Source: an optimization exercise on an open RTL-to-GDS flow (aim: small area and a short achievable clock period). Production flows keep margins and buffers that such runs may drop. RTL that was checked went through simulation tests only; none was proved equivalent to the original. The series may have gaps, and a smaller design here may also do less where the tests do not look. For run 5, only the layout was checked, not whether the RTL still works. No activity file was given, so power comes from the tool's default toggle rates.

run_1/congestion_map.png
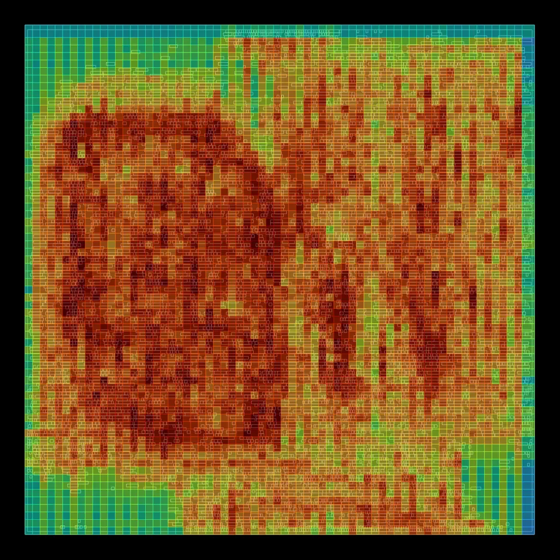
run_1/closeup.png
Scale bar: 10 microns. Region (97, 97) to (137, 137) microns. Cells in grey, sequential cells in the stronger grey; small squares are vias.
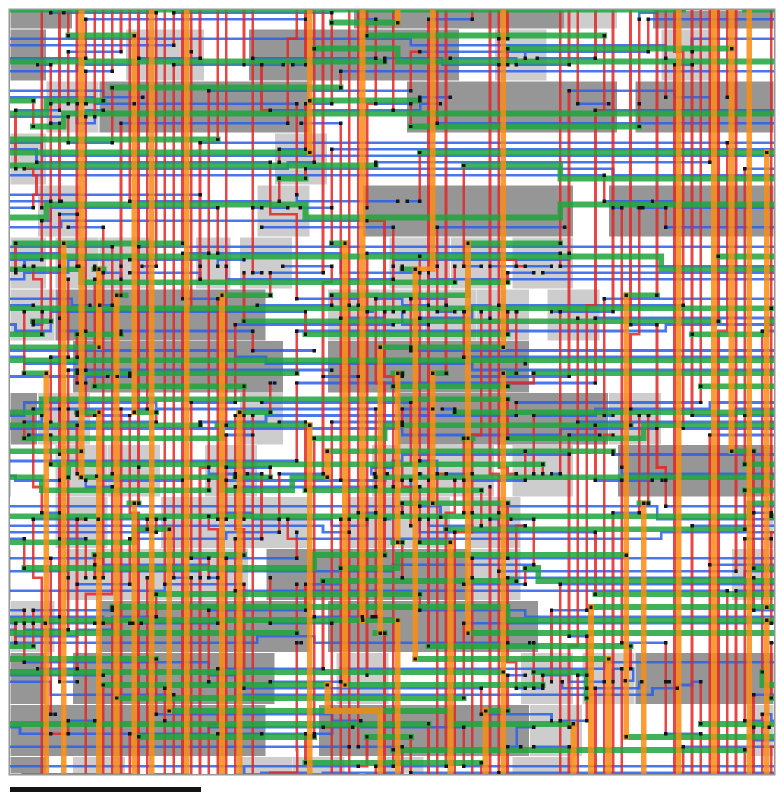
run_1/util_map.png
The die is cut into 23 by 23 equal tiles; dark blue is low, red is high, 0 to 100% covered.
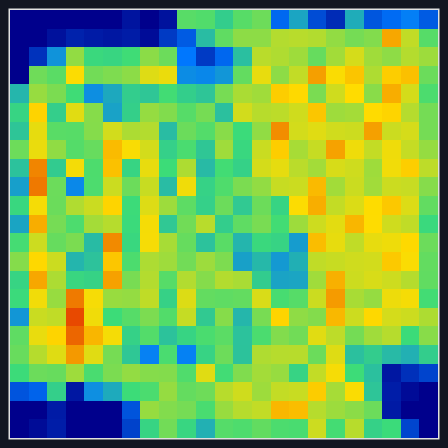
**flow/flow/run.sh**
```bash
#!/bin/bash
# Standard ORFS layout (standard.sh) with two changes:
#  * the port buffers that buffer_ports inserts are sky130_fd_sc_hd__buf_2
#    instead of the cell it picks by default (a clkdlybuf4s50_1 delay cell);
#    every port still gets its buffer.
#  * clock tree synthesis clusters up to 20 sinks (80 um across) per leaf buffer and inserts
#    no dummy loads.
# The make output goes to orfs_make.log; each ORFS step keeps its own log
# under orfs/logs.
set -euo pipefail
export BUFFER_PORTS_ARGS="-buffer_cell sky130_fd_sc_hd__buf_2"
export CTS_ARGS="-sink_clustering_enable -repair_clock_nets -sink_clustering_size 20 -sink_clustering_max_diameter 80 -dont_use_dummy_load"
bash standard.sh "$@" > orfs_make.log 2>&1
```
**flow/standard.sh**
```bash
#!/bin/bash
# synth_recipe.tcl (not shown) runs the flow's synth.tcl, then flattens the netlist and writes it again
# the make line also repeats each setting of config.mk as NAME=value (left out here)
make -C /OpenROAD-flow-scripts/flow DESIGN_CONFIG=/design/flow/config.mk WORK_HOME=/design/flow/orfs CLKGATE_MAP_FILE= SYNTH_SCRIPT=/design/flow/synth_recipe.tcl "${@:-finish}"
```
**flow/config.mk**
```make
export PLATFORM = sky130hd
export DESIGN_NAME = main
export DESIGN_NICKNAME = main
export VERILOG_FILES = /design/flow/design.v
export SDC_FILE = /design/flow/constraint.sdc
export NUM_CORES = 4
export LEC_CHECK = 0
export ABC_CLOCK_PERIOD_IN_PS = 2000
export CAP_MARGIN = 20
export CORE_MARGIN = 2
export CORE_UTILIZATION = 50
export PLACE_DENSITY = 0.65
export SETUP_SLACK_MARGIN = 2.7
export SLEW_MARGIN = 20
```
**flow/constraint.sdc**
```tcl
create_clock -name core_clock -period 5.5 [get_ports {clk}]
set_input_delay 1.1000 -clock core_clock [delete_from_list [all_inputs] [get_ports {clk}]]
set_output_delay 1.1000 -clock core_clock [all_outputs]
set_load 0.01 [all_outputs]
```
**flow/design.v**
```verilog
module kogge_stone_carry32(
    output [31:0] c,         
    output        cout,
    input  [31:0] p,
    input  [31:0] g
);
    wire [32*6-1:0] G, P;
    assign G[31:0] = g;
    assign P[31:0] = p;
    genvar l, i;
    generate
        for (l = 0; l < 5; l = l + 1) begin : lvl
            for (i = 0; i < 32; i = i + 1) begin : bit_
                if (i >= (1 << l)) begin : comb
                    assign G[32*(l+1) + i] = G[32*l + i] | (P[32*l + i] & G[32*l + i - (1 << l)]);
                    assign P[32*(l+1) + i] = P[32*l + i] & P[32*l + i - (1 << l)];
                end else begin : pass
                    assign G[32*(l+1) + i] = G[32*l + i];
                    assign P[32*(l+1) + i] = P[32*l + i];
                end
            end
        end
    endgenerate
    assign c    = {G[32*5 +: 31], 1'b0};
    assign cout = G[32*5 + 31];
endmodule
module main(
    output [31:0] instr_out_reg_IF,
    output [31:0] PC_out_reg_IF,
    output [31:0] PC_out_reg_ID,
    output [31:0] Rs_Data_reg_ID,
    output [31:0] Rt_Data_reg_ID,
    output [31:0] ext_imm_reg_ID,
    output [4:0] rt_add_reg_ID,
    output [4:0] rd_add_reg_ID,
    output [1:0] ALUop_reg_ID,
    output RegDst_reg_ID,
    output ALUsrc_reg_ID,
    output Branch_reg_ID,
    output MemWrite_reg_ID,
    output MemRead_reg_ID,
    output MemToReg_reg_ID,
    output RegWriteFromCS_reg_ID,
    output [25:0] add_jType_ID,
    output Jump_reg_ID,
    output Branch_reg_EXE,
    output MemWrite_reg_EXE,
    output MemRead_reg_EXE,
    output MemToReg_reg_EXE,
    output RegWriteFromCS_reg_EXE,
    output zero_EXE,
    output [4:0] Destination_EXE,
    output [31:0] branchAddOut_EXE,
    output [31:0] ALUresult_EXE,
    output [31:0] Rt_Data_out_EXE,
    output [31:0] branch_out_MEM,
    output [31:0] ALUresultOut_MEM,
    output [31:0] readData_MEM,
    output PCsrc_MEM,
    output regWriteOut_MEM,
    output MemToRegOut_MEM,
    output [4:0] Destination_out_MEM,
    output [31:0] writeData_WB,
    output regWriteOut_WB,
    output [4:0] Destination_out_WB,
    output [31:0] imem_addr,
    input [31:0] imem_data,
    input clk,
    input rst
);
    function [31:0] regInit;
        input [4:0] idx;
        begin
            case (idx)
                5'd16: regInit = 32'h00000011;
                5'd17: regInit = 32'h00000012;
                5'd18: regInit = 32'h00000013;
                5'd19: regInit = 32'h00000014;
                5'd20: regInit = 32'h00000015;
                5'd21: regInit = 32'h00000016;
                5'd22: regInit = 32'h00000017;
                5'd23: regInit = 32'h00000018;
                5'd24: regInit = 32'h00000019;
                5'd25: regInit = 32'h0000001A;
                5'd26: regInit = 32'h0000001B;
                5'd27: regInit = 32'h0000001C;
                5'd28: regInit = 32'h0000001D;
                5'd29: regInit = 32'h0000001E;
                5'd30: regInit = 32'h0000001F;
                5'd31: regInit = 32'h00000010;
                default: regInit = {27'b0, idx};
            endcase
        end
    endfunction
    function [31:0] memInit;
        input [4:0] idx;
        begin
            case (idx)
                5'd16: memInit = 32'h00000011;
                5'd17: memInit = 32'h00000012;
                5'd18: memInit = 32'h00000013;
                5'd19: memInit = 32'h00000014;
                5'd20: memInit = 32'h00000015;
                5'd21: memInit = 32'h00000001;
                5'd22: memInit = 32'h00000010;
                5'd23: memInit = 32'h00000018;
                5'd24: memInit = 32'h00000019;
                5'd25: memInit = 32'h0000001A;
                5'd26: memInit = 32'h0000001B;
                5'd27: memInit = 32'h0000001C;
                5'd28: memInit = 32'h0000001D;
                5'd29: memInit = 32'h0000001E;
                5'd30: memInit = 32'h0000001F;
                5'd31: memInit = 32'h00000010;
                default: memInit = {27'b0, idx};
            endcase
        end
    endfunction
    reg  [31:0] rf_valid, dm_valid;
    wire [31:0] rf_q [0:31];
    wire [31:0] dm_q [0:31];
    wire [31:0] rf_we, dm_we;
    reg  [31:0] wdata_WB;          
    reg         regwrite_MEM;      
    reg  [4:0]  dest_MEM;          
    reg  [31:0] alu_EXE, rt_EXE;
    reg         memwrite_EXE;
    reg  [31:0] rf_wdata, dm_wdata;
    genvar w;
    generate
        for (w = 0; w < 32; w = w + 1) begin : rf
            reg [31:0] q;
            assign rf_we[w] = regwrite_MEM & (dest_MEM == w);
            always @(posedge clk)
                if (rf_we[w])
                    q <= rf_wdata;
            assign rf_q[w] = q;
        end
        for (w = 0; w < 32; w = w + 1) begin : dm
            reg [31:0] q;
            assign dm_we[w] = memwrite_EXE & (alu_EXE[4:0] == w);
            always @(posedge clk)
                if (dm_we[w])
                    q <= dm_wdata;
            assign dm_q[w] = q;
        end
    endgenerate
    wire [31:0] rf_valid_nx = rf_valid | rf_we;
    wire [31:0] dm_valid_nx = dm_valid | dm_we;
    always @(posedge clk or posedge rst) begin
        if (rst) begin
            rf_valid <= 32'b0;
            dm_valid <= 32'b0;
        end else begin
            rf_valid <= rf_valid_nx;
            dm_valid <= dm_valid_nx;
        end
    end
    reg [31:0] pc;
    reg [31:0] instr_IF, pc_IF;
    reg [31:0] rs_hit, rt_hit;
    reg        pcsrc_r;            
    reg        jump_ID;
    reg [9:0]  jt_hi_ID;
    reg [15:0] imm_ID;
    wire [4:0] rs_nx = imem_data[25:21];
    wire [4:0] rt_nx = imem_data[20:16];
    wire rs_wr = regwrite_MEM & (rs_nx == dest_MEM);
    wire rt_wr = regwrite_MEM & (rt_nx == dest_MEM);
    assign imem_addr = pc;
    assign instr_out_reg_IF = instr_IF;
    assign PC_out_reg_IF = pc_IF;
    integer k_if, k_ex;    
    always @(posedge clk or posedge rst) begin
        if (rst) begin
            pc <= 32'b0;
            instr_IF <= 32'b0;
            pc_IF <= 32'b0;
            rs_hit <= 32'b0;
            rt_hit <= 32'b0;
        end else begin
            if (pcsrc_r)
                pc <= branchAddOut_EXE;
            else if (jump_ID)
                pc <= {pc[31:28], jt_hi_ID, imm_ID, 2'b00};
            else
                pc <= pc + 32'd1;
            instr_IF <= imem_data;
            pc_IF <= pc;
            for (k_if = 0; k_if < 32; k_if = k_if + 1) begin
                rs_hit[k_if] <= (rs_nx == k_if) & (rf_valid[k_if] | rs_wr);
                rt_hit[k_if] <= (rt_nx == k_if) & (rf_valid[k_if] | rt_wr);
            end
        end
    end
    wire [5:0] opcode = instr_IF[31:26];
    wire [5:0] funct  = instr_IF[5:0];
    wire is_lw = (opcode == 6'b100011);
    wire is_sw = (opcode == 6'b101011);
    wire is_r  = (opcode == 6'b000000);
    wire is_j  = (opcode == 6'b000010);
    wire is_br = ~(is_lw | is_sw | is_r | is_j);    
    wire ext_op = ~(is_r | is_j);
    wire f_sub = (funct == 6'b100010);
    wire f_and = (funct == 6'b100100);
    wire f_or  = (funct == 6'b100101);
    wire f_slt = (funct == 6'b101010);
    wire op_and = is_r & f_and;
    wire op_or  = is_r & f_or;
    wire op_slt = is_r & f_slt;
    wire op_sub = is_br | (is_r & f_sub);
    wire op_add = ~(op_and | op_or | op_slt | op_sub);
    wire [31:0] rs_init = regInit(instr_IF[25:21]);
    wire [31:0] rt_init = regInit(instr_IF[20:16]);
    wire [32*33-1:0] rs_or, rt_or;
    assign rs_or[31:0] = (|rs_hit) ? 32'b0 : rs_init;
    assign rt_or[31:0] = (|rt_hit) ? 32'b0 : rt_init;
    generate
        for (w = 0; w < 32; w = w + 1) begin : rd
            assign rs_or[32*(w+1) +: 32] = rs_or[32*w +: 32] | ({32{rs_hit[w]}} & rf_q[w]);
            assign rt_or[32*(w+1) +: 32] = rt_or[32*w +: 32] | ({32{rt_hit[w]}} & rf_q[w]);
        end
    endgenerate
    wire [31:0] rs_val = rs_or[32*32 +: 32];
    wire [31:0] rt_val = rt_or[32*32 +: 32];
    wire op_inv = op_sub | op_slt;
    wire [31:0] a_val = rs_val ^ {32{op_inv}};
    wire [31:0] b_val = (is_lw | is_sw) ? {{16{ext_op & instr_IF[15]}}, instr_IF[15:0]} : rt_val;
    reg [31:0] pc_ID, rs_ID, rt_ID;
    reg [31:0] p_ID, g_ID;
    reg        imm_hi_ID;
    reg [4:0]  rt_add_ID;
    reg        regdst_ID, alusrc_ID, branch_ID, memwrite_ID, memread_ID, memtoreg_ID;
    reg        add_ID, sub_ID, and_ID, or_ID, slt_ID;    
    always @(posedge clk or posedge rst) begin
        if (rst) begin
            pc_ID <= 32'b0;
            rs_ID <= 32'b0;
            rt_ID <= 32'b0;
            p_ID <= 32'b0;
            g_ID <= 32'b0;
            imm_ID <= 16'b0;
            imm_hi_ID <= 1'b0;
            rt_add_ID <= 5'b0;
            jt_hi_ID <= 10'b0;
            regdst_ID <= 1'b0;
            alusrc_ID <= 1'b0;
            branch_ID <= 1'b0;
            jump_ID <= 1'b0;
            memwrite_ID <= 1'b0;
            memread_ID <= 1'b0;
            memtoreg_ID <= 1'b0;
            add_ID <= 1'b1;
            sub_ID <= 1'b0;
            and_ID <= 1'b0;
            or_ID <= 1'b0;
            slt_ID <= 1'b0;
        end else begin
            pc_ID <= pc_IF;
            rs_ID <= rs_val;
            rt_ID <= rt_val;
            p_ID <= a_val ^ b_val;
            g_ID <= a_val & b_val;
            imm_ID <= instr_IF[15:0];
            imm_hi_ID <= ext_op & instr_IF[15];
            rt_add_ID <= instr_IF[20:16];
            jt_hi_ID <= instr_IF[25:16];
            regdst_ID <= is_r;
            alusrc_ID <= is_lw | is_sw;
            branch_ID <= is_br;
            jump_ID <= is_j;
            memwrite_ID <= is_sw;
            memread_ID <= is_lw;
            memtoreg_ID <= is_lw | is_r;
            add_ID <= op_add;
            sub_ID <= op_sub;
            and_ID <= op_and;
            or_ID <= op_or;
            slt_ID <= op_slt;
        end
    end
    wire [31:0] imm_ext_ID = {{16{imm_hi_ID}}, imm_ID};
    assign PC_out_reg_ID = pc_ID;
    assign Rs_Data_reg_ID = rs_ID;
    assign Rt_Data_reg_ID = rt_ID;
    assign ext_imm_reg_ID = imm_ext_ID;
    assign rt_add_reg_ID = rt_add_ID;
    assign rd_add_reg_ID = imm_ID[15:11];
    assign ALUop_reg_ID = {regdst_ID, branch_ID};
    assign RegDst_reg_ID = regdst_ID;
    assign ALUsrc_reg_ID = alusrc_ID;
    assign Branch_reg_ID = branch_ID;
    assign MemWrite_reg_ID = memwrite_ID;
    assign MemRead_reg_ID = memread_ID;
    assign MemToReg_reg_ID = memtoreg_ID;
    assign RegWriteFromCS_reg_ID = memtoreg_ID;
    assign add_jType_ID = {jt_hi_ID, imm_ID};
    assign Jump_reg_ID = jump_ID;
    wire [31:0] p = p_ID;
    wire [31:0] g = g_ID;
    wire [31:0] c;           
    wire        cout;
    kogge_stone_carry32 carries (.c(c), .cout(cout), .p(p), .g(g));
    wire [31:0] sum = p ^ c;
    wire inv = sub_ID | slt_ID;
    wire [31:0] zk = {inv | g[30:0] | p[30:0], inv};
    wire z_arith = &(p ~^ zk);
    wire z_and = ~|g;
    wire z_or  = ~|(g | p);
    wire [31:0] alu_res = ({32{add_ID}} & sum)
                        | ({32{sub_ID}} & ~sum)
                        | ({32{and_ID}} & g)
                        | ({32{or_ID}} & (g | p))
                        | {31'b0, slt_ID & cout};
    wire alu_zero = ((add_ID | sub_ID) & z_arith) | (and_ID & z_and) | (or_ID & z_or) | (slt_ID & ~cout);
    reg [31:0] br_off;       
    reg [31:0] br_addr;      
    wire [31:0] br_p = br_off ^ pc_ID;
    wire [31:0] br_c;
    wire        br_cout;
    kogge_stone_carry32 br_carries (.c(br_c), .cout(br_cout), .p(br_p), .g(br_off & pc_ID));
    reg branch_EXE, memread_EXE, memtoreg_EXE, zero_r;
    reg [4:0] dest_EXE;
    reg [31:0] brout_EXE;
    reg [31:0] dm_hit;
    wire [4:0] da_nx = sum[4:0];
    wire da_wr = memwrite_EXE & (da_nx == alu_EXE[4:0]);    
    always @(posedge clk or posedge rst) begin
        if (rst) begin
            br_off <= 32'b0;
            br_addr <= 32'b0;
            branch_EXE <= 1'b0;
            memwrite_EXE <= 1'b0;
            memread_EXE <= 1'b0;
            memtoreg_EXE <= 1'b0;
            zero_r <= 1'b0;
            pcsrc_r <= 1'b0;
            dest_EXE <= 5'b0;
            brout_EXE <= 32'b0;
            alu_EXE <= 32'b0;
            rt_EXE <= 32'b0;
            dm_hit <= 32'b0;
        end else begin
            br_off <= {imm_ext_ID[29:0], 2'b00};
            br_addr <= br_p ^ br_c;
            branch_EXE <= branch_ID;
            memwrite_EXE <= memwrite_ID;
            memread_EXE <= memread_ID;
            memtoreg_EXE <= memtoreg_ID;
            zero_r <= alu_zero;
            pcsrc_r <= branch_ID & alu_zero;
            dest_EXE <= regdst_ID ? imm_ID[15:11] : rt_add_ID;
            brout_EXE <= br_addr;
            alu_EXE <= alu_res;
            rt_EXE <= rt_ID;
            for (k_ex = 0; k_ex < 32; k_ex = k_ex + 1)
                dm_hit[k_ex] <= memread_ID & (da_nx == k_ex) & (dm_valid[k_ex] | da_wr);
        end
    end
    always @(posedge clk)
        dm_wdata <= rt_ID;
    assign Branch_reg_EXE = branch_EXE;
    assign MemWrite_reg_EXE = memwrite_EXE;
    assign MemRead_reg_EXE = memread_EXE;
    assign MemToReg_reg_EXE = memtoreg_EXE;
    assign RegWriteFromCS_reg_EXE = memtoreg_EXE;
    assign zero_EXE = zero_r;
    assign Destination_EXE = dest_EXE;
    assign branchAddOut_EXE = brout_EXE;
    assign ALUresult_EXE = alu_EXE;
    assign Rt_Data_out_EXE = rt_EXE;
    wire [31:0] dm_init = memInit(alu_EXE[4:0]);
    wire [32*33-1:0] dm_or;
    assign dm_or[31:0] = (memread_EXE & ~|dm_hit) ? dm_init : 32'b0;
    generate
        for (w = 0; w < 32; w = w + 1) begin : mrd
            assign dm_or[32*(w+1) +: 32] = dm_or[32*w +: 32] | ({32{dm_hit[w]}} & dm_q[w]);
        end
    endgenerate
    wire [31:0] dm_val = dm_or[32*32 +: 32];
    reg [31:0] alu_MEM, rdata_MEM;
    reg memtoreg_MEM;
    always @(posedge clk or posedge rst) begin
        if (rst) begin
            alu_MEM <= 32'b0;
            rdata_MEM <= 32'b0;
            regwrite_MEM <= 1'b0;
            memtoreg_MEM <= 1'b0;
            dest_MEM <= 5'b0;
        end else begin
            alu_MEM <= alu_EXE;
            rdata_MEM <= dm_val;
            regwrite_MEM <= memtoreg_EXE;
            memtoreg_MEM <= memtoreg_EXE;
            dest_MEM <= dest_EXE;
        end
    end
    assign PCsrc_MEM = pcsrc_r;
    assign branch_out_MEM = brout_EXE;
    assign ALUresultOut_MEM = alu_MEM;
    assign readData_MEM = rdata_MEM;
    assign regWriteOut_MEM = regwrite_MEM;
    assign MemToRegOut_MEM = memtoreg_MEM;
    assign Destination_out_MEM = dest_MEM;
    always @(posedge clk or posedge rst) begin
        if (rst)
            wdata_WB <= 32'b0;
        else
            wdata_WB <= memtoreg_MEM ? alu_MEM : 32'b0;
    end
    always @(posedge clk)
        rf_wdata <= memtoreg_MEM ? alu_MEM : 32'b0;
    assign writeData_WB = wdata_WB;
    assign regWriteOut_WB = regwrite_MEM;
    assign Destination_out_WB = dest_MEM;
endmodule
```
==> flow_summary.rst, run 1 <==
.. list-table::
   :header-rows: 1

   * - Metric
     - Value
   * - Leak pwr
     - 0.0457 uW
   * - Share of the clock period used by the worst path after layout
     - 52.8%
   * - Critical-path top delay cell
     - dfrtp_2
   * - Global placer's final weighted congestion
     - 0.992
   * - Number of different library cells in the post-synthesis netlist
     - 85
   * - HPWL after detailed placement
     - 267000 microns
   * - Cts hold-fix bufs
     - 0
   * - Setup repair after global routing missed its margin
     - yes
   * - Predominant post-synthesis flop cell
     - edfxtp_1
   * - Post-CTS Setup Inserts
     - 136
   * - Chip Height
     - 467 microns
   * - Type of the worst setup path
     - reg2reg
   * - Shortest period the worst path allows
     - 2.90 ns
   * - CTS tree
     - yes
   * - Endpoint type of the worst setup path
     - flip-flop
   * - Post-route cell area
     - 0.121 sq mm
   * - Top-level port count
     - 553
   * - Largest delay share family, worst path
     - simple AND/OR/NAND/NOR gates
   * - Transition time of the tightest slew-check pin
     - 1.20 ns
   * - Layout Area Growth over Synthesis
     - 13.3%
   * - Run status
     - no timing/DRC/antenna violations
   * - Cell at the root of the clock tree
     - clkbuf_16
   * - Floorplan die area
     - 0.218 sq mm
   * - Yosys synthesis warning count
     - 1
   * - Peak supply drop
     - 376 uV
   * - Maximum number of pins on one net before global-route repair
     - 115
   * - Detailed Route WL
     - 465000 microns
   * - Final Max Tran Viols
     - 0
   * - Reported max-cap violation count
     - 0
   * - Largest area contributor in the netlist
     - edfxtp_1
   * - Slew Limit Headroom
     - 20.2%
   * - Fraction of final layout cells sized beyond drive strength 1
     - 22.2%
   * - Max frequency
     - 345 MHz
   * - Commonest non-fill, non-tap cell in the layout
     - edfxtp_1
   * - Number of instances in the synthesized netlist
     - 6824
   * - Sequential area share after synthesis
     - 75.3%
   * - Number of DRC markers after the initial detailed-route iteration
     - 15.7k
   * - Post-route worst setup slack
     - 2.60 ns
   * - Buffering stage count on the worst path with inverters included
     - 1
   * - Pre-CTS setup slack
     - 2.00 ns
   * - Chain of cells forming the critical path
     - buf_4 -> nor4_1 -> nand4_1 -> nor4_1 -> nand4_1 -> o21ai_0
   * - Maximum fanout encountered on the critical timing path
     - 17
   * - Registers with the highest flip-flop counts
     - dm.q x1024, rf.q x1024
   * - Area of the mapped netlist
     - 0.107 sq mm
   * - Share of async-settable or async-resettable flops after synthesis
     - 25.2%
   * - Wire length of the first global-routing pass
     - 621000 microns
   * - Number of flip-flops and latches in the synthesized netlist
     - 2825
   * - Data required time of the worst path
     - 6.18 ns
   * - Fill count
     - 16.4k
   * - Worst stage delay on the critical path
     - 0.64 ns
   * - Largest cells by area after synthesis
     - edfxtp_1, dfrtp_1, a22oi_1, a22o_1, a221oi_1
   * - DIE WIDTH
     - 467 microns
   * - Startpoint type of the worst setup path
     - flip-flop
   * - Post-cts repair resize count
     - 244
   * - Area after DPL
     - 0.113 sq mm
   * - Setup-failing EPs final
     - 0
   * - Worst setup skew after layout
     - 0.0897 ns
   * - Hold violation total from the final report
     - 0
   * - Global route overflow
     - 0
   * - Antenna violations before repair
     - 43
   * - Ratio of total power to cell area
     - 332 mW/mm^2
   * - Final net count
     - 7551
   * - Quantity of I/O buffers inserted on ports
     - 552
   * - H-tree levels
     - 4
   * - Mean instance size in the synthesized netlist
     - 15.7 sq um
   * - Syn_nets
     - 6922
   * - Total number of vias
     - 77.3k
Notes on congestion_map.png above:
grt peak-use layer: met2
routed length per instance: 45.1 microns
met3 GRT Util: 13.8%
met1 layer usage reported by global route: 52.6%
fraction of met2 tracks used by global routing: 62.4%

Notes on closeup.png above:
[M2] red
[M3] green
[M4] orange
[M1] blue
netlist names of flops here include: `rf.q` (13), `rt_hit` (3), `rs_hit` (2)
cells with their middle in the window: 63
most frequent: a22oi_1 (23), edfxtp_1 (13), buf_4 (7)
sequential cells in the window: 18

Notes on util_map.png above:
mean over tiles: 54%
densest ninth of the die: right middle
nearly empty tiles: 4.5%
final core utilization: 57.1%
initial core utilization: 50.4%
area of the core: 0.213 sq mm

==> run 1: metrics by stage <==
stage	power, uW	utilization [%]	hold WS, ns	std cells	setup TNS, ns
floorplan	26500	-	0.331	6824	-3821.05
global placement	28300	53.4	0.331	9871	0
detailed placement	28300	53.4	0.336	9875	0
CTS	40100	56.4	0.311	10200	0
global route	41300	57.1	0.328	10300	0
finish	40300	57.1	0.337	10300	0
==> run 1: synth_stat cells (64+ instances only) <==
library cell and number:
a22oi_1 1169, o21ai_0 108, clkbuf_1 400, edfxtp_1 2048, dfrtp_1 712, nand4_1 230, nand3_1 216, o211a_1 68
dfxtp_1 64, xnor2_1 81, a22o_1 187, or4_1 85, a21oi_1 89, a221oi_1 186, nor2_1 254, or2_2 72
buf_4 88, nand2_1 133
==> run 1: metal layers <==
metal  share of wire [%]  GRT usage [%]
met5               0.077          0.615
met1                  34           52.6
met4                 8.4           27.0
met3                  14           13.8
met2                  44           62.4
==> run 1: report_power, final <==
part / total [uW] / switching (uW) / internal [uW]
Combinational: 3680 / 2250 / 1430
Clock: 12000 / 6680 / 5290
Sequential: 24700 / 1190 / 23500
Total: 40300 / 10100 / 30200
==> run 1: final timing paths <==
path / cells past startpoint / from / end
min: 0 / br_addr[27]$_DFF_PP0_ / brout_EXE[27]$_DFF_PP0_
min reg2reg: 0 / br_addr[27]$_DFF_PP0_ / brout_EXE[27]$_DFF_PP0_
min in group asynchronous: 2 / rst / instr_IF[9]$_DFF_PP0_
max: 6 / dm_hit[31]$_DFF_PP0_ / rdata_MEM[4]$_DFF_PP0_
max in group asynchronous: 4 / rst / p_ID[16]$_DFF_PP0_
max reg2reg: 6 / dm_hit[31]$_DFF_PP0_ / rdata_MEM[4]$_DFF_PP0_
==> run 1: final cells by class <==
type                            instances  area [sq um]  area share, %
Antenna cell                           47           118         0.0969
Multi-Input combinational cell       3427         25400           20.9
Sequential cell                      2825         81000           66.7
Timing Repair Buffer                  999          7100           5.85
Inverter                               35           139          0.114
Tap cell                             2821          3530           2.91
Clock buffer                          164          4100           3.38
Timing Repair inverter                  1          5.00        0.00412
==> run 1: cells by family after synthesis <==
group / Yosys count / synth area share (%)
compound gates: 1980 / 14.2
xor+xnor: 118 / 0.965
fa+ha+maj: 64 / 0.755
buf+inv: 574 / 2.34
flops: 2825 / 75.3
mux: 38 / 0.370
simple gates: 1225 / 6.11
run_1/top_view.png
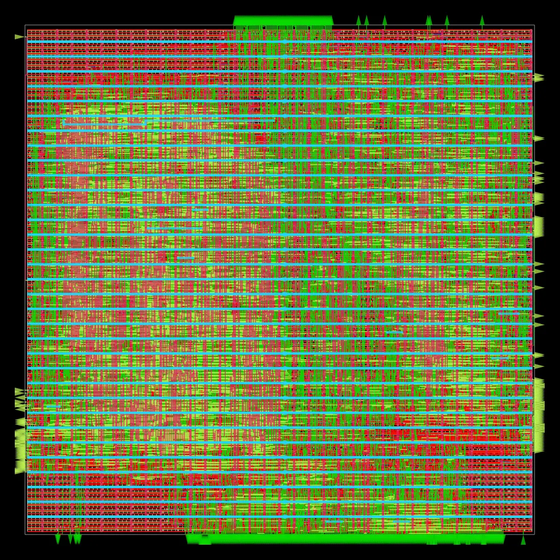

--- run 2 (diff from run 1) ---
--- a/flow/design.v
+++ b/flow/design.v
@@ -126,5 +126,4 @@
     reg  [31:0] alu_EXE, rt_EXE;
     reg         memwrite_EXE;
-    reg  [31:0] rf_wdata, dm_wdata;
     genvar w;
     generate
@@ -134,5 +133,5 @@
             always @(posedge clk)
                 if (rf_we[w])
-                    q <= rf_wdata;
+                    q <= wdata_WB;
             assign rf_q[w] = q;
         end
@@ -142,5 +141,5 @@
             always @(posedge clk)
                 if (dm_we[w])
-                    q <= dm_wdata;
+                    q <= rt_EXE;
             assign dm_q[w] = q;
         end
@@ -358,6 +357,4 @@
         end
     end
-    always @(posedge clk)
-        dm_wdata <= rt_ID;
     assign Branch_reg_EXE = branch_EXE;
     assign MemWrite_reg_EXE = memwrite_EXE;
@@ -409,6 +406,4 @@
             wdata_WB <= memtoreg_MEM ? alu_MEM : 32'b0;
     end
-    always @(posedge clk)
-        rf_wdata <= memtoreg_MEM ? alu_MEM : 32'b0;
     assign writeData_WB = wdata_WB;
     assign regWriteOut_WB = regwrite_MEM;
==> flow/flow/run.sh (replaced) <==
#!/bin/bash
# Standard ORFS layout (standard.sh) with two changes:
#  * the port buffers that buffer_ports inserts are sky130_fd_sc_hd__buf_2
#    instead of the cell it picks by default (a clkdlybuf4s50_1 delay cell);
#    every port still gets its buffer.
#  * clock tree synthesis clusters up to 25 sinks (100 um across) per leaf buffer and inserts
#    no dummy loads.
# The make output goes to orfs_make.log; each ORFS step keeps its own log
# under orfs/logs.
set -euo pipefail
export BUFFER_PORTS_ARGS="-buffer_cell sky130_fd_sc_hd__buf_2"
export CTS_ARGS="-sink_clustering_enable -repair_clock_nets -sink_clustering_size 25 -sink_clustering_max_diameter 100 -dont_use_dummy_load"
bash standard.sh "$@" > orfs_make.log 2>&1
run_2/top_view.png
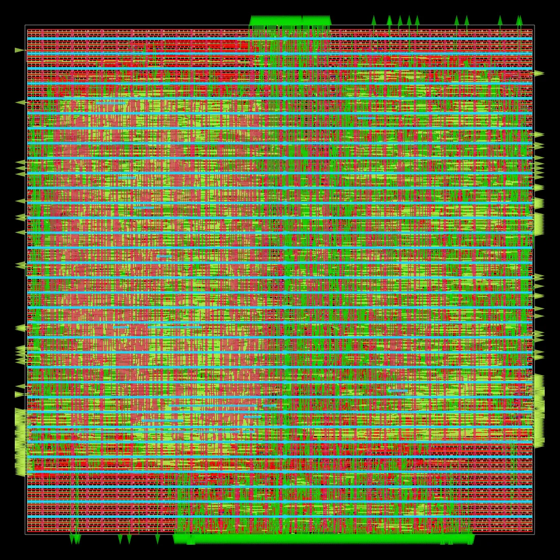
post-route cell area: 0.119 sq mm
top-level port count: 553
floorplan die area: 0.215 sq mm
Detailed Route WL: 452000 microns

run_2/closeup.png
Scale bar: 10 microns. Region (96, 96) to (136, 136) microns. Cells in grey, sequential cells in the stronger grey; small squares are vias.
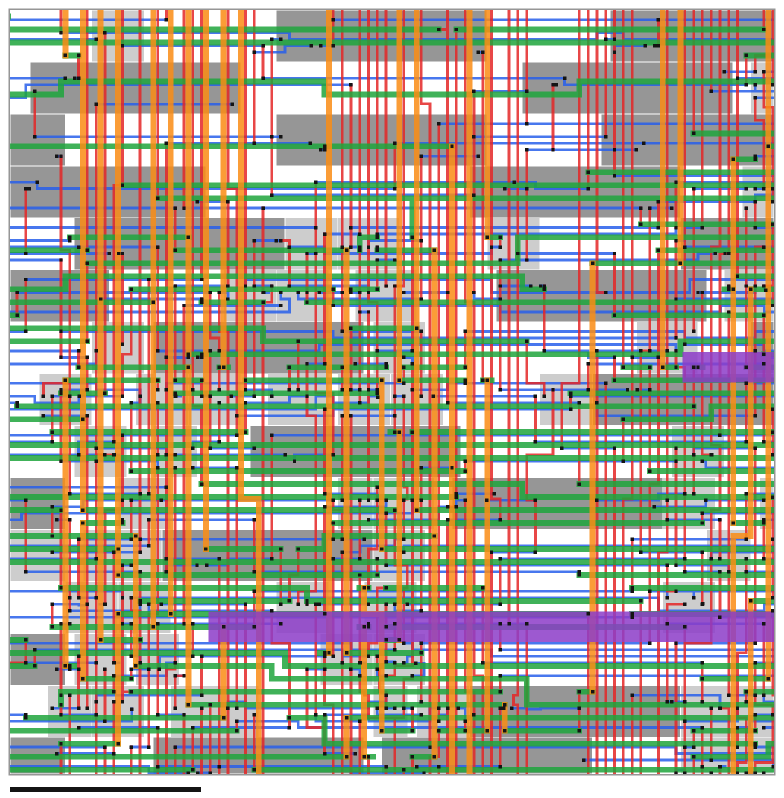
[M4] orange
[M1] blue
[M2] red
[M5] purple
[M3] green
most frequent: a22oi_1 (25), edfxtp_1 (18), buf_4 (7)
cells with their middle in the window: 66
netlist names of flops here include: `rf.q` (18)
sequential cells in the window: 18

==> flow_summary.rst, run 2 <==
.. list-table::
   :header-rows: 1

   * - Metric
     - Value
   * - H-tree levels
     - 4 (unchanged)
   * - Fraction of met2 tracks used by global routing
     - 60.0% (-2.3 points)
   * - Met3 GRT Util
     - 15.9% (+2.1 points)
   * - Buffering stage count on the worst path with inverters included
     - 1 (unchanged)
   * - Area of the core
     - 0.210 sq mm (-1.2%)
   * - Final Max Tran Viols
     - 0 (unchanged)
   * - Cts hold-fix bufs
     - 0 (unchanged)
   * - Setup-failing EPs final
     - 0 (unchanged)
   * - Slew Limit Headroom
     - 21.2% (+0.99 points)
   * - DIE WIDTH
     - 464 microns (-0.62%)
   * - HPWL after detailed placement
     - 248000 microns (-7.4%)
   * - Global route overflow
     - 0 (unchanged)
   * - Peak supply drop
     - 372 uV (-1.2%)
   * - Commonest non-fill, non-tap cell in the layout
     - edfxtp_1
   * - Hold violation total from the final report
     - 0 (unchanged)
   * - Commonest cells after routing, fill and taps aside
     - edfxtp_1, a22oi_1, buf_2, dfrtp_1, buf_4
   * - Pre-CTS setup slack
     - 2.05 ns (+0.0442 ns)
   * - Share of async-settable or async-resettable flops after synthesis
     - 25.8% (+0.59 points)
   * - Wire length of the first global-routing pass
     - 601000 microns (-3.3%)
   * - First element of the critical path
     - rt_EXE[1]$_DFF_PP0_
   * - Syn_nets
     - 6859 (-0.91%)
   * - Area after DPL
     - 0.112 sq mm (-1.1%)
   * - CTS tree
     - yes
   * - Mean instance size in the synthesized netlist
     - 15.6 sq um (-0.32%)
   * - Number of instances in the synthesized netlist
     - 6761 (-0.92%)
   * - Largest cells by area after synthesis
     - edfxtp_1, dfrtp_1, a22oi_1, a22o_1, a221oi_1
   * - Number of different library cells in the post-synthesis netlist
     - 90 (+5.9%)
   * - Largest delay share family, worst path
     - flip-flops
   * - Critical-path top delay cell
     - dfrtp_4
   * - Type of the worst setup path
     - reg2out
   * - Shortest period the worst path allows
     - 2.96 ns (+0.0547 ns)
   * - Quantity of I/O buffers inserted on ports
     - 552 (unchanged)
   * - Hold Crit Start
     - imem_data[30]
   * - Chain of cells forming the critical path
     - buf_2
   * - Data required time of the worst path
     - 4.40 ns (-1.78 ns)
   * - Layout Area Growth over Synthesis
     - 12.9%
   * - Reported max-cap violation count
     - 0 (unchanged)
   * - Fraction of final layout cells sized beyond drive strength 1
     - 21.9% (-0.24 points)
   * - Number of flip-flops and latches in the synthesized netlist
     - 2761 (-2.3%)
   * - Sequential area share after synthesis
     - 75.0% (-0.27 points)
   * - Maximum number of pins on one net before global-route repair
     - 155 (+35%)
   * - Endpoint type of the worst setup path
     - primary output
   * - Pwr Total
     - 38800 uW (-3.8%)
   * - Non-filler instance count after layout
     - 10.2k (-0.96%)
   * - Run status
     - no timing/DRC/antenna violations
   * - Grt peak-use layer
     - met2
   * - Setup repair after global routing missed its margin
     - yes
   * - Initial core utilization
     - 50.4% (about the same)
   * - Cell total after placement
     - 9817 (-0.59%)
   * - Post-route worst setup slack
     - 2.54 ns (-0.0547 ns)
   * - Most instantiated cells after synthesis
     - edfxtp_1, a22oi_1, dfrtp_1
   * - Yosys synthesis warning count
     - 1 (unchanged)
   * - Cell at the root of the clock tree
     - clkbuf_16
   * - Worst flop-to-flop path startpoint
     - pc_ID[2]$_DFF_PP0_
   * - Number of DRC markers after the initial detailed-route iteration
     - 15.5k (-1.6%)
   * - Met1 layer usage reported by global route
     - 50.5% (-2.2 points)
   * - Maximum fanout encountered on the critical timing path
     - 33 (+16)
   * - Predominant post-synthesis flop cell
     - edfxtp_1
   * - Transition time of the tightest slew-check pin
     - 1.18 ns (-0.0132 ns)
   * - Final net count
     - 7472 (-1.0%)
run_2/route_heat.png
The die is cut into 23 by 23 equal tiles; dark blue is low, red is high, scaled to the fullest tile. Values are wire area over tile area, all layers added.
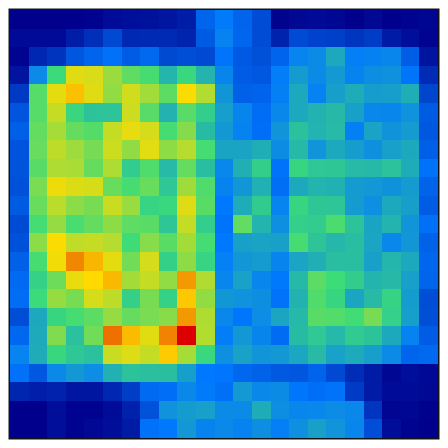
tiles over half the peak: 26%
fullest tile: 1.1
nearly empty tiles: 5.9%
total number of vias: 77.1k
All-Layer GR Usage: 40.6%

[run 2: cell types whose count changed after synthesis, moves of 7 or more]
cell	change
a21oi_1	+13
mux2i_1	-12
dfxtp_1	-64
and3_1	+8
clkbuf_1	-7
buf_1	+7
o211ai_1	+7
a21o_1	-7
a211oi_1	+8
[run 2: final timing paths]
path,to,slack (ns),depth (start not counted)
min in group asynchronous,pc[11]$_DFF_PP0_,0.43,2
worst min register to register,brout_EXE[10]$_DFF_PP0_,0.35,0
worst max register to register,br_addr[26]$_DFF_PP0_,2.60,15
worst min-delay path,instr_IF[30]$_DFF_PP0_,0.35,1
worst max-delay path,Rt_Data_out_EXE[1],2.54,1
max in group asynchronous,rt_hit[21]$_DFF_PP0_,3.52,3
[run 2: power by group]
part | switching, uW | internal [uW]
clock | 6340 | 4280
sequential | 1090 | 23100
combinational | 2470 | 1550
[run 2: cell type report]
class                           count  area, sq um
Fill cell                       16200        90600
Sequential cell                  2761        79700
Multi-Input combinational cell   3431        25200
Timing Repair Buffer             1021         7510
Tap cell                         2805         3510
Clock buffer                      131         3280
Inverter                           28          114
Antenna cell                       43          108
[run 2: metrics by stage]
stage | util (%) | TNS (ns)
floorplan | - | -3821.05
global placement | 53.4 | 0
detailed placement | 53.4 | 0
CTS | 56.2 | 0
global route | 56.8 | 0
finish | 56.9 | 0
[run 2: timing repair]
item | 4_1_cts | 5_1_grt
setup endpoints to repair | 1561 | 298
buffers inserted | 150 | 74
pin swaps | 56 | 43
resized for setup | 301 | 170
gates cloned | 1 | 4
[run 2: layer usage]
metal	wire length, microns	vias to the layer above	share of wire (%)
li1	-	28300	-
met1	148000	38400	33
met2	193000	8062	43
met3	71400	2340	16
met4	39200	29	8.7
met5	490	-	0.11
[run 2: cells by family after synthesis]
group	share of synthesized area, %
flops	75.0
compound gates	14.5
simple gates	6.19
buf+inv	2.36
xor+xnor	1.02
fa+ha+maj	0.764
mux	0.176
run_2/clock_wires.png
Scale bar: 100 microns.
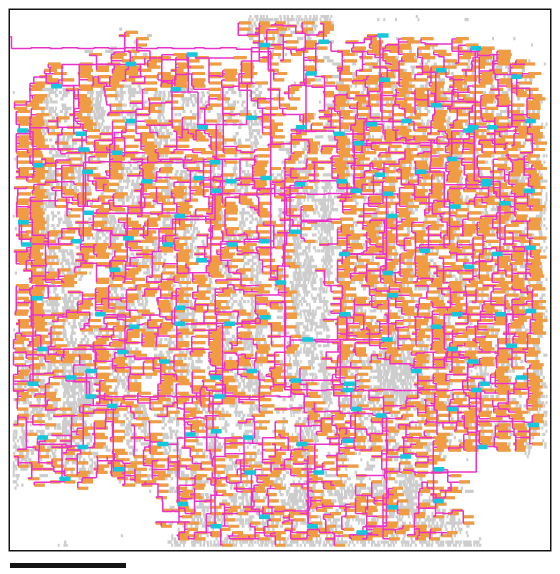

--- run 3 (diff from run 2) ---
--- a/flow/config.mk
+++ b/flow/config.mk
@@ -9,6 +9,6 @@
 export CAP_MARGIN = 20
 export CORE_MARGIN = 2
-export CORE_UTILIZATION = 50
-export PLACE_DENSITY = 0.65
+export CORE_UTILIZATION = 55
+export PLACE_DENSITY = 0.7
 export SETUP_SLACK_MARGIN = 2.7
 export SLEW_MARGIN = 20
run_3/clock_wires.png
Scale bar: 100 microns.
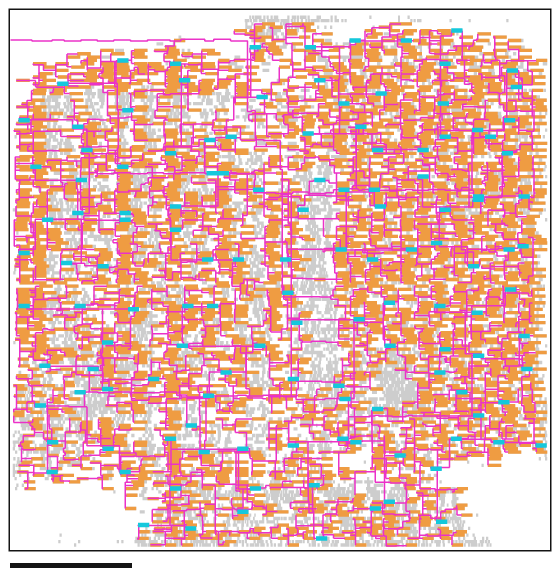
[flip-flops] orange | count: 2761
[clock wires] magenta | length: 26.5 mm
[clock-net drivers] cyan | count: 130
flops lie: spread over the die
routed clock nets: 131
power dissipated in the clock network: 10500 uW
latest clock arrival within the worst-skew pair: 0.86 ns
portion of total power attributed to the clock network: 27.3%

run_3/congestion_map.png
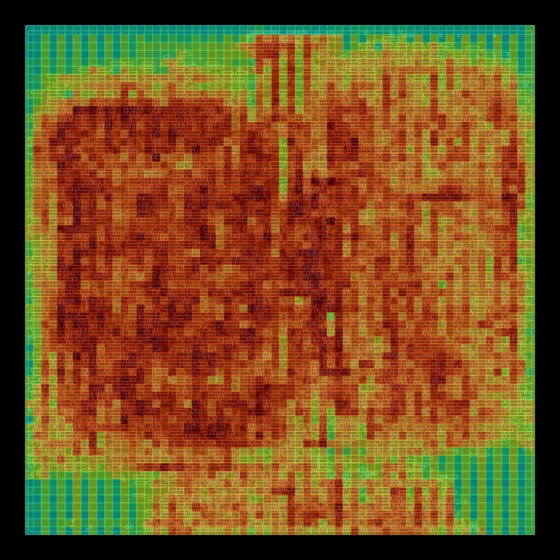
fraction of met2 tracks used by global routing: 63.5%
All-Layer GR Usage: 43.4%
routed length per instance: 44.4 microns
met1 layer usage reported by global route: 52.6%

==> flow_summary.rst, run 3 <==
.. list-table::
   :header-rows: 1

   * - Metric
     - Value
   * - Largest area contributor in the netlist
     - edfxtp_1
   * - Commonest non-fill, non-tap cell in the layout
     - edfxtp_1
   * - Type of the worst setup path
     - reg2reg
   * - Run status
     - no timing/DRC/antenna violations
   * - Number of flip-flops and latches in the synthesized netlist
     - 2761 (unchanged)
   * - Area share of the largest cell type after synthesis
     - 58.1%
   * - Largest cells by area after synthesis
     - edfxtp_1, dfrtp_1, a22oi_1, a22o_1, a221oi_1
   * - Share of the clock period used by the worst path after layout
     - 53.7%
   * - Endpoint type of the worst setup path
     - flip-flop
   * - Post-synth EDFFs
     - 2048
   * - Total number of vias
     - 77.7k (+0.78%)
   * - Count leader, synth
     - edfxtp_1
   * - Registers with the highest flip-flop counts
     - dm.q x1024, rf.q x1024
   * - Predominant post-synthesis flop cell
     - edfxtp_1
   * - Most instantiated cells after synthesis
     - edfxtp_1, a22oi_1, dfrtp_1
   * - Pwr Total
     - 38700 uW (-0.33%)
   * - Reported max-cap violation count
     - 0 (unchanged)
   * - Fraction of final layout cells sized beyond drive strength 1
     - 21.8% (-0.16 points)
   * - Cell at the root of the clock tree
     - clkbuf_16
   * - Pre-CTS setup slack
     - 2.07 ns (+0.0266 ns)
   * - Worst min path class
     - reg2reg
   * - Fill count
     - 13.8k (-15%)
   * - Sequential area share after synthesis
     - 75.0% (unchanged)
   * - Maximum number of pins on one net before global-route repair
     - 144 (-7.1%)
   * - Setup-failing EPs final
     - 0 (unchanged)
   * - Ratio of total power to cell area
     - 326 mW/mm^2
   * - Shortest period the worst path allows
     - 2.96 ns (-0.00118 ns)
   * - Number of global-route vias before repair
     - 72.3k
   * - DRC Markers
     - 0
   * - Commonest cells after routing, fill and taps aside
     - edfxtp_1, a22oi_1, buf_2, dfrtp_1, buf_4
   * - Final net count
     - 7472 (unchanged)
   * - Post-route worst setup slack
     - 2.54 ns (+0.00118 ns)
   * - Data required time of the worst path
     - 6.19 ns (+1.79 ns)
   * - Area of the mapped netlist
     - 0.106 sq mm
   * - Yosys synthesis warning count
     - 1 (unchanged)
   * - Global route overflow
     - 0 (unchanged)
   * - Longest Clk Path Bufs
     - 3
   * - Grt peak-use layer
     - met2
   * - Worst setup skew after layout
     - 0.0936 ns
   * - DRT Pass-1 Iters
     - 15
   * - Cts hold-fix bufs
     - 0 (unchanged)
   * - Peak supply drop
     - 357 uV (-4.1%)
   * - Routed Antenna Nets
     - 0
   * - Hold violation total from the final report
     - 0 (unchanged)
   * - Quantity of I/O buffers inserted on ports
     - 552 (unchanged)
   * - Worst-path clk slew
     - 0.10 ns
   * - Number of different library cells in the post-synthesis netlist
     - 90 (unchanged)
   * - Slew Limit Headroom
     - 14.2% (-6.9 points)
   * - Top-level port count
     - 553 (unchanged)
   * - Max frequency
     - 338 MHz
   * - Detailed Route WL
     - 440000 microns (-2.6%)
   * - H-tree levels
     - 4 (unchanged)
   * - Arrival time at the worst endpoint
     - 3.65 ns
   * - Post-route cell area
     - 0.119 sq mm (-0.47%)
   * - Maximum fanout encountered on the critical timing path
     - 26 (-21%)
   * - Chip Height
     - 443 microns
   * - Leak pwr
     - 0.0442 uW
   * - Sink count of the clock tree
     - 2761
   * - Met3 GRT Util
     - 17.9% (+2.1 points)
   * - Layout Area Growth over Synthesis
     - 12.4%
   * - Floorplan die area
     - 0.196 sq mm (-9.0%)
   * - Mean instance size in the synthesized netlist
     - 15.6 sq um (unchanged)
   * - Wire length of the first global-routing pass
     - 586000 microns (-2.4%)
   * - HPWL after detailed placement
     - 243000 microns (-1.8%)
   * - Share of async-settable or async-resettable flops after synthesis
     - 25.8% (unchanged)
   * - Number of DRC markers after the initial detailed-route iteration
     - 16.9k (+9.0%)
   * - Setup repair after global routing missed its margin
     - yes
   * - Area after DPL
     - 0.112 sq mm (-0.37%)
   * - Transition time of the tightest slew-check pin
     - 1.28 ns (+0.103 ns)
   * - Startpoint type of the worst setup path
     - flip-flop
   * - Area of the core
     - 0.191 sq mm (-9.2%)
   * - Syn_nets
     - 6859 (unchanged)
   * - Number of instances in the synthesized netlist
     - 6761 (unchanged)
   * - Antenna violations before repair
     - 28
   * - Drt via density
     - 7.85
   * - Final Max Tran Viols
     - 0 (unchanged)
   * - Total CTS buffers
     - 130
   * - DIE WIDTH
     - 443 microns (-4.6%)
   * - Global placer's final weighted congestion
     - 1.00
   * - Initial core utilization
     - 55.5% (+5.1 points)
   * - CTS tree
     - yes
   * - Std-Cell Rows
     - 160
run_3/closeup.png
Scale bar: 10 microns. Region (91, 91) to (131, 131) microns. Cells in grey, sequential cells in the stronger grey; small squares are vias.
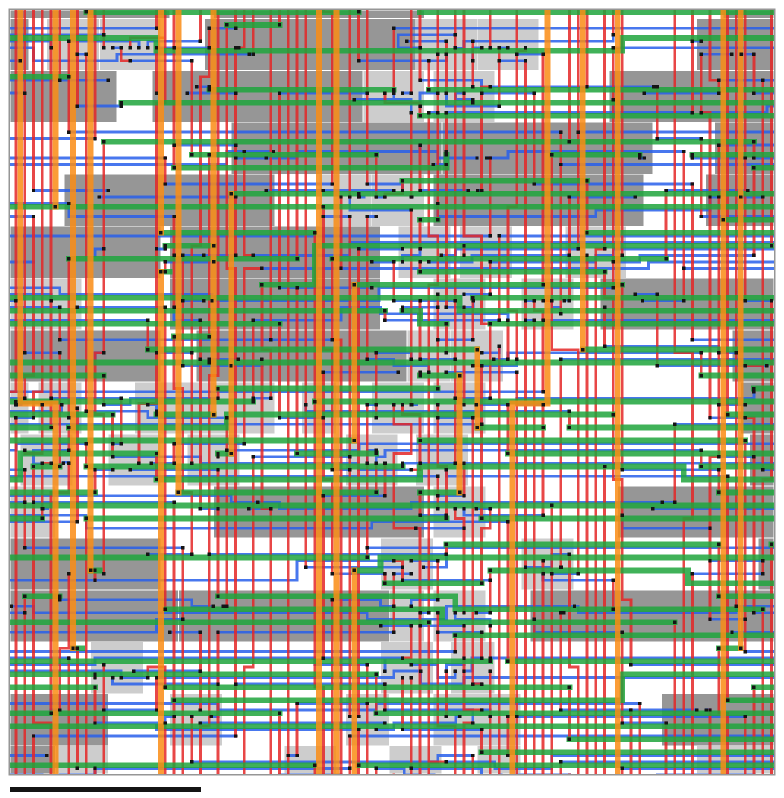
[M3] green
[M4] orange
[M2] red
[M1] blue
cells with their middle in the window: 62
sequential cells in the window: 21
netlist names of flops here include: `rf.q` (18), `rt_hit` (2)
most frequent: a22oi_1 (21), edfxtp_1 (18)

run 3: cell counts after synthesis:
Identical to the previous run, type by type.
run 3: critical path, cell delays in order (launching register included):
cell     delay (ns)
dfrtp_2        0.57
buf_6          0.35
a22oi_1        0.29
nand4_1        0.20
nor4_2         0.67
o21ai_4        0.21
xnor2_1        0.18
ha_1           0.32
run 3: layer usage:
metal | up-vias | wire length [microns]
met5 | - | 390
met4 | 26 | 42100
met3 | 2743 | 72700
met2 | 8614 | 187000
met1 | 38100 | 138000
li1 | 28300 | -
run 3: kinds of logic after synthesis:
logic type / synth area share [%]
AO/OA/AOI/OAI: 14.5
XOR/XNOR: 1.02
adder cells (fa/ha/maj): 0.764
buffers and inverters: 2.36
flip-flops: 75.0
multiplexers: 0.176
AND/OR/NAND/NOR: 6.19
run 3: area by class of cell:
cell class / instances / area, sq um / share of cell area (%)
diodes: 22 / 55.1 / 0.0463
well taps: 2511 / 3140 / 2.64
clock buffers: 130 / 3250 / 2.74
repair buffers: 1022 / 7420 / 6.25
multi-input cells: 3431 / 25100 / 21.1
inverters: 28 / 109 / 0.0916
flip-flops and latches: 2761 / 79700 / 67.1
run 3: where the power goes:
group	internal (uW)	switching, uW
Sequential	23100	1090
Clock	4250	6300
Combinational	1500	2450
Total	28900	9840
run 3: stage by stage:
step	setup TNS, ns	instances	hold WS, ns	util [%]
6_report	0	9905	0.355	62.4
2_1_floorplan	-3821.05	6761	0.331	-
4_1_cts	0	9769	0.340	61.5
3_3_place_gp	0	9520	0.331	58.7
5_1_grt	0	9887	0.349	62.3
3_5_place_dp	0	9521	0.335	58.7
run 3: final timing paths:
path / start / to / slack [ns] / cells past startpoint
worst min register to register: br_addr[30]$_DFF_PP0_ / brout_EXE[30]$_DFF_PP0_ / 0.35 / 0
worst min-delay path: br_addr[30]$_DFF_PP0_ / brout_EXE[30]$_DFF_PP0_ / 0.35 / 0
max in group asynchronous: rst / wdata_WB[16]$_DFF_PP0_ / 3.51 / 4
worst max-delay path: rs_hit[2]$_DFF_PP0_ / p_ID[3]$_DFF_PP0_ / 2.54 / 7
worst max register to register: rs_hit[2]$_DFF_PP0_ / p_ID[3]$_DFF_PP0_ / 2.54 / 7
min in group asynchronous: rst / pc[25]$_DFF_PP0_ / 0.44 / 2
run 3: timing repair:
item	CTS	global route
gates resized for setup	302	153
endpoints found under the setup margin	1024	298
cloned	2	7
pin swaps	57	52
buffers inserted	116	106
run_3/util_map.png
The die is cut into 22 by 22 equal tiles; dark blue is low, red is high, 0 to 100% covered.
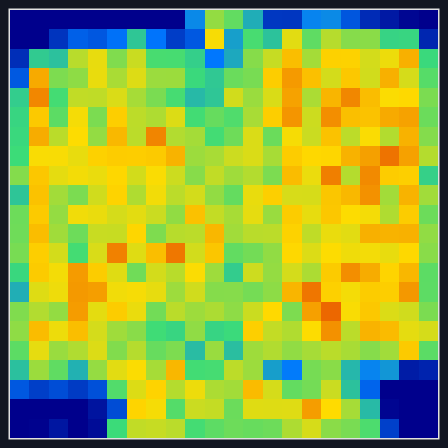

--- run 4 (diff from run 3) ---
--- a/flow/design.v
+++ b/flow/design.v
@@ -120,5 +120,5 @@
     wire [31:0] rf_q [0:31];
     wire [31:0] dm_q [0:31];
-    wire [31:0] rf_we, dm_we;
+    reg  [31:0] rf_we, dm_we;
     reg  [31:0] wdata_WB;          
     reg         regwrite_MEM;      
@@ -126,20 +126,19 @@
     reg  [31:0] alu_EXE, rt_EXE;
     reg         memwrite_EXE;
+    reg  [31:0] rf_wdata, dm_wdata;
     genvar w;
     generate
         for (w = 0; w < 32; w = w + 1) begin : rf
             reg [31:0] q;
-            assign rf_we[w] = regwrite_MEM & (dest_MEM == w);
             always @(posedge clk)
                 if (rf_we[w])
-                    q <= wdata_WB;
+                    q <= rf_wdata;
             assign rf_q[w] = q;
         end
         for (w = 0; w < 32; w = w + 1) begin : dm
             reg [31:0] q;
-            assign dm_we[w] = memwrite_EXE & (alu_EXE[4:0] == w);
             always @(posedge clk)
                 if (dm_we[w])
-                    q <= rt_EXE;
+                    q <= dm_wdata;
             assign dm_q[w] = q;
         end
@@ -170,5 +169,5 @@
     assign instr_out_reg_IF = instr_IF;
     assign PC_out_reg_IF = pc_IF;
-    integer k_if, k_ex;    
+    integer k_if, k_ex, k_mem;    
     always @(posedge clk or posedge rst) begin
         if (rst) begin
@@ -340,4 +339,5 @@
             rt_EXE <= 32'b0;
             dm_hit <= 32'b0;
+            dm_we <= 32'b0;
         end else begin
             br_off <= {imm_ext_ID[29:0], 2'b00};
@@ -353,8 +353,12 @@
             alu_EXE <= alu_res;
             rt_EXE <= rt_ID;
-            for (k_ex = 0; k_ex < 32; k_ex = k_ex + 1)
+            for (k_ex = 0; k_ex < 32; k_ex = k_ex + 1) begin
                 dm_hit[k_ex] <= memread_ID & (da_nx == k_ex) & (dm_valid[k_ex] | da_wr);
+                dm_we[k_ex] <= memwrite_ID & (da_nx == k_ex);
+            end
         end
     end
+    always @(posedge clk)
+        dm_wdata <= rt_ID;
     assign Branch_reg_EXE = branch_EXE;
     assign MemWrite_reg_EXE = memwrite_EXE;
@@ -385,4 +389,5 @@
             memtoreg_MEM <= 1'b0;
             dest_MEM <= 5'b0;
+            rf_we <= 32'b0;
         end else begin
             alu_MEM <= alu_EXE;
@@ -391,4 +396,6 @@
             memtoreg_MEM <= memtoreg_EXE;
             dest_MEM <= dest_EXE;
+            for (k_mem = 0; k_mem < 32; k_mem = k_mem + 1)
+                rf_we[k_mem] <= memtoreg_EXE & (dest_EXE == k_mem);
         end
     end
@@ -406,4 +413,6 @@
             wdata_WB <= memtoreg_MEM ? alu_MEM : 32'b0;
     end
+    always @(posedge clk)
+        rf_wdata <= memtoreg_MEM ? alu_MEM : 32'b0;
     assign writeData_WB = wdata_WB;
     assign regWriteOut_WB = regwrite_MEM;
--- a/flow/config.mk
+++ b/flow/config.mk
@@ -9,6 +9,6 @@
 export CAP_MARGIN = 20
 export CORE_MARGIN = 2
-export CORE_UTILIZATION = 55
-export PLACE_DENSITY = 0.7
+export CORE_UTILIZATION = 50
+export PLACE_DENSITY = 0.65
 export SETUP_SLACK_MARGIN = 2.7
 export SLEW_MARGIN = 20
run_4/util_map.png
The die is cut into 24 by 24 equal tiles; dark blue is low, red is high, 0 to 100% covered.
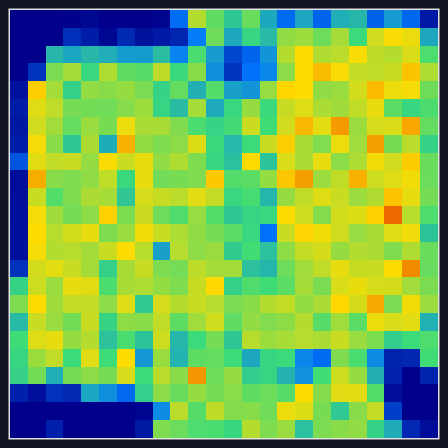
tiles over 75% full: 5.0%
fullest tile: 88%
nearly empty tiles: 6.1%
initial core utilization: 50.2%
area of the core: 0.217 sq mm
final core utilization: 55.1%

run_4/route_heat.png
The die is cut into 24 by 24 equal tiles; dark blue is low, red is high, scaled to the fullest tile. Values are wire area over tile area, all layers added.
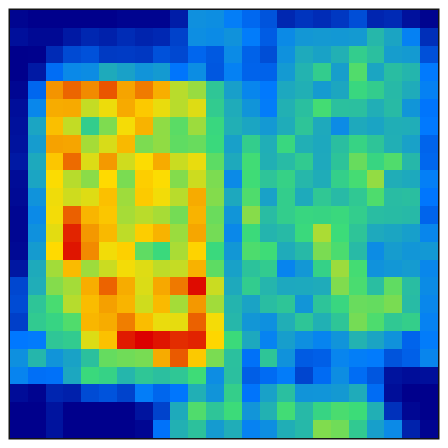
fullest tile: 0.88
mean over tiles: 0.37
tiles over half the peak: 31%
All-Layer GR Usage: 39.1%
Detailed Route WL: 445000 microns
total number of vias: 75.7k
routed length per instance: 43.7 microns

==> flow_summary.rst, run 4 <==
.. list-table::
   :header-rows: 1

   * - Metric
     - Value
   * - Wire length of the first global-routing pass
     - 594000 microns (+1.4%)
   * - Final Max Tran Viols
     - 0 (unchanged)
   * - Post-route cell area
     - 0.119 sq mm (+0.32%)
   * - Hold violation total from the final report
     - 0 (unchanged)
   * - Peak supply drop
     - 316 uV (-11%)
   * - Power dissipated in the clock network
     - 11100 uW (+6%)
   * - Cell at the root of the clock tree
     - clkbuf_16
   * - CTS tree
     - yes
   * - Latest clock arrival within the worst-skew pair
     - 0.86 ns (about the same)
   * - Arrival time at the worst endpoint
     - 3.61 ns (-0.04 ns)
   * - Final net count
     - 7400 (-0.96%)
   * - HPWL after detailed placement
     - 239000 microns (-1.5%)
   * - Quantity of I/O buffers inserted on ports
     - 552 (unchanged)
   * - Aggregate negative setup slack
     - 0 ns (unchanged)
   * - Power dissipated in combinational cells
     - 3250 uW (-18%)
   * - H-tree levels
     - 4 (unchanged)
   * - DRT Pass-1 Iters
     - 13 (-2)
   * - Met3 layer wire length in the routed design
     - 64800 microns (-11%)
   * - Top-level port count
     - 553 (unchanged)
   * - Worst flop-to-flop path startpoint
     - rs_hit[20]$_DFF_PP0_
   * - Leak pwr
     - 0.0437 uW (-1.2%)
   * - Largest delay share family, worst path
     - simple AND/OR/NAND/NOR gates
   * - Count leader, synth
     - edfxtp_1
   * - Commonest non-fill, non-tap cell in the layout
     - edfxtp_1
   * - Post-synth EDFFs
     - 2048 (unchanged)
   * - Critical-path top delay cell
     - or4_1
   * - Number of global-route vias before repair
     - 71.4k (-1.3%)
   * - Layout Area Growth over Synthesis
     - 9.74%
   * - Syn_nets
     - 7009 (+2.2%)
   * - Area of the mapped netlist
     - 0.109 sq mm (+2.7%)
   * - Top routing layer in use
     - met5
   * - Buffering stage count on the worst path with inverters included
     - 1 (unchanged)
   * - Drt via density
     - 7.44 (-5.2%)
   * - Data required time of the worst path
     - 6.23 ns (+0.04 ns)
   * - Slew Limit Headroom
     - 20.3% (+6.0 points)
   * - Endpoint type of the worst setup path
     - flip-flop
   * - Antenna violations before repair
     - 45 (+61%)
   * - Combinational Power Share
     - 8.3% (-1.9 points)
   * - Proportion of power drawn by flip-flops and latches
     - 63.4% (+0.9 points)
   * - Registers with the highest flip-flop counts
     - dm.q x1024, rf.q x1024
   * - DRC Markers
     - 0 (unchanged)
   * - Maximum fanout encountered on the critical timing path
     - 33 (+27%)
   * - Number of flip-flops and latches in the synthesized netlist
     - 2889 (+4.6%)
   * - Worst setup skew after layout
     - 0.0810 ns (-0.0127 ns)
   * - Portion of total power attributed to the clock network
     - 28.3% (+1.0 points)
   * - Floorplan die area
     - 0.221 sq mm (+13%)
   * - Maximum number of pins on one net before global-route repair
     - 125 (-13%)
   * - Worst-path clk slew
     - 0.10 ns (about the same)
   * - Max frequency
     - 348 MHz (+2.7%)
   * - Biggest power consumer among the groups
     - sequential cells
   * - Longest Clk Path Bufs
     - 3 (unchanged)
   * - Global placer's final weighted congestion
     - 0.958 (-4.4%)
   * - Pwr Total
     - 39200 uW (+1.4%)
   * - Worst min path class
     - reg2reg
   * - Chain of cells forming the critical path
     - buf_4 -> a22o_1 -> a221oi_1 -> nand3_1 -> or4_1 -> xnor2_1 -> ha_1
   * - Global route overflow
     - 0 (unchanged)
   * - Fraction of final layout cells sized beyond drive strength 1
     - 18.8% (-3.0 points)
   * - Number of different library cells in the post-synthesis netlist
     - 84 (-6.7%)
   * - Yosys synthesis warning count
     - 1 (unchanged)
   * - Shortest period the worst path allows
     - 2.88 ns (-0.0790 ns)
   * - Run status
     - no timing/DRC/antenna violations
   * - Number of DRC markers after the initial detailed-route iteration
     - 15.0k (-11%)
   * - DIE WIDTH
     - 470 microns (+6.2%)
   * - Routed Antenna Nets
     - 0 (unchanged)
   * - Largest cells by area after synthesis
     - edfxtp_1, dfrtp_1, a22oi_1, a221oi_1, a22o_1
   * - Area after DPL
     - 0.114 sq mm (+2.1%)
   * - Detailed-routing wirelength on met1
     - 148000 microns (+7.4%)
   * - Reported max-cap violation count
     - 0 (unchanged)
   * - Predominant post-synthesis flop cell
     - edfxtp_1
   * - Transition time of the tightest slew-check pin
     - 1.20 ns (-0.0893 ns)
   * - Startpoint type of the worst setup path
     - flip-flop
   * - Ratio of total power to cell area
     - 329 mW/mm^2 (+1.1%)
   * - Total CTS buffers
     - 138 (+6.2%)
   * - Pint
     - 29600 uW (+2.7%)
   * - Switching Share
     - 24.4% (-0.98 points)
   * - Sink count of the clock tree
     - 2889 (+4.6%)
   * - Largest area contributor in the netlist
     - edfxtp_1
   * - Hold Crit Start
     - br_addr[20]$_DFF_PP0_
   * - Power in sequential cells
     - 24900 uW (+3%)
   * - First element of the critical path
     - rs_hit[20]$_DFF_PP0_
   * - Net switching power
     - 9590 uW (-2.5%)
   * - Most instantiated cells after synthesis
     - edfxtp_1, a22oi_1, dfrtp_1
   * - Share of the clock period used by the worst path after layout
     - 52.3% (-1.4 points)
   * - Setup-failing EPs final
     - 0 (unchanged)
   * - Sequential area share after synthesis
     - 75.7% (+0.67 points)
   * - Commonest cells after routing, fill and taps aside
     - edfxtp_1, a22oi_1, buf_2, dfrtp_1, nor2_1
   * - Cts hold-fix bufs
     - 0 (unchanged)
   * - Area share of the largest cell type after synthesis
     - 56.6% (-1.5 points)
   * - Share of async-settable or async-resettable flops after synthesis
     - 26.9% (+1.1 points)
   * - Mean instance size in the synthesized netlist
     - 15.7 sq um (+0.48%)
   * - Setup repair after global routing missed its margin
     - yes
   * - Worst stage delay on the critical path
     - 0.71 ns (+0.04 ns)
   * - Detailed route wirelength on metal2
     - 197000 microns (+5.6%)
   * - Type of the worst setup path
     - reg2reg
   * - Number of instances in the synthesized netlist
     - 6911 (+2.2%)
   * - Post-route worst setup slack
     - 2.62 ns (+0.0790 ns)
   * - Pre-CTS setup slack
     - 2.17 ns (+0.102 ns)
run_4/top_view.png
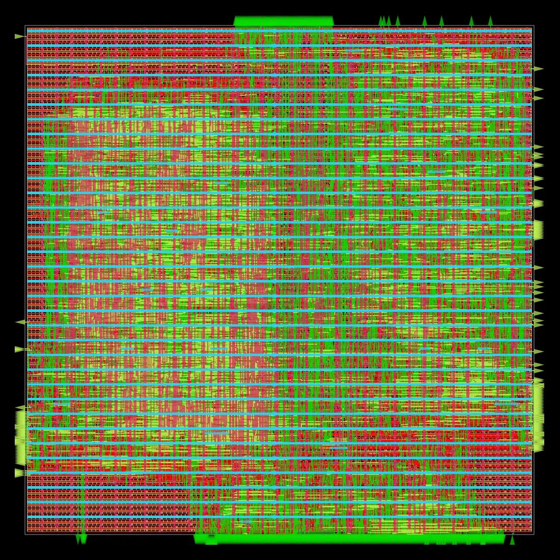
Chip Height: 470 microns
Std-Cell Rows: 171

==> run 4: cell types whose count changed after synthesis, sizes merged, moves of 10 or more <==
cell and delta:
dfrtp +64, dfxtp +64, nor2 +41, o211a -39
nor3 +35, mux2 +20, mux2i +13, a211oi -12
o21ai -12, a21oi -11, xor2 +10
==> run 4: layout make-up <==
cell class | count | area, sq um
Tap cell | 2854 | 3570
Clock buffer | 138 | 3450
Sequential cell | 2889 | 82600
Antenna cell | 23 | 57.6
Fill cell | 17100 | 97300
Timing Repair Buffer | 787 | 4940
Multi-Input combinational cell | 3457 | 24500
Inverter | 29 | 113
==> run 4: through the flow <==
step           util, %  std cells  hold slack [ns]
5_1_grt           55.0      10200            0.336
6_report          55.1      10200            0.355
3_5_place_dp      52.7       9947            0.335
3_3_place_gp      52.7       9947            0.333
4_1_cts           54.7      10100            0.322
2_1_floorplan        -       6911            0.331
==> run 4: cell families (layout without fill, tap and decap cells) <==
kind of cell | Yosys count | in the layout | share of synthesized area [%]
and+or+nand+nor | 1305 | 1305 | 6.36
adders and majority gates | 64 | 64 | 0.744
muxes | 51 | 51 | 0.502
AOI/OAI and AO/OA | 1909 | 1909 | 13.4
buffers and inverters | 565 | 954 | 2.28
other | 0 | 23 | 0
xor gates and xnor gates | 128 | 128 | 1.03
DFF | 2889 | 2889 | 75.7
==> run 4: path summary, 6_finish.rpt <==
check | end | slack, ns | cells after the start
min in group asynchronous | instr_IF[26]$_DFF_PP0_ | 0.41 | 2
max in group asynchronous | rt_ID[8]$_DFF_PP0_ | 3.68 | 3
hold reg to reg | brout_EXE[20]$_DFF_PP0_ | 0.35 | 0
setup / recovery | p_ID[12]$_DFF_PP0_ | 2.62 | 7
hold / removal | brout_EXE[20]$_DFF_PP0_ | 0.35 | 0
setup reg to reg | p_ID[12]$_DFF_PP0_ | 2.62 | 7
==> run 4: timing repair <==
item,4_1_cts,5_1_grt
buffers inserted,35,32
cloned,0,1
pin swaps,8,11
gates resized for setup,165,91
endpoints found under the setup margin,202,86
==> run 4: layer usage <==
layer | GRT usage, % | vias to the layer above
met5 | 0 | -
met3 | 13.1 | 2047
met1 | 48.9 | 38100
met4 | 23.5 | 36
li1 | - | 28200
met2 | 59.3 | 7345
run_4/closeup.png
Scale bar: 10 microns. Region (98, 98) to (138, 138) microns. Cells in grey, sequential cells in the stronger grey; small squares are vias.
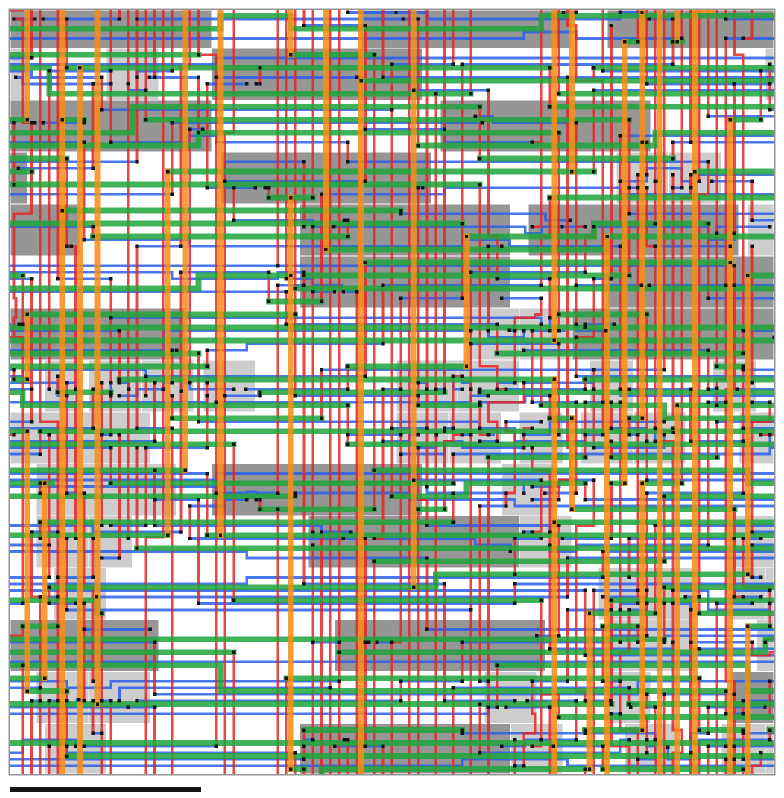

==> run 5: too many edits to list; what changed since run 4 <==
flow/design.v: 420 -> 1083 lines; modules unchanged: 0
  PC: new, 31 lines
  Instr_mem: new, 18 lines
  IF_ID_reg: new, 21 lines
  IF: new, 38 lines
  decoder: new, 38 lines
  controlSignals: new, 114 lines
  regFile: new, 55 lines
  ext_immediate: new, 25 lines
  ID_EXE_reg: new, 75 lines
  ID: new, 132 lines
  PC_branch: new, 22 lines
  ALUcontrol: new, 36 lines
  ALU: new, 56 lines
  EXE_MEM_reg: new, 49 lines
  EXE: new, 80 lines
  dataMemory: new, 52 lines
  MEM_WB_reg: new, 29 lines
  MEM: new, 36 lines
  WB: new, 33 lines
  main: edited, 394 -> 143 lines
  removed: kogge_stone_carry32
==> module decoder as of run 5 <==
module decoder(
	output reg [25:0] add_jType, 
	output reg [15:0] imm_val_iType,
	output reg [5:0] opcode_instr,	
	output reg [5:0] funct_instr,	
	output reg [4:0] rs_add,	
	output reg [4:0] rt_add,	
	output reg [4:0] rd_add,	
	output reg [4:0] shamt,
	input [31:0] instr_out_reg,	 
	input clk, rst
    );
	always @(*)
		begin
			if(rst)
				begin
					add_jType = 0;
					imm_val_iType <= 0;
					opcode_instr <= 0;
					funct_instr <= 0;
					rs_add <= 0;
					rt_add <= 0;
					rd_add <= 0;
					shamt <= 0;
				end
			else
				begin 
					add_jType = instr_out_reg[25:0];
					imm_val_iType <= instr_out_reg[15:0];
					opcode_instr <= instr_out_reg[31:26];
					funct_instr <= instr_out_reg[5:0];
					rs_add <= instr_out_reg[25:21];
					rt_add <= instr_out_reg[20:16];
					rd_add <= instr_out_reg[15:11];
					shamt <= instr_out_reg[10:6];
				end
		end
endmodule
==> module ALUcontrol as of run 5 <==
module ALUcontrol(
	output reg [3:0] ALUoperation,
	input [1:0] ALUop_controlSignals,
	input [5:0] funct,
	input clk, rst
    );
	always @(*)
		begin
			if (rst) 
				begin
					ALUoperation <= 0;
				end
			else 
				begin
					case (ALUop_controlSignals)
						2'b00:
							begin
								ALUoperation <= 4'b0010;
							end
						2'b01: ALUoperation <= 4'b0110;
						2'b10:
							begin
								case (funct)
									6'b100000: ALUoperation <= 4'b0010;
									6'b100010: ALUoperation <= 4'b0110;
									6'b100100: ALUoperation <= 4'b0000;
									6'b100101: ALUoperation <= 4'b0001;
									6'b101010: ALUoperation <= 4'b0111;
									default: ALUoperation <= 4'b0010;
								endcase
							end
						default: ALUoperation <= 4'b0010;
					endcase
				end
		end
endmodule
==> module main as of run 5 <==
module main(
	 output [31:0] instr_out_reg_IF,
    output [31:0] PC_out_reg_IF,
    output [31:0] PC_out_reg_ID,
    output [31:0] Rs_Data_reg_ID,
    output [31:0] Rt_Data_reg_ID,
    output [31:0] ext_imm_reg_ID,
    output [4:0] rt_add_reg_ID,
    output [4:0] rd_add_reg_ID,
    output [1:0] ALUop_reg_ID,
    output RegDst_reg_ID,
    output ALUsrc_reg_ID,
    output Branch_reg_ID,
    output MemWrite_reg_ID,
    output MemRead_reg_ID,
    output MemToReg_reg_ID,
    output RegWriteFromCS_reg_ID,
	 output [25:0] add_jType_ID, 
	 output Jump_reg_ID, 
    output Branch_reg_EXE,
    output MemWrite_reg_EXE,
    output MemRead_reg_EXE,
    output MemToReg_reg_EXE,
    output RegWriteFromCS_reg_EXE,
    output zero_EXE,
    output [4:0] Destination_EXE,
    output [31:0] branchAddOut_EXE,
    output [31:0] ALUresult_EXE,
    output [31:0] Rt_Data_out_EXE,
    output [31:0] branch_out_MEM,
    output [31:0] ALUresultOut_MEM,
    output [31:0] readData_MEM,
    output PCsrc_MEM,
    output regWriteOut_MEM,
    output MemToRegOut_MEM,
    output [4:0] Destination_out_MEM,
    output [31:0] writeData_WB,
    output regWriteOut_WB,
    output [4:0] Destination_out_WB,
    output [31:0] imem_addr,
    input [31:0] imem_data,
    input clk,
    input rst
);
    IF if_module (
        .instr_out_reg(instr_out_reg_IF),
        .PC_out_reg(PC_out_reg_IF),
        .branch_add(branch_out_MEM),
		  .jump_add(add_jType_ID),
        .PCSrc(PCsrc_MEM),
		  .Jump(Jump_reg_ID),
        .imem_addr(imem_addr),
        .imem_data(imem_data),
        .clk(clk),
        .rst(rst) 
    );
    ID id_module (
        .PC_out_reg_out(PC_out_reg_ID),
        .Rs_Data_reg(Rs_Data_reg_ID),
        .Rt_Data_reg(Rt_Data_reg_ID),
        .ext_imm_reg(ext_imm_reg_ID),
        .rt_add_reg(rt_add_reg_ID),
        .rd_add_reg(rd_add_reg_ID),
        .ALUop_reg(ALUop_reg_ID),
		  .add_jType_out(add_jType_ID),
		  .Jump_reg(Jump_reg_ID),
        .RegDst_reg(RegDst_reg_ID),
        .ALUsrc_reg(ALUsrc_reg_ID),
        .Branch_reg(Branch_reg_ID),
        .MemWrite_reg(MemWrite_reg_ID),
        .MemRead_reg(MemRead_reg_ID),
        .MemToReg_reg(MemToReg_reg_ID),
        .RegWriteFromCS_reg(RegWriteFromCS_reg_ID),
        .regWriteFromWB(regWriteOut_WB),
        .writeData(writeData_WB),
        .Destination(Destination_out_WB),
        .instr_out_reg(instr_out_reg_IF),
        .PC_out_reg_in(PC_out_reg_IF),
        .clk(clk),
        .rst(rst)
    );
    EXE exe_module (
        .Branch_regOut(Branch_reg_EXE),
        .MemWrite_regOut(MemWrite_reg_EXE),
        .MemRead_regOut(MemRead_reg_EXE),
        .MemToReg_regOut(MemToReg_reg_EXE),
        .RegWriteFromCS_regOut(RegWriteFromCS_reg_EXE),
        .zero(zero_EXE),
        .Destination(Destination_EXE),
        .branchAddOut(branchAddOut_EXE),
        .ALUresult(ALUresult_EXE),
        .Rt_Data_out(Rt_Data_out_EXE),
        .PC_out_reg_out(PC_out_reg_ID),
        .Rs_Data_reg(Rs_Data_reg_ID),
        .Rt_Data_reg(Rt_Data_reg_ID),
        .ext_imm_reg(ext_imm_reg_ID),
        .rt_add_reg(rt_add_reg_ID),
        .rd_add_reg(rd_add_reg_ID),
        .ALUop_reg(ALUop_reg_ID),
        .RegDst_reg(RegDst_reg_ID),
        .ALUsrc_reg(ALUsrc_reg_ID),
        .Branch_reg(Branch_reg_ID),
        .MemWrite_reg(MemWrite_reg_ID),
        .MemRead_reg(MemRead_reg_ID),
        .MemToReg_reg(MemToReg_reg_ID),
        .RegWriteFromCS_reg(RegWriteFromCS_reg_ID),
        .clk(clk),
        .rst(rst)
    );
    MEM mem_module (
        .branch_out(branch_out_MEM),
        .ALUresultOut(ALUresultOut_MEM),
        .readData(readData_MEM),
        .PCsrc(PCsrc_MEM),
        .regWriteOut(regWriteOut_MEM),
        .MemToRegOut(MemToRegOut_MEM),
        .Destination_out(Destination_out_MEM),
        .branch_in(branchAddOut_EXE),
        .ALUresult(ALUresult_EXE),
        .Rt_data(Rt_Data_out_EXE),
        .Destination_in(Destination_EXE),
        .memRead(MemRead_reg_EXE),
        .memWrite(MemWrite_reg_EXE),
        .zero(zero_EXE),
        .branch(Branch_reg_EXE),
        .regWriteIn(RegWriteFromCS_reg_EXE),
        .MemToRegIn(MemToReg_reg_EXE),
        .clk(clk),
        .rst(rst)
    );
    WB wb_module (
        .writeData(writeData_WB),
        .regWriteOut(regWriteOut_WB),
        .Destination_out(Destination_out_WB),
        .MemToReg(MemToRegOut_MEM),
        .regWriteIn(RegWriteFromCS_reg_EXE),
        .memData(readData_MEM),
        .ALUreseult(ALUresultOut_MEM),
        .Destination_in(Destination_EXE),
        .clk(clk),
        .rst(rst)
    );
endmodule
==> module PC_branch as of run 5 <==
module PC_branch(
	 output reg [31:0] branchAddOut,		 
    input [31:0] addFromPC,		 
    input [31:0] branch_add,		 
    input clk,
    input rst
    );
	reg [31:0]	temp_branch;
	always @(posedge clk or posedge rst)
		begin
			if (rst)
				begin
					branchAddOut <= 0;
					temp_branch <= 0;
				end
			else
				begin
					temp_branch <= branch_add << 2;
					branchAddOut <= temp_branch + addFromPC;
				end			
		end
endmodule
==> module EXE_MEM_reg as of run 5 <==
module EXE_MEM_reg(
	 output reg Branch_regOut,
    output reg MemWrite_regOut,
    output reg MemRead_regOut,
    output reg MemToReg_regOut,
    output reg RegWriteFromCS_regOut,
    output reg zeroOut,
    output reg [4:0] DestinationOut,
	 output reg [31:0] branchAddOut, ALUresultOut, Rt_Data_out,
	 input Branch_regIn,
    input MemWrite_regIn,
    input MemRead_regIn,
    input MemToReg_regIn,
    input RegWriteFromCS_regIn,
    input zeroIn,
    input [4:0] DestinationIn,
	 input [31:0] branchAddIn, ALUresultIn, Rt_Data_in,
	 input clk, rst
    );
	always@(posedge clk or posedge rst)
		begin 
			if (rst)
				begin
					 Branch_regOut <= 0;
					 MemWrite_regOut <= 0;
					 MemRead_regOut <= 0;
					 MemToReg_regOut <= 0;
					 RegWriteFromCS_regOut <= 0;
					 zeroOut <= 0;
					 DestinationOut <= 0;
					 branchAddOut <= 0;
					 ALUresultOut <= 0;
					 Rt_Data_out <= 0;		
				end
			else 
				begin
					 Branch_regOut <= Branch_regIn;
					 MemWrite_regOut <= MemWrite_regIn;
					 MemRead_regOut <= MemRead_regIn;
					 MemToReg_regOut <= MemToReg_regIn;
					 RegWriteFromCS_regOut <= RegWriteFromCS_regIn;
					 zeroOut <= zeroIn;
					 DestinationOut <= DestinationIn;
					 branchAddOut <= branchAddIn;
					 ALUresultOut <= ALUresultIn;
					 Rt_Data_out <= Rt_Data_in;	
				end
		end
endmodule
==> module IF_ID_reg as of run 5 <==
module IF_ID_reg(
	output reg [31:0] instr_out_reg,
	output reg [31:0] PC_out_reg,
	input [31:0] PC_out,
	input [31:0] instr_out, 
	input clk, rst
    );
	always@(posedge clk or posedge rst)
		begin 
			if (rst)
				begin
					instr_out_reg <= 0;
					PC_out_reg <= 0;
				end
			else 
				begin
					instr_out_reg <= instr_out;
					PC_out_reg <= PC_out;
				end
		end
endmodule
==> module ext_immediate as of run 5 <==
module ext_immediate(
	 output reg [31:0] ext_imm,
	 input [15:0] imm_val_iType,
	 input extOp,
	 input clk, rst
    );
	always @(*) 		
		begin
			if (rst)
				begin
					ext_imm <= 0;
				end
			else 
				begin 
					if (extOp) 
						begin		 
							ext_imm <= { {16{imm_val_iType[15]}}, imm_val_iType};
						end
					else 
						begin		 
							ext_imm <= {16'b0, imm_val_iType};
						end
				end
		end
endmodule
==> module MEM as of run 5 <==
module MEM(
	 output [31:0] branch_out, ALUresultOut, readData,		 
	 output PCsrc, regWriteOut, MemToRegOut,
	 output [4:0] Destination_out,
	 input [31:0] branch_in, ALUresult, Rt_data,
	 input [4:0] Destination_in,
	 input memRead, memWrite, zero, branch, regWriteIn, MemToRegIn, clk, rst
    );
	 wire [31:0] readDataMemory;
    wire memWriteSignal, memReadSignal;
    dataMemory mem (
        .readData(readDataMemory),       
        .ALUresult(ALUresult),           
        .writeData(Rt_data),             
        .memWrite(memWrite),             
        .memRead(memRead),               
        .clk(clk), 
        .rst(rst)
    );
    assign PCsrc = branch && zero;
    assign branch_out = branch_in;
    MEM_WB_reg mem_wb (
        .ALUresultOut(ALUresultOut), 
        .readDataOut(readData), 
        .regWriteOut(regWriteOut), 
        .MemToRegOut(MemToRegOut), 
        .Destination_out(Destination_out),
        .ALUresultIn(ALUresult), 
        .readDataIn(readDataMemory), 
        .regWriteIn(regWriteIn), 
        .MemToRegIn(MemToRegIn), 
        .Destination_in(Destination_in), 
        .clk(clk), 
        .rst(rst)
    );
endmodule
==> module EXE as of run 5 <==
module EXE(
	 output Branch_regOut,
    output MemWrite_regOut,
    output MemRead_regOut,
    output MemToReg_regOut,
    output RegWriteFromCS_regOut,
    output zero,
    output [4:0] Destination,
	 output [31:0] branchAddOut, ALUresult, Rt_Data_out,
	 input [31:0] PC_out_reg_out,
    input [31:0] Rs_Data_reg,
    input [31:0] Rt_Data_reg,
    input [31:0] ext_imm_reg,
    input [4:0] rt_add_reg,
    input [4:0] rd_add_reg,			 
    input [1:0] ALUop_reg,
    input RegDst_reg,
    input ALUsrc_reg,
    input Branch_reg,
    input MemWrite_reg,
    input MemRead_reg,
    input MemToReg_reg,
    input RegWriteFromCS_reg, clk, rst
    );
	wire [3:0] ALUoperation;
	wire [31:0] branch_address;
	wire [31:0] ALUresult_temp;
	wire zeroIn;
	wire [4:0] DestinationIn;
	ALUcontrol alu_control (
		.ALUoperation(ALUoperation),
		.ALUop_controlSignals(ALUop_reg),
		.funct(ext_imm_reg[5:0]),
		.clk(clk),
		.rst(rst)
	);
	ALU alu (
		.ALUresult(ALUresult_temp),
		.zero(zeroIn),
		.Rs_Data(Rs_Data_reg),
		.Rt_Data(Rt_Data_reg),
		.ext_imm(ext_imm_reg),	
		.ALUoperation(ALUoperation),
		.ALUsrc(ALUsrc_reg),
		.clk(clk),
		.rst(rst)
	);
	PC_branch pc_branch (
		.branchAddOut(branch_address),
		.addFromPC(PC_out_reg_out),
		.branch_add(ext_imm_reg),
		.clk(clk),
		.rst(rst)
	);
	assign DestinationIn = (RegDst_reg) ? rd_add_reg : rt_add_reg;
	EXE_MEM_reg exe_mem_reg (
		.Branch_regOut(Branch_regOut),
		.MemWrite_regOut(MemWrite_regOut),
		.MemRead_regOut(MemRead_regOut),
		.MemToReg_regOut(MemToReg_regOut),
		.RegWriteFromCS_regOut(RegWriteFromCS_regOut),
		.zeroOut(zero),
		.DestinationOut(Destination),
		.branchAddOut(branchAddOut),
		.ALUresultOut(ALUresult),
		.Rt_Data_out(Rt_Data_out),
		.Branch_regIn(Branch_reg),
		.MemWrite_regIn(MemWrite_reg),
		.MemRead_regIn(MemRead_reg),
		.MemToReg_regIn(MemToReg_reg),
		.RegWriteFromCS_regIn(RegWriteFromCS_reg),
		.zeroIn(zeroIn),
		.DestinationIn(DestinationIn),
		.branchAddIn(branch_address),
		.ALUresultIn(ALUresult_temp),
		.Rt_Data_in(Rt_Data_reg),
		.clk(clk),
		.rst(rst)
	);
endmodule
==> module WB as of run 5 <==
module WB(
	 output reg [31:0] writeData,		 
	 output reg regWriteOut,
	 output reg [4:0] Destination_out,
	 input MemToReg, regWriteIn,	 
	 input [31:0] memData, 	 
	 input [31:0] ALUreseult,	 
	 input [4:0] Destination_in,	 
	 input clk, rst
    );
	 always@ (posedge clk or posedge rst)
		begin
			if (rst)
				begin
					writeData <= 0;
					regWriteOut <= 0;
					Destination_out <= 0;
				end
			else
				begin
					if(MemToReg)
						begin
							writeData <= ALUreseult;		 
						end
					else
						begin
							writeData <= memData;
						end
					regWriteOut <= regWriteIn;
					Destination_out <= Destination_in;
				end
		end
endmodule
==> flow/run.sh (new file) <==
#!/bin/bash
# synth_recipe.tcl (not shown) runs the flow's synth.tcl, then flattens the netlist and writes it again
# the make line also repeats each setting of config.mk as NAME=value (left out here)
make -C /OpenROAD-flow-scripts/flow DESIGN_CONFIG=/design/flow/config.mk WORK_HOME=/design/flow/orfs CLKGATE_MAP_FILE= SYNTH_SCRIPT=/design/flow/synth_recipe.tcl finish
==> flow/config.mk (replaced) <==
export PLATFORM = sky130hd
export DESIGN_NAME = main
export DESIGN_NICKNAME = main
export VERILOG_FILES = /design/flow/design.v
export SDC_FILE = /design/flow/constraint.sdc
export NUM_CORES = 4
export LEC_CHECK = 0
export CAP_MARGIN = 20
export CORE_MARGIN = 2
export CORE_UTILIZATION = 40
export PLACE_DENSITY = 0.6
export SLEW_MARGIN = 20
removed: flow/flow/run.sh
removed: flow/standard.sh
run_5/closeup.png
Scale bar: 10 microns. Region (117, 117) to (157, 157) microns. Cells in grey, sequential cells in the stronger grey; small squares are vias.
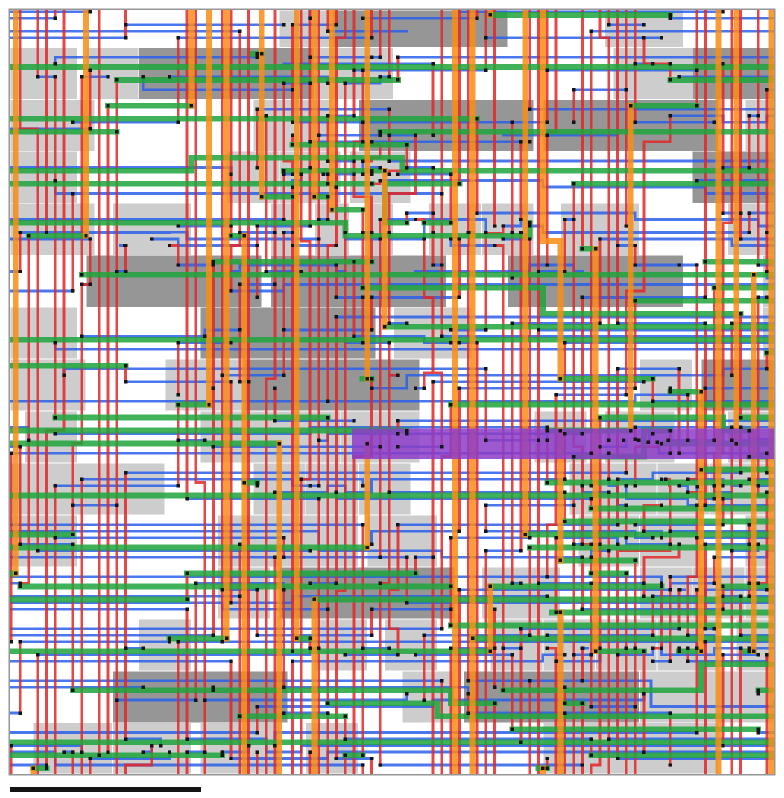
[M1] blue
[M3] green
[M2] red
[M5] purple
[M4] orange
cells with their middle in the window: 70
most frequent: buf_4 (17), dfrtp_1 (12), mux2_2 (11)
sequential cells in the window: 12
netlist names of flops here include: `id_module.registers.regs.q` (10)

run_5/clock_wires.png
Scale bar: 200 microns.
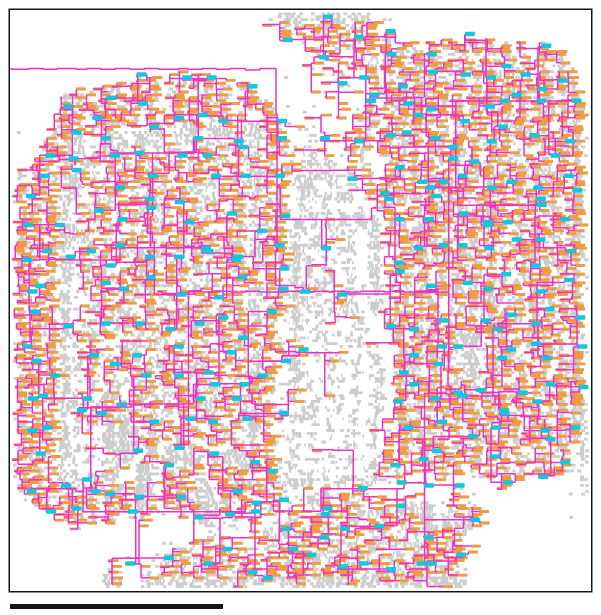
[clock-net drivers] cyan | count: 287
[clock wires] magenta | length: 33.3 mm
[flip-flops] orange | count: 2533
flops lie: spread over the die
power dissipated in the clock network: 20100 uW
portion of total power attributed to the clock network: 45.9%
worst setup skew after layout: 0.0384 ns
latest clock arrival within the worst-skew pair: 0.95 ns

run_5/congestion_map.png
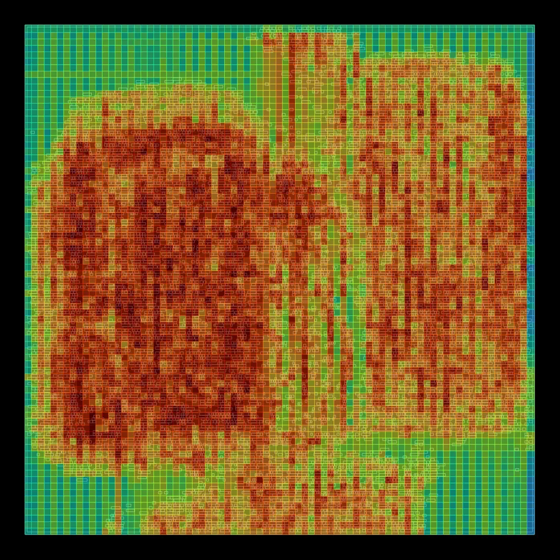
routed length per instance: 40.0 microns
met1 layer usage reported by global route: 45.1%
met3 GRT Util: 10.7%

==> flow_summary.rst, run 5 <==
.. list-table::
   :header-rows: 1

   * - Metric
     - Value
   * - Run status
     - no timing/DRC/antenna violations
   * - Final Max Tran Viols
     - 0 (unchanged)
   * - Maximum fanout encountered on the critical timing path
     - 42 (+27%)
   * - Share of the clock period used by the worst path after layout
     - 91.5% (+39 points)
   * - Arrival time at the worst endpoint
     - 5.86 ns (+2.25 ns)
   * - Number of global-route vias before repair
     - 93.7k (+31%)
   * - Endpoint type of the worst setup path
     - flip-flop
   * - Worst-path clk slew
     - 0.06 ns (-0.04 ns)
   * - Cell total after placement
     - 13.5k (+36%)
   * - Type of the worst setup path
     - reg2reg
   * - Floorplan die area
     - 0.298 sq mm (+35%)
   * - Leak pwr
     - 0.0647 uW (+48%)
   * - Footprint of the multi-input gates
     - 0.0512 sq mm (+110%)
   * - Max frequency
     - 199 MHz (-43%)
   * - Wire length of the first global-routing pass
     - 774000 microns (+30%)
   * - Non-filler instance count after layout
     - 14.1k (+38%)
   * - Slew Limit Headroom
     - 15.7% (-4.6 points)
   * - Worst min path class
     - reg2reg
   * - Transition time of the tightest slew-check pin
     - 1.26 ns (+0.0664 ns)
   * - Pwr Total
     - 43900 uW (+12%)
   * - Commonest cells after routing, fill and taps aside
     - dfrtp_1, mux2_2, a22oi_1, clkdlybuf4s50_1, buf_4
   * - Area of the core
     - 0.293 sq mm (+35%)
   * - Top-level port count
     - 553 (unchanged)
   * - Area share of the largest cell type after synthesis
     - 50.6% (-6.0 points)
   * - DIE WIDTH
     - 546 microns (+16%)
   * - Pint
     - 32500 uW (+9.7%)
   * - Most instantiated cells after synthesis
     - dfrtp_1, mux2_2, a22oi_1
   * - Reported max-cap violation count
     - 0 (unchanged)
   * - Syn_nets
     - 9699 (+38%)
   * - Proportion of power drawn by flip-flops and latches
     - 45.5% (-18 points)
   * - Number of DRC markers after the initial detailed-route iteration
     - 12.8k (-14%)
   * - HPWL after detailed placement
     - 365000 microns (+53%)
   * - Number of flip-flops and latches in the synthesized netlist
     - 2533 (-12%)
   * - Std-Cell Rows
     - 199 (+16%)
   * - Slack of the worst reg-to-reg path
     - 0.47 ns (-2.16 ns)
   * - Pre-CTS setup slack
     - 0.373 ns (-1.80 ns)
   * - Final core utilization
     - 47.7% (-7.4 points)
   * - Peak supply drop
     - 257 uV (-19%)
   * - CTS tree
     - yes
   * - DRC Markers
     - 0 (unchanged)
   * - Predominant post-synthesis flop cell
     - dfrtp_1
   * - Total CTS buffers
     - 287 (+110%)
   * - Layout Area Growth over Synthesis
     - 18.9%
   * - Setup-failing EPs final
     - 0 (unchanged)
   * - Combinational Power Share
     - 8.6% (+0.3 points)
   * - Initial core utilization
     - 40.1% (-10 points)
   * - Post-cts repair resize count
     - 0 (-100%)
   * - Maximum number of pins on one net before global-route repair
     - 190 (+52%)
   * - Yosys synthesis warning count
     - 17 (+16)
   * - Area after DPL
     - 0.130 sq mm (+14%)
   * - H-tree levels
     - 5 (+1)
   * - Sequential area share after synthesis
     - 54.1% (-22 points)
   * - Shortest period the worst path allows
     - 5.03 ns (+2.16 ns)
   * - Global placer's final weighted congestion
     - 1.01 (+5.2%)
   * - Largest area contributor in the netlist
     - dfrtp_1
   * - Post-route worst setup slack
     - 0.467 ns (-2.16 ns)
   * - Fraction of final layout cells sized beyond drive strength 1
     - 33.5% (+15 points)
   * - Registers with the highest flip-flop counts
     - id_module.registers.regs.q x1024, mem_module.mem.words.q x1024
   * - Ratio of total power to cell area
     - 314 mW/mm^2 (-4.6%)
   * - Cts hold-fix bufs
     - 0 (unchanged)
   * - Share of async-settable or async-resettable flops after synthesis
     - 100% (+73 points)
   * - Aggregate negative setup slack
     - 0 ns (unchanged)
   * - Fill count
     - 26.1k (+53%)
   * - Area occupied by registers
     - 0.0636 sq mm (-23%)
   * - Data required time of the worst path
     - 6.33 ns (+0.10 ns)
   * - Startpoint type of the worst setup path
     - flip-flop
   * - Longest Clk Path Bufs
     - 4 (+1)
   * - Hold violation total from the final report
     - 0 (unchanged)
   * - Setup repair after global routing missed its margin
     - no
   * - Total number of vias
     - 94.2k (+24%)
   * - Net switching power
     - 11400 uW (+19%)
   * - Count leader, synth
     - dfrtp_1
   * - Commonest non-fill, non-tap cell in the layout
     - dfrtp_1
   * - Global route overflow
     - 0 (unchanged)
   * - Antenna violations before repair
     - 33 (-27%)
   * - Largest cells by area after synthesis
     - dfrtp_1, mux2_2, a22oi_1, dfstp_2, ha_1
   * - Post-route cell area
     - 0.140 sq mm (+17%)
   * - Routed Antenna Nets
     - 0 (unchanged)
   * - Mean instance size in the synthesized netlist
     - 12.4 sq um (-21%)
   * - Quantity of I/O buffers inserted on ports
     - 552 (unchanged)
   * - Area of the mapped netlist
     - 0.118 sq mm (+8.3%)
   * - Cell at the root of the clock tree
     - clkbuf_16
   * - Detailed Route WL
     - 563000 microns (+27%)
   * - All-Layer GR Usage
     - 36.8% (-2.3 points)
   * - Post-CTS Setup Inserts
     - 0 (-100%)
   * - Drt via density
     - 6.69 (-10%)
   * - Final Hold Slack
     - 0.342 ns (-0.0123 ns)
   * - Switching Share
     - 25.9% (+1.5 points)
   * - Post-synth EDFFs
     - 0 (-100%)
   * - Chip Height
     - 546 microns (+16%)
   * - Number of different library cells in the post-synthesis netlist
     - 88 (+4.8%)
   * - Sink count of the clock tree
     - 2533 (-12%)
   * - Final net count
     - 10.1k (+37%)
   * - DRT Pass-1 Iters
     - 13 (unchanged)
   * - Number of instances in the synthesized netlist
     - 9470 (+37%)
-- run 5: per-layer routing --
metal | GRT usage, % | share of wire [%] | wire length (microns)
met3 | 10.7 | 11 | 59900
met2 | 56.4 | 44 | 249000
met5 | 0.0962 | 0.018 | 102
met4 | 24.7 | 8.2 | 46300
met1 | 45.1 | 37 | 208000
-- run 5: worst max-delay path: stages (launching register included) --
cell	delay, ns
dfrtp_2	0.56
buf_12	0.27
buf_4	0.33
o21ai_0	0.23
ha_1	0.46
a21oi_1	0.11
o21ai_0	0.34
nor3_1	0.14
a2bb2oi_1	0.57
a21oi_1	0.16
a211o_1	0.33
o21ai_0	0.51
xnor2_1	0.14
a21oi_1	0.16
o211ai_1	0.10
buf_4	0.18
nor4_2	0.25
-- run 5: path summary, 6_finish.rpt --
check,cells after the start,start,endpoint
worst max-delay path,16,id_module.reg2.ALUsrc_reg$_DFF_PP0_,exe_module.exe_mem_reg.zeroOut$_DFF_PP0_
max in group asynchronous,6,rst,mem_module.mem.words[20].q[3]$_DFFE_PP0P_
worst min-delay path,0,exe_module.pc_branch.branchAddOut[7]$_DFF_PP0_,exe_module.exe_mem_reg.branchAddOut[7]$_DFF_PP0_
worst max register to register,16,id_module.reg2.ALUsrc_reg$_DFF_PP0_,exe_module.exe_mem_reg.zeroOut$_DFF_PP0_
min in group asynchronous,3,rst,id_module.reg2.Rs_Data_reg[10]$_DFF_PP0_
worst min register to register,0,exe_module.pc_branch.branchAddOut[7]$_DFF_PP0_,exe_module.exe_mem_reg.branchAddOut[7]$_DFF_PP0_
-- run 5: kinds of logic after synthesis --
group	Yosys count	share of synthesized area, %
flops	2533	54.1
compound gates	2164	13.6
simple gates	1389	5.98
buf+inv	988	3.43
mux	2104	20.1
xor+xnor	97	0.722
fa+ha+maj	195	2.10
-- run 5: power groups by stage --
stage	combinational, uW	sequential, uW	clock (uW)
6_report	3760	20000	20100
5_1_grt	3950	20000	21100
4_1_cts	3730	20000	20300
3_5_place_dp	3720	20300	0
3_3_place_gp	3690	20300	0
2_1_floorplan	1530	20100	0
-- run 5: area by class of cell --
cell class / count / share of cell area [%]
diodes: 19 / 0.0340
clock buffers: 406 / 5.94
clock inverters: 111 / 1.08
inverters: 136 / 0.386
multi-input cells: 5949 / 36.6
flip-flops and latches: 2533 / 45.5
well taps: 3919 / 3.51
repair buffers: 1008 / 6.98

## re-timing with driven ports
The flow's constraints put no driver on any port. The routed layouts listed below were extracted and timed again, unchanged, in two steps. Step 1, drivers: a clkbuf_16 drives clk and a buf_2 each remaining input, both assumed. Step 2, shift: input delay + t, output delay - t, t = (earliest + latest rising clock arrival at the registers) / 2. This alone moves slack from input paths to output paths. a / b / c = no drivers / after step 1 / after step 2; a / b = the first two.
| run | shift t [ns] | slack for setup (ns) | latest minus earliest clock arrival (ns) |
|---|---|---|---|
| run 1 | 0.934 | 2.597 / 2.597 / 1.987 | 0.090 / 0.090 |
| run 2 | 0.896 | 2.543 / 2.452 / 2.591 | 0.097 / 0.096 |
| run 3 | 0.910 | 2.544 / 2.544 / 2.211 | 0.103 / 0.103 |
| run 4 | 0.914 | 2.623 / 2.623 / 2.479 | 0.085 / 0.085 |
| run 5 | 1.010 | 0.467 / 0.467 / 0.232 | 0.047 / 0.047 |
After both steps setup and hold are still met in every run listed. The setup slack of run 1, which loses most, moves by 0.000 ns with the drivers and by -0.610 ns with both steps.
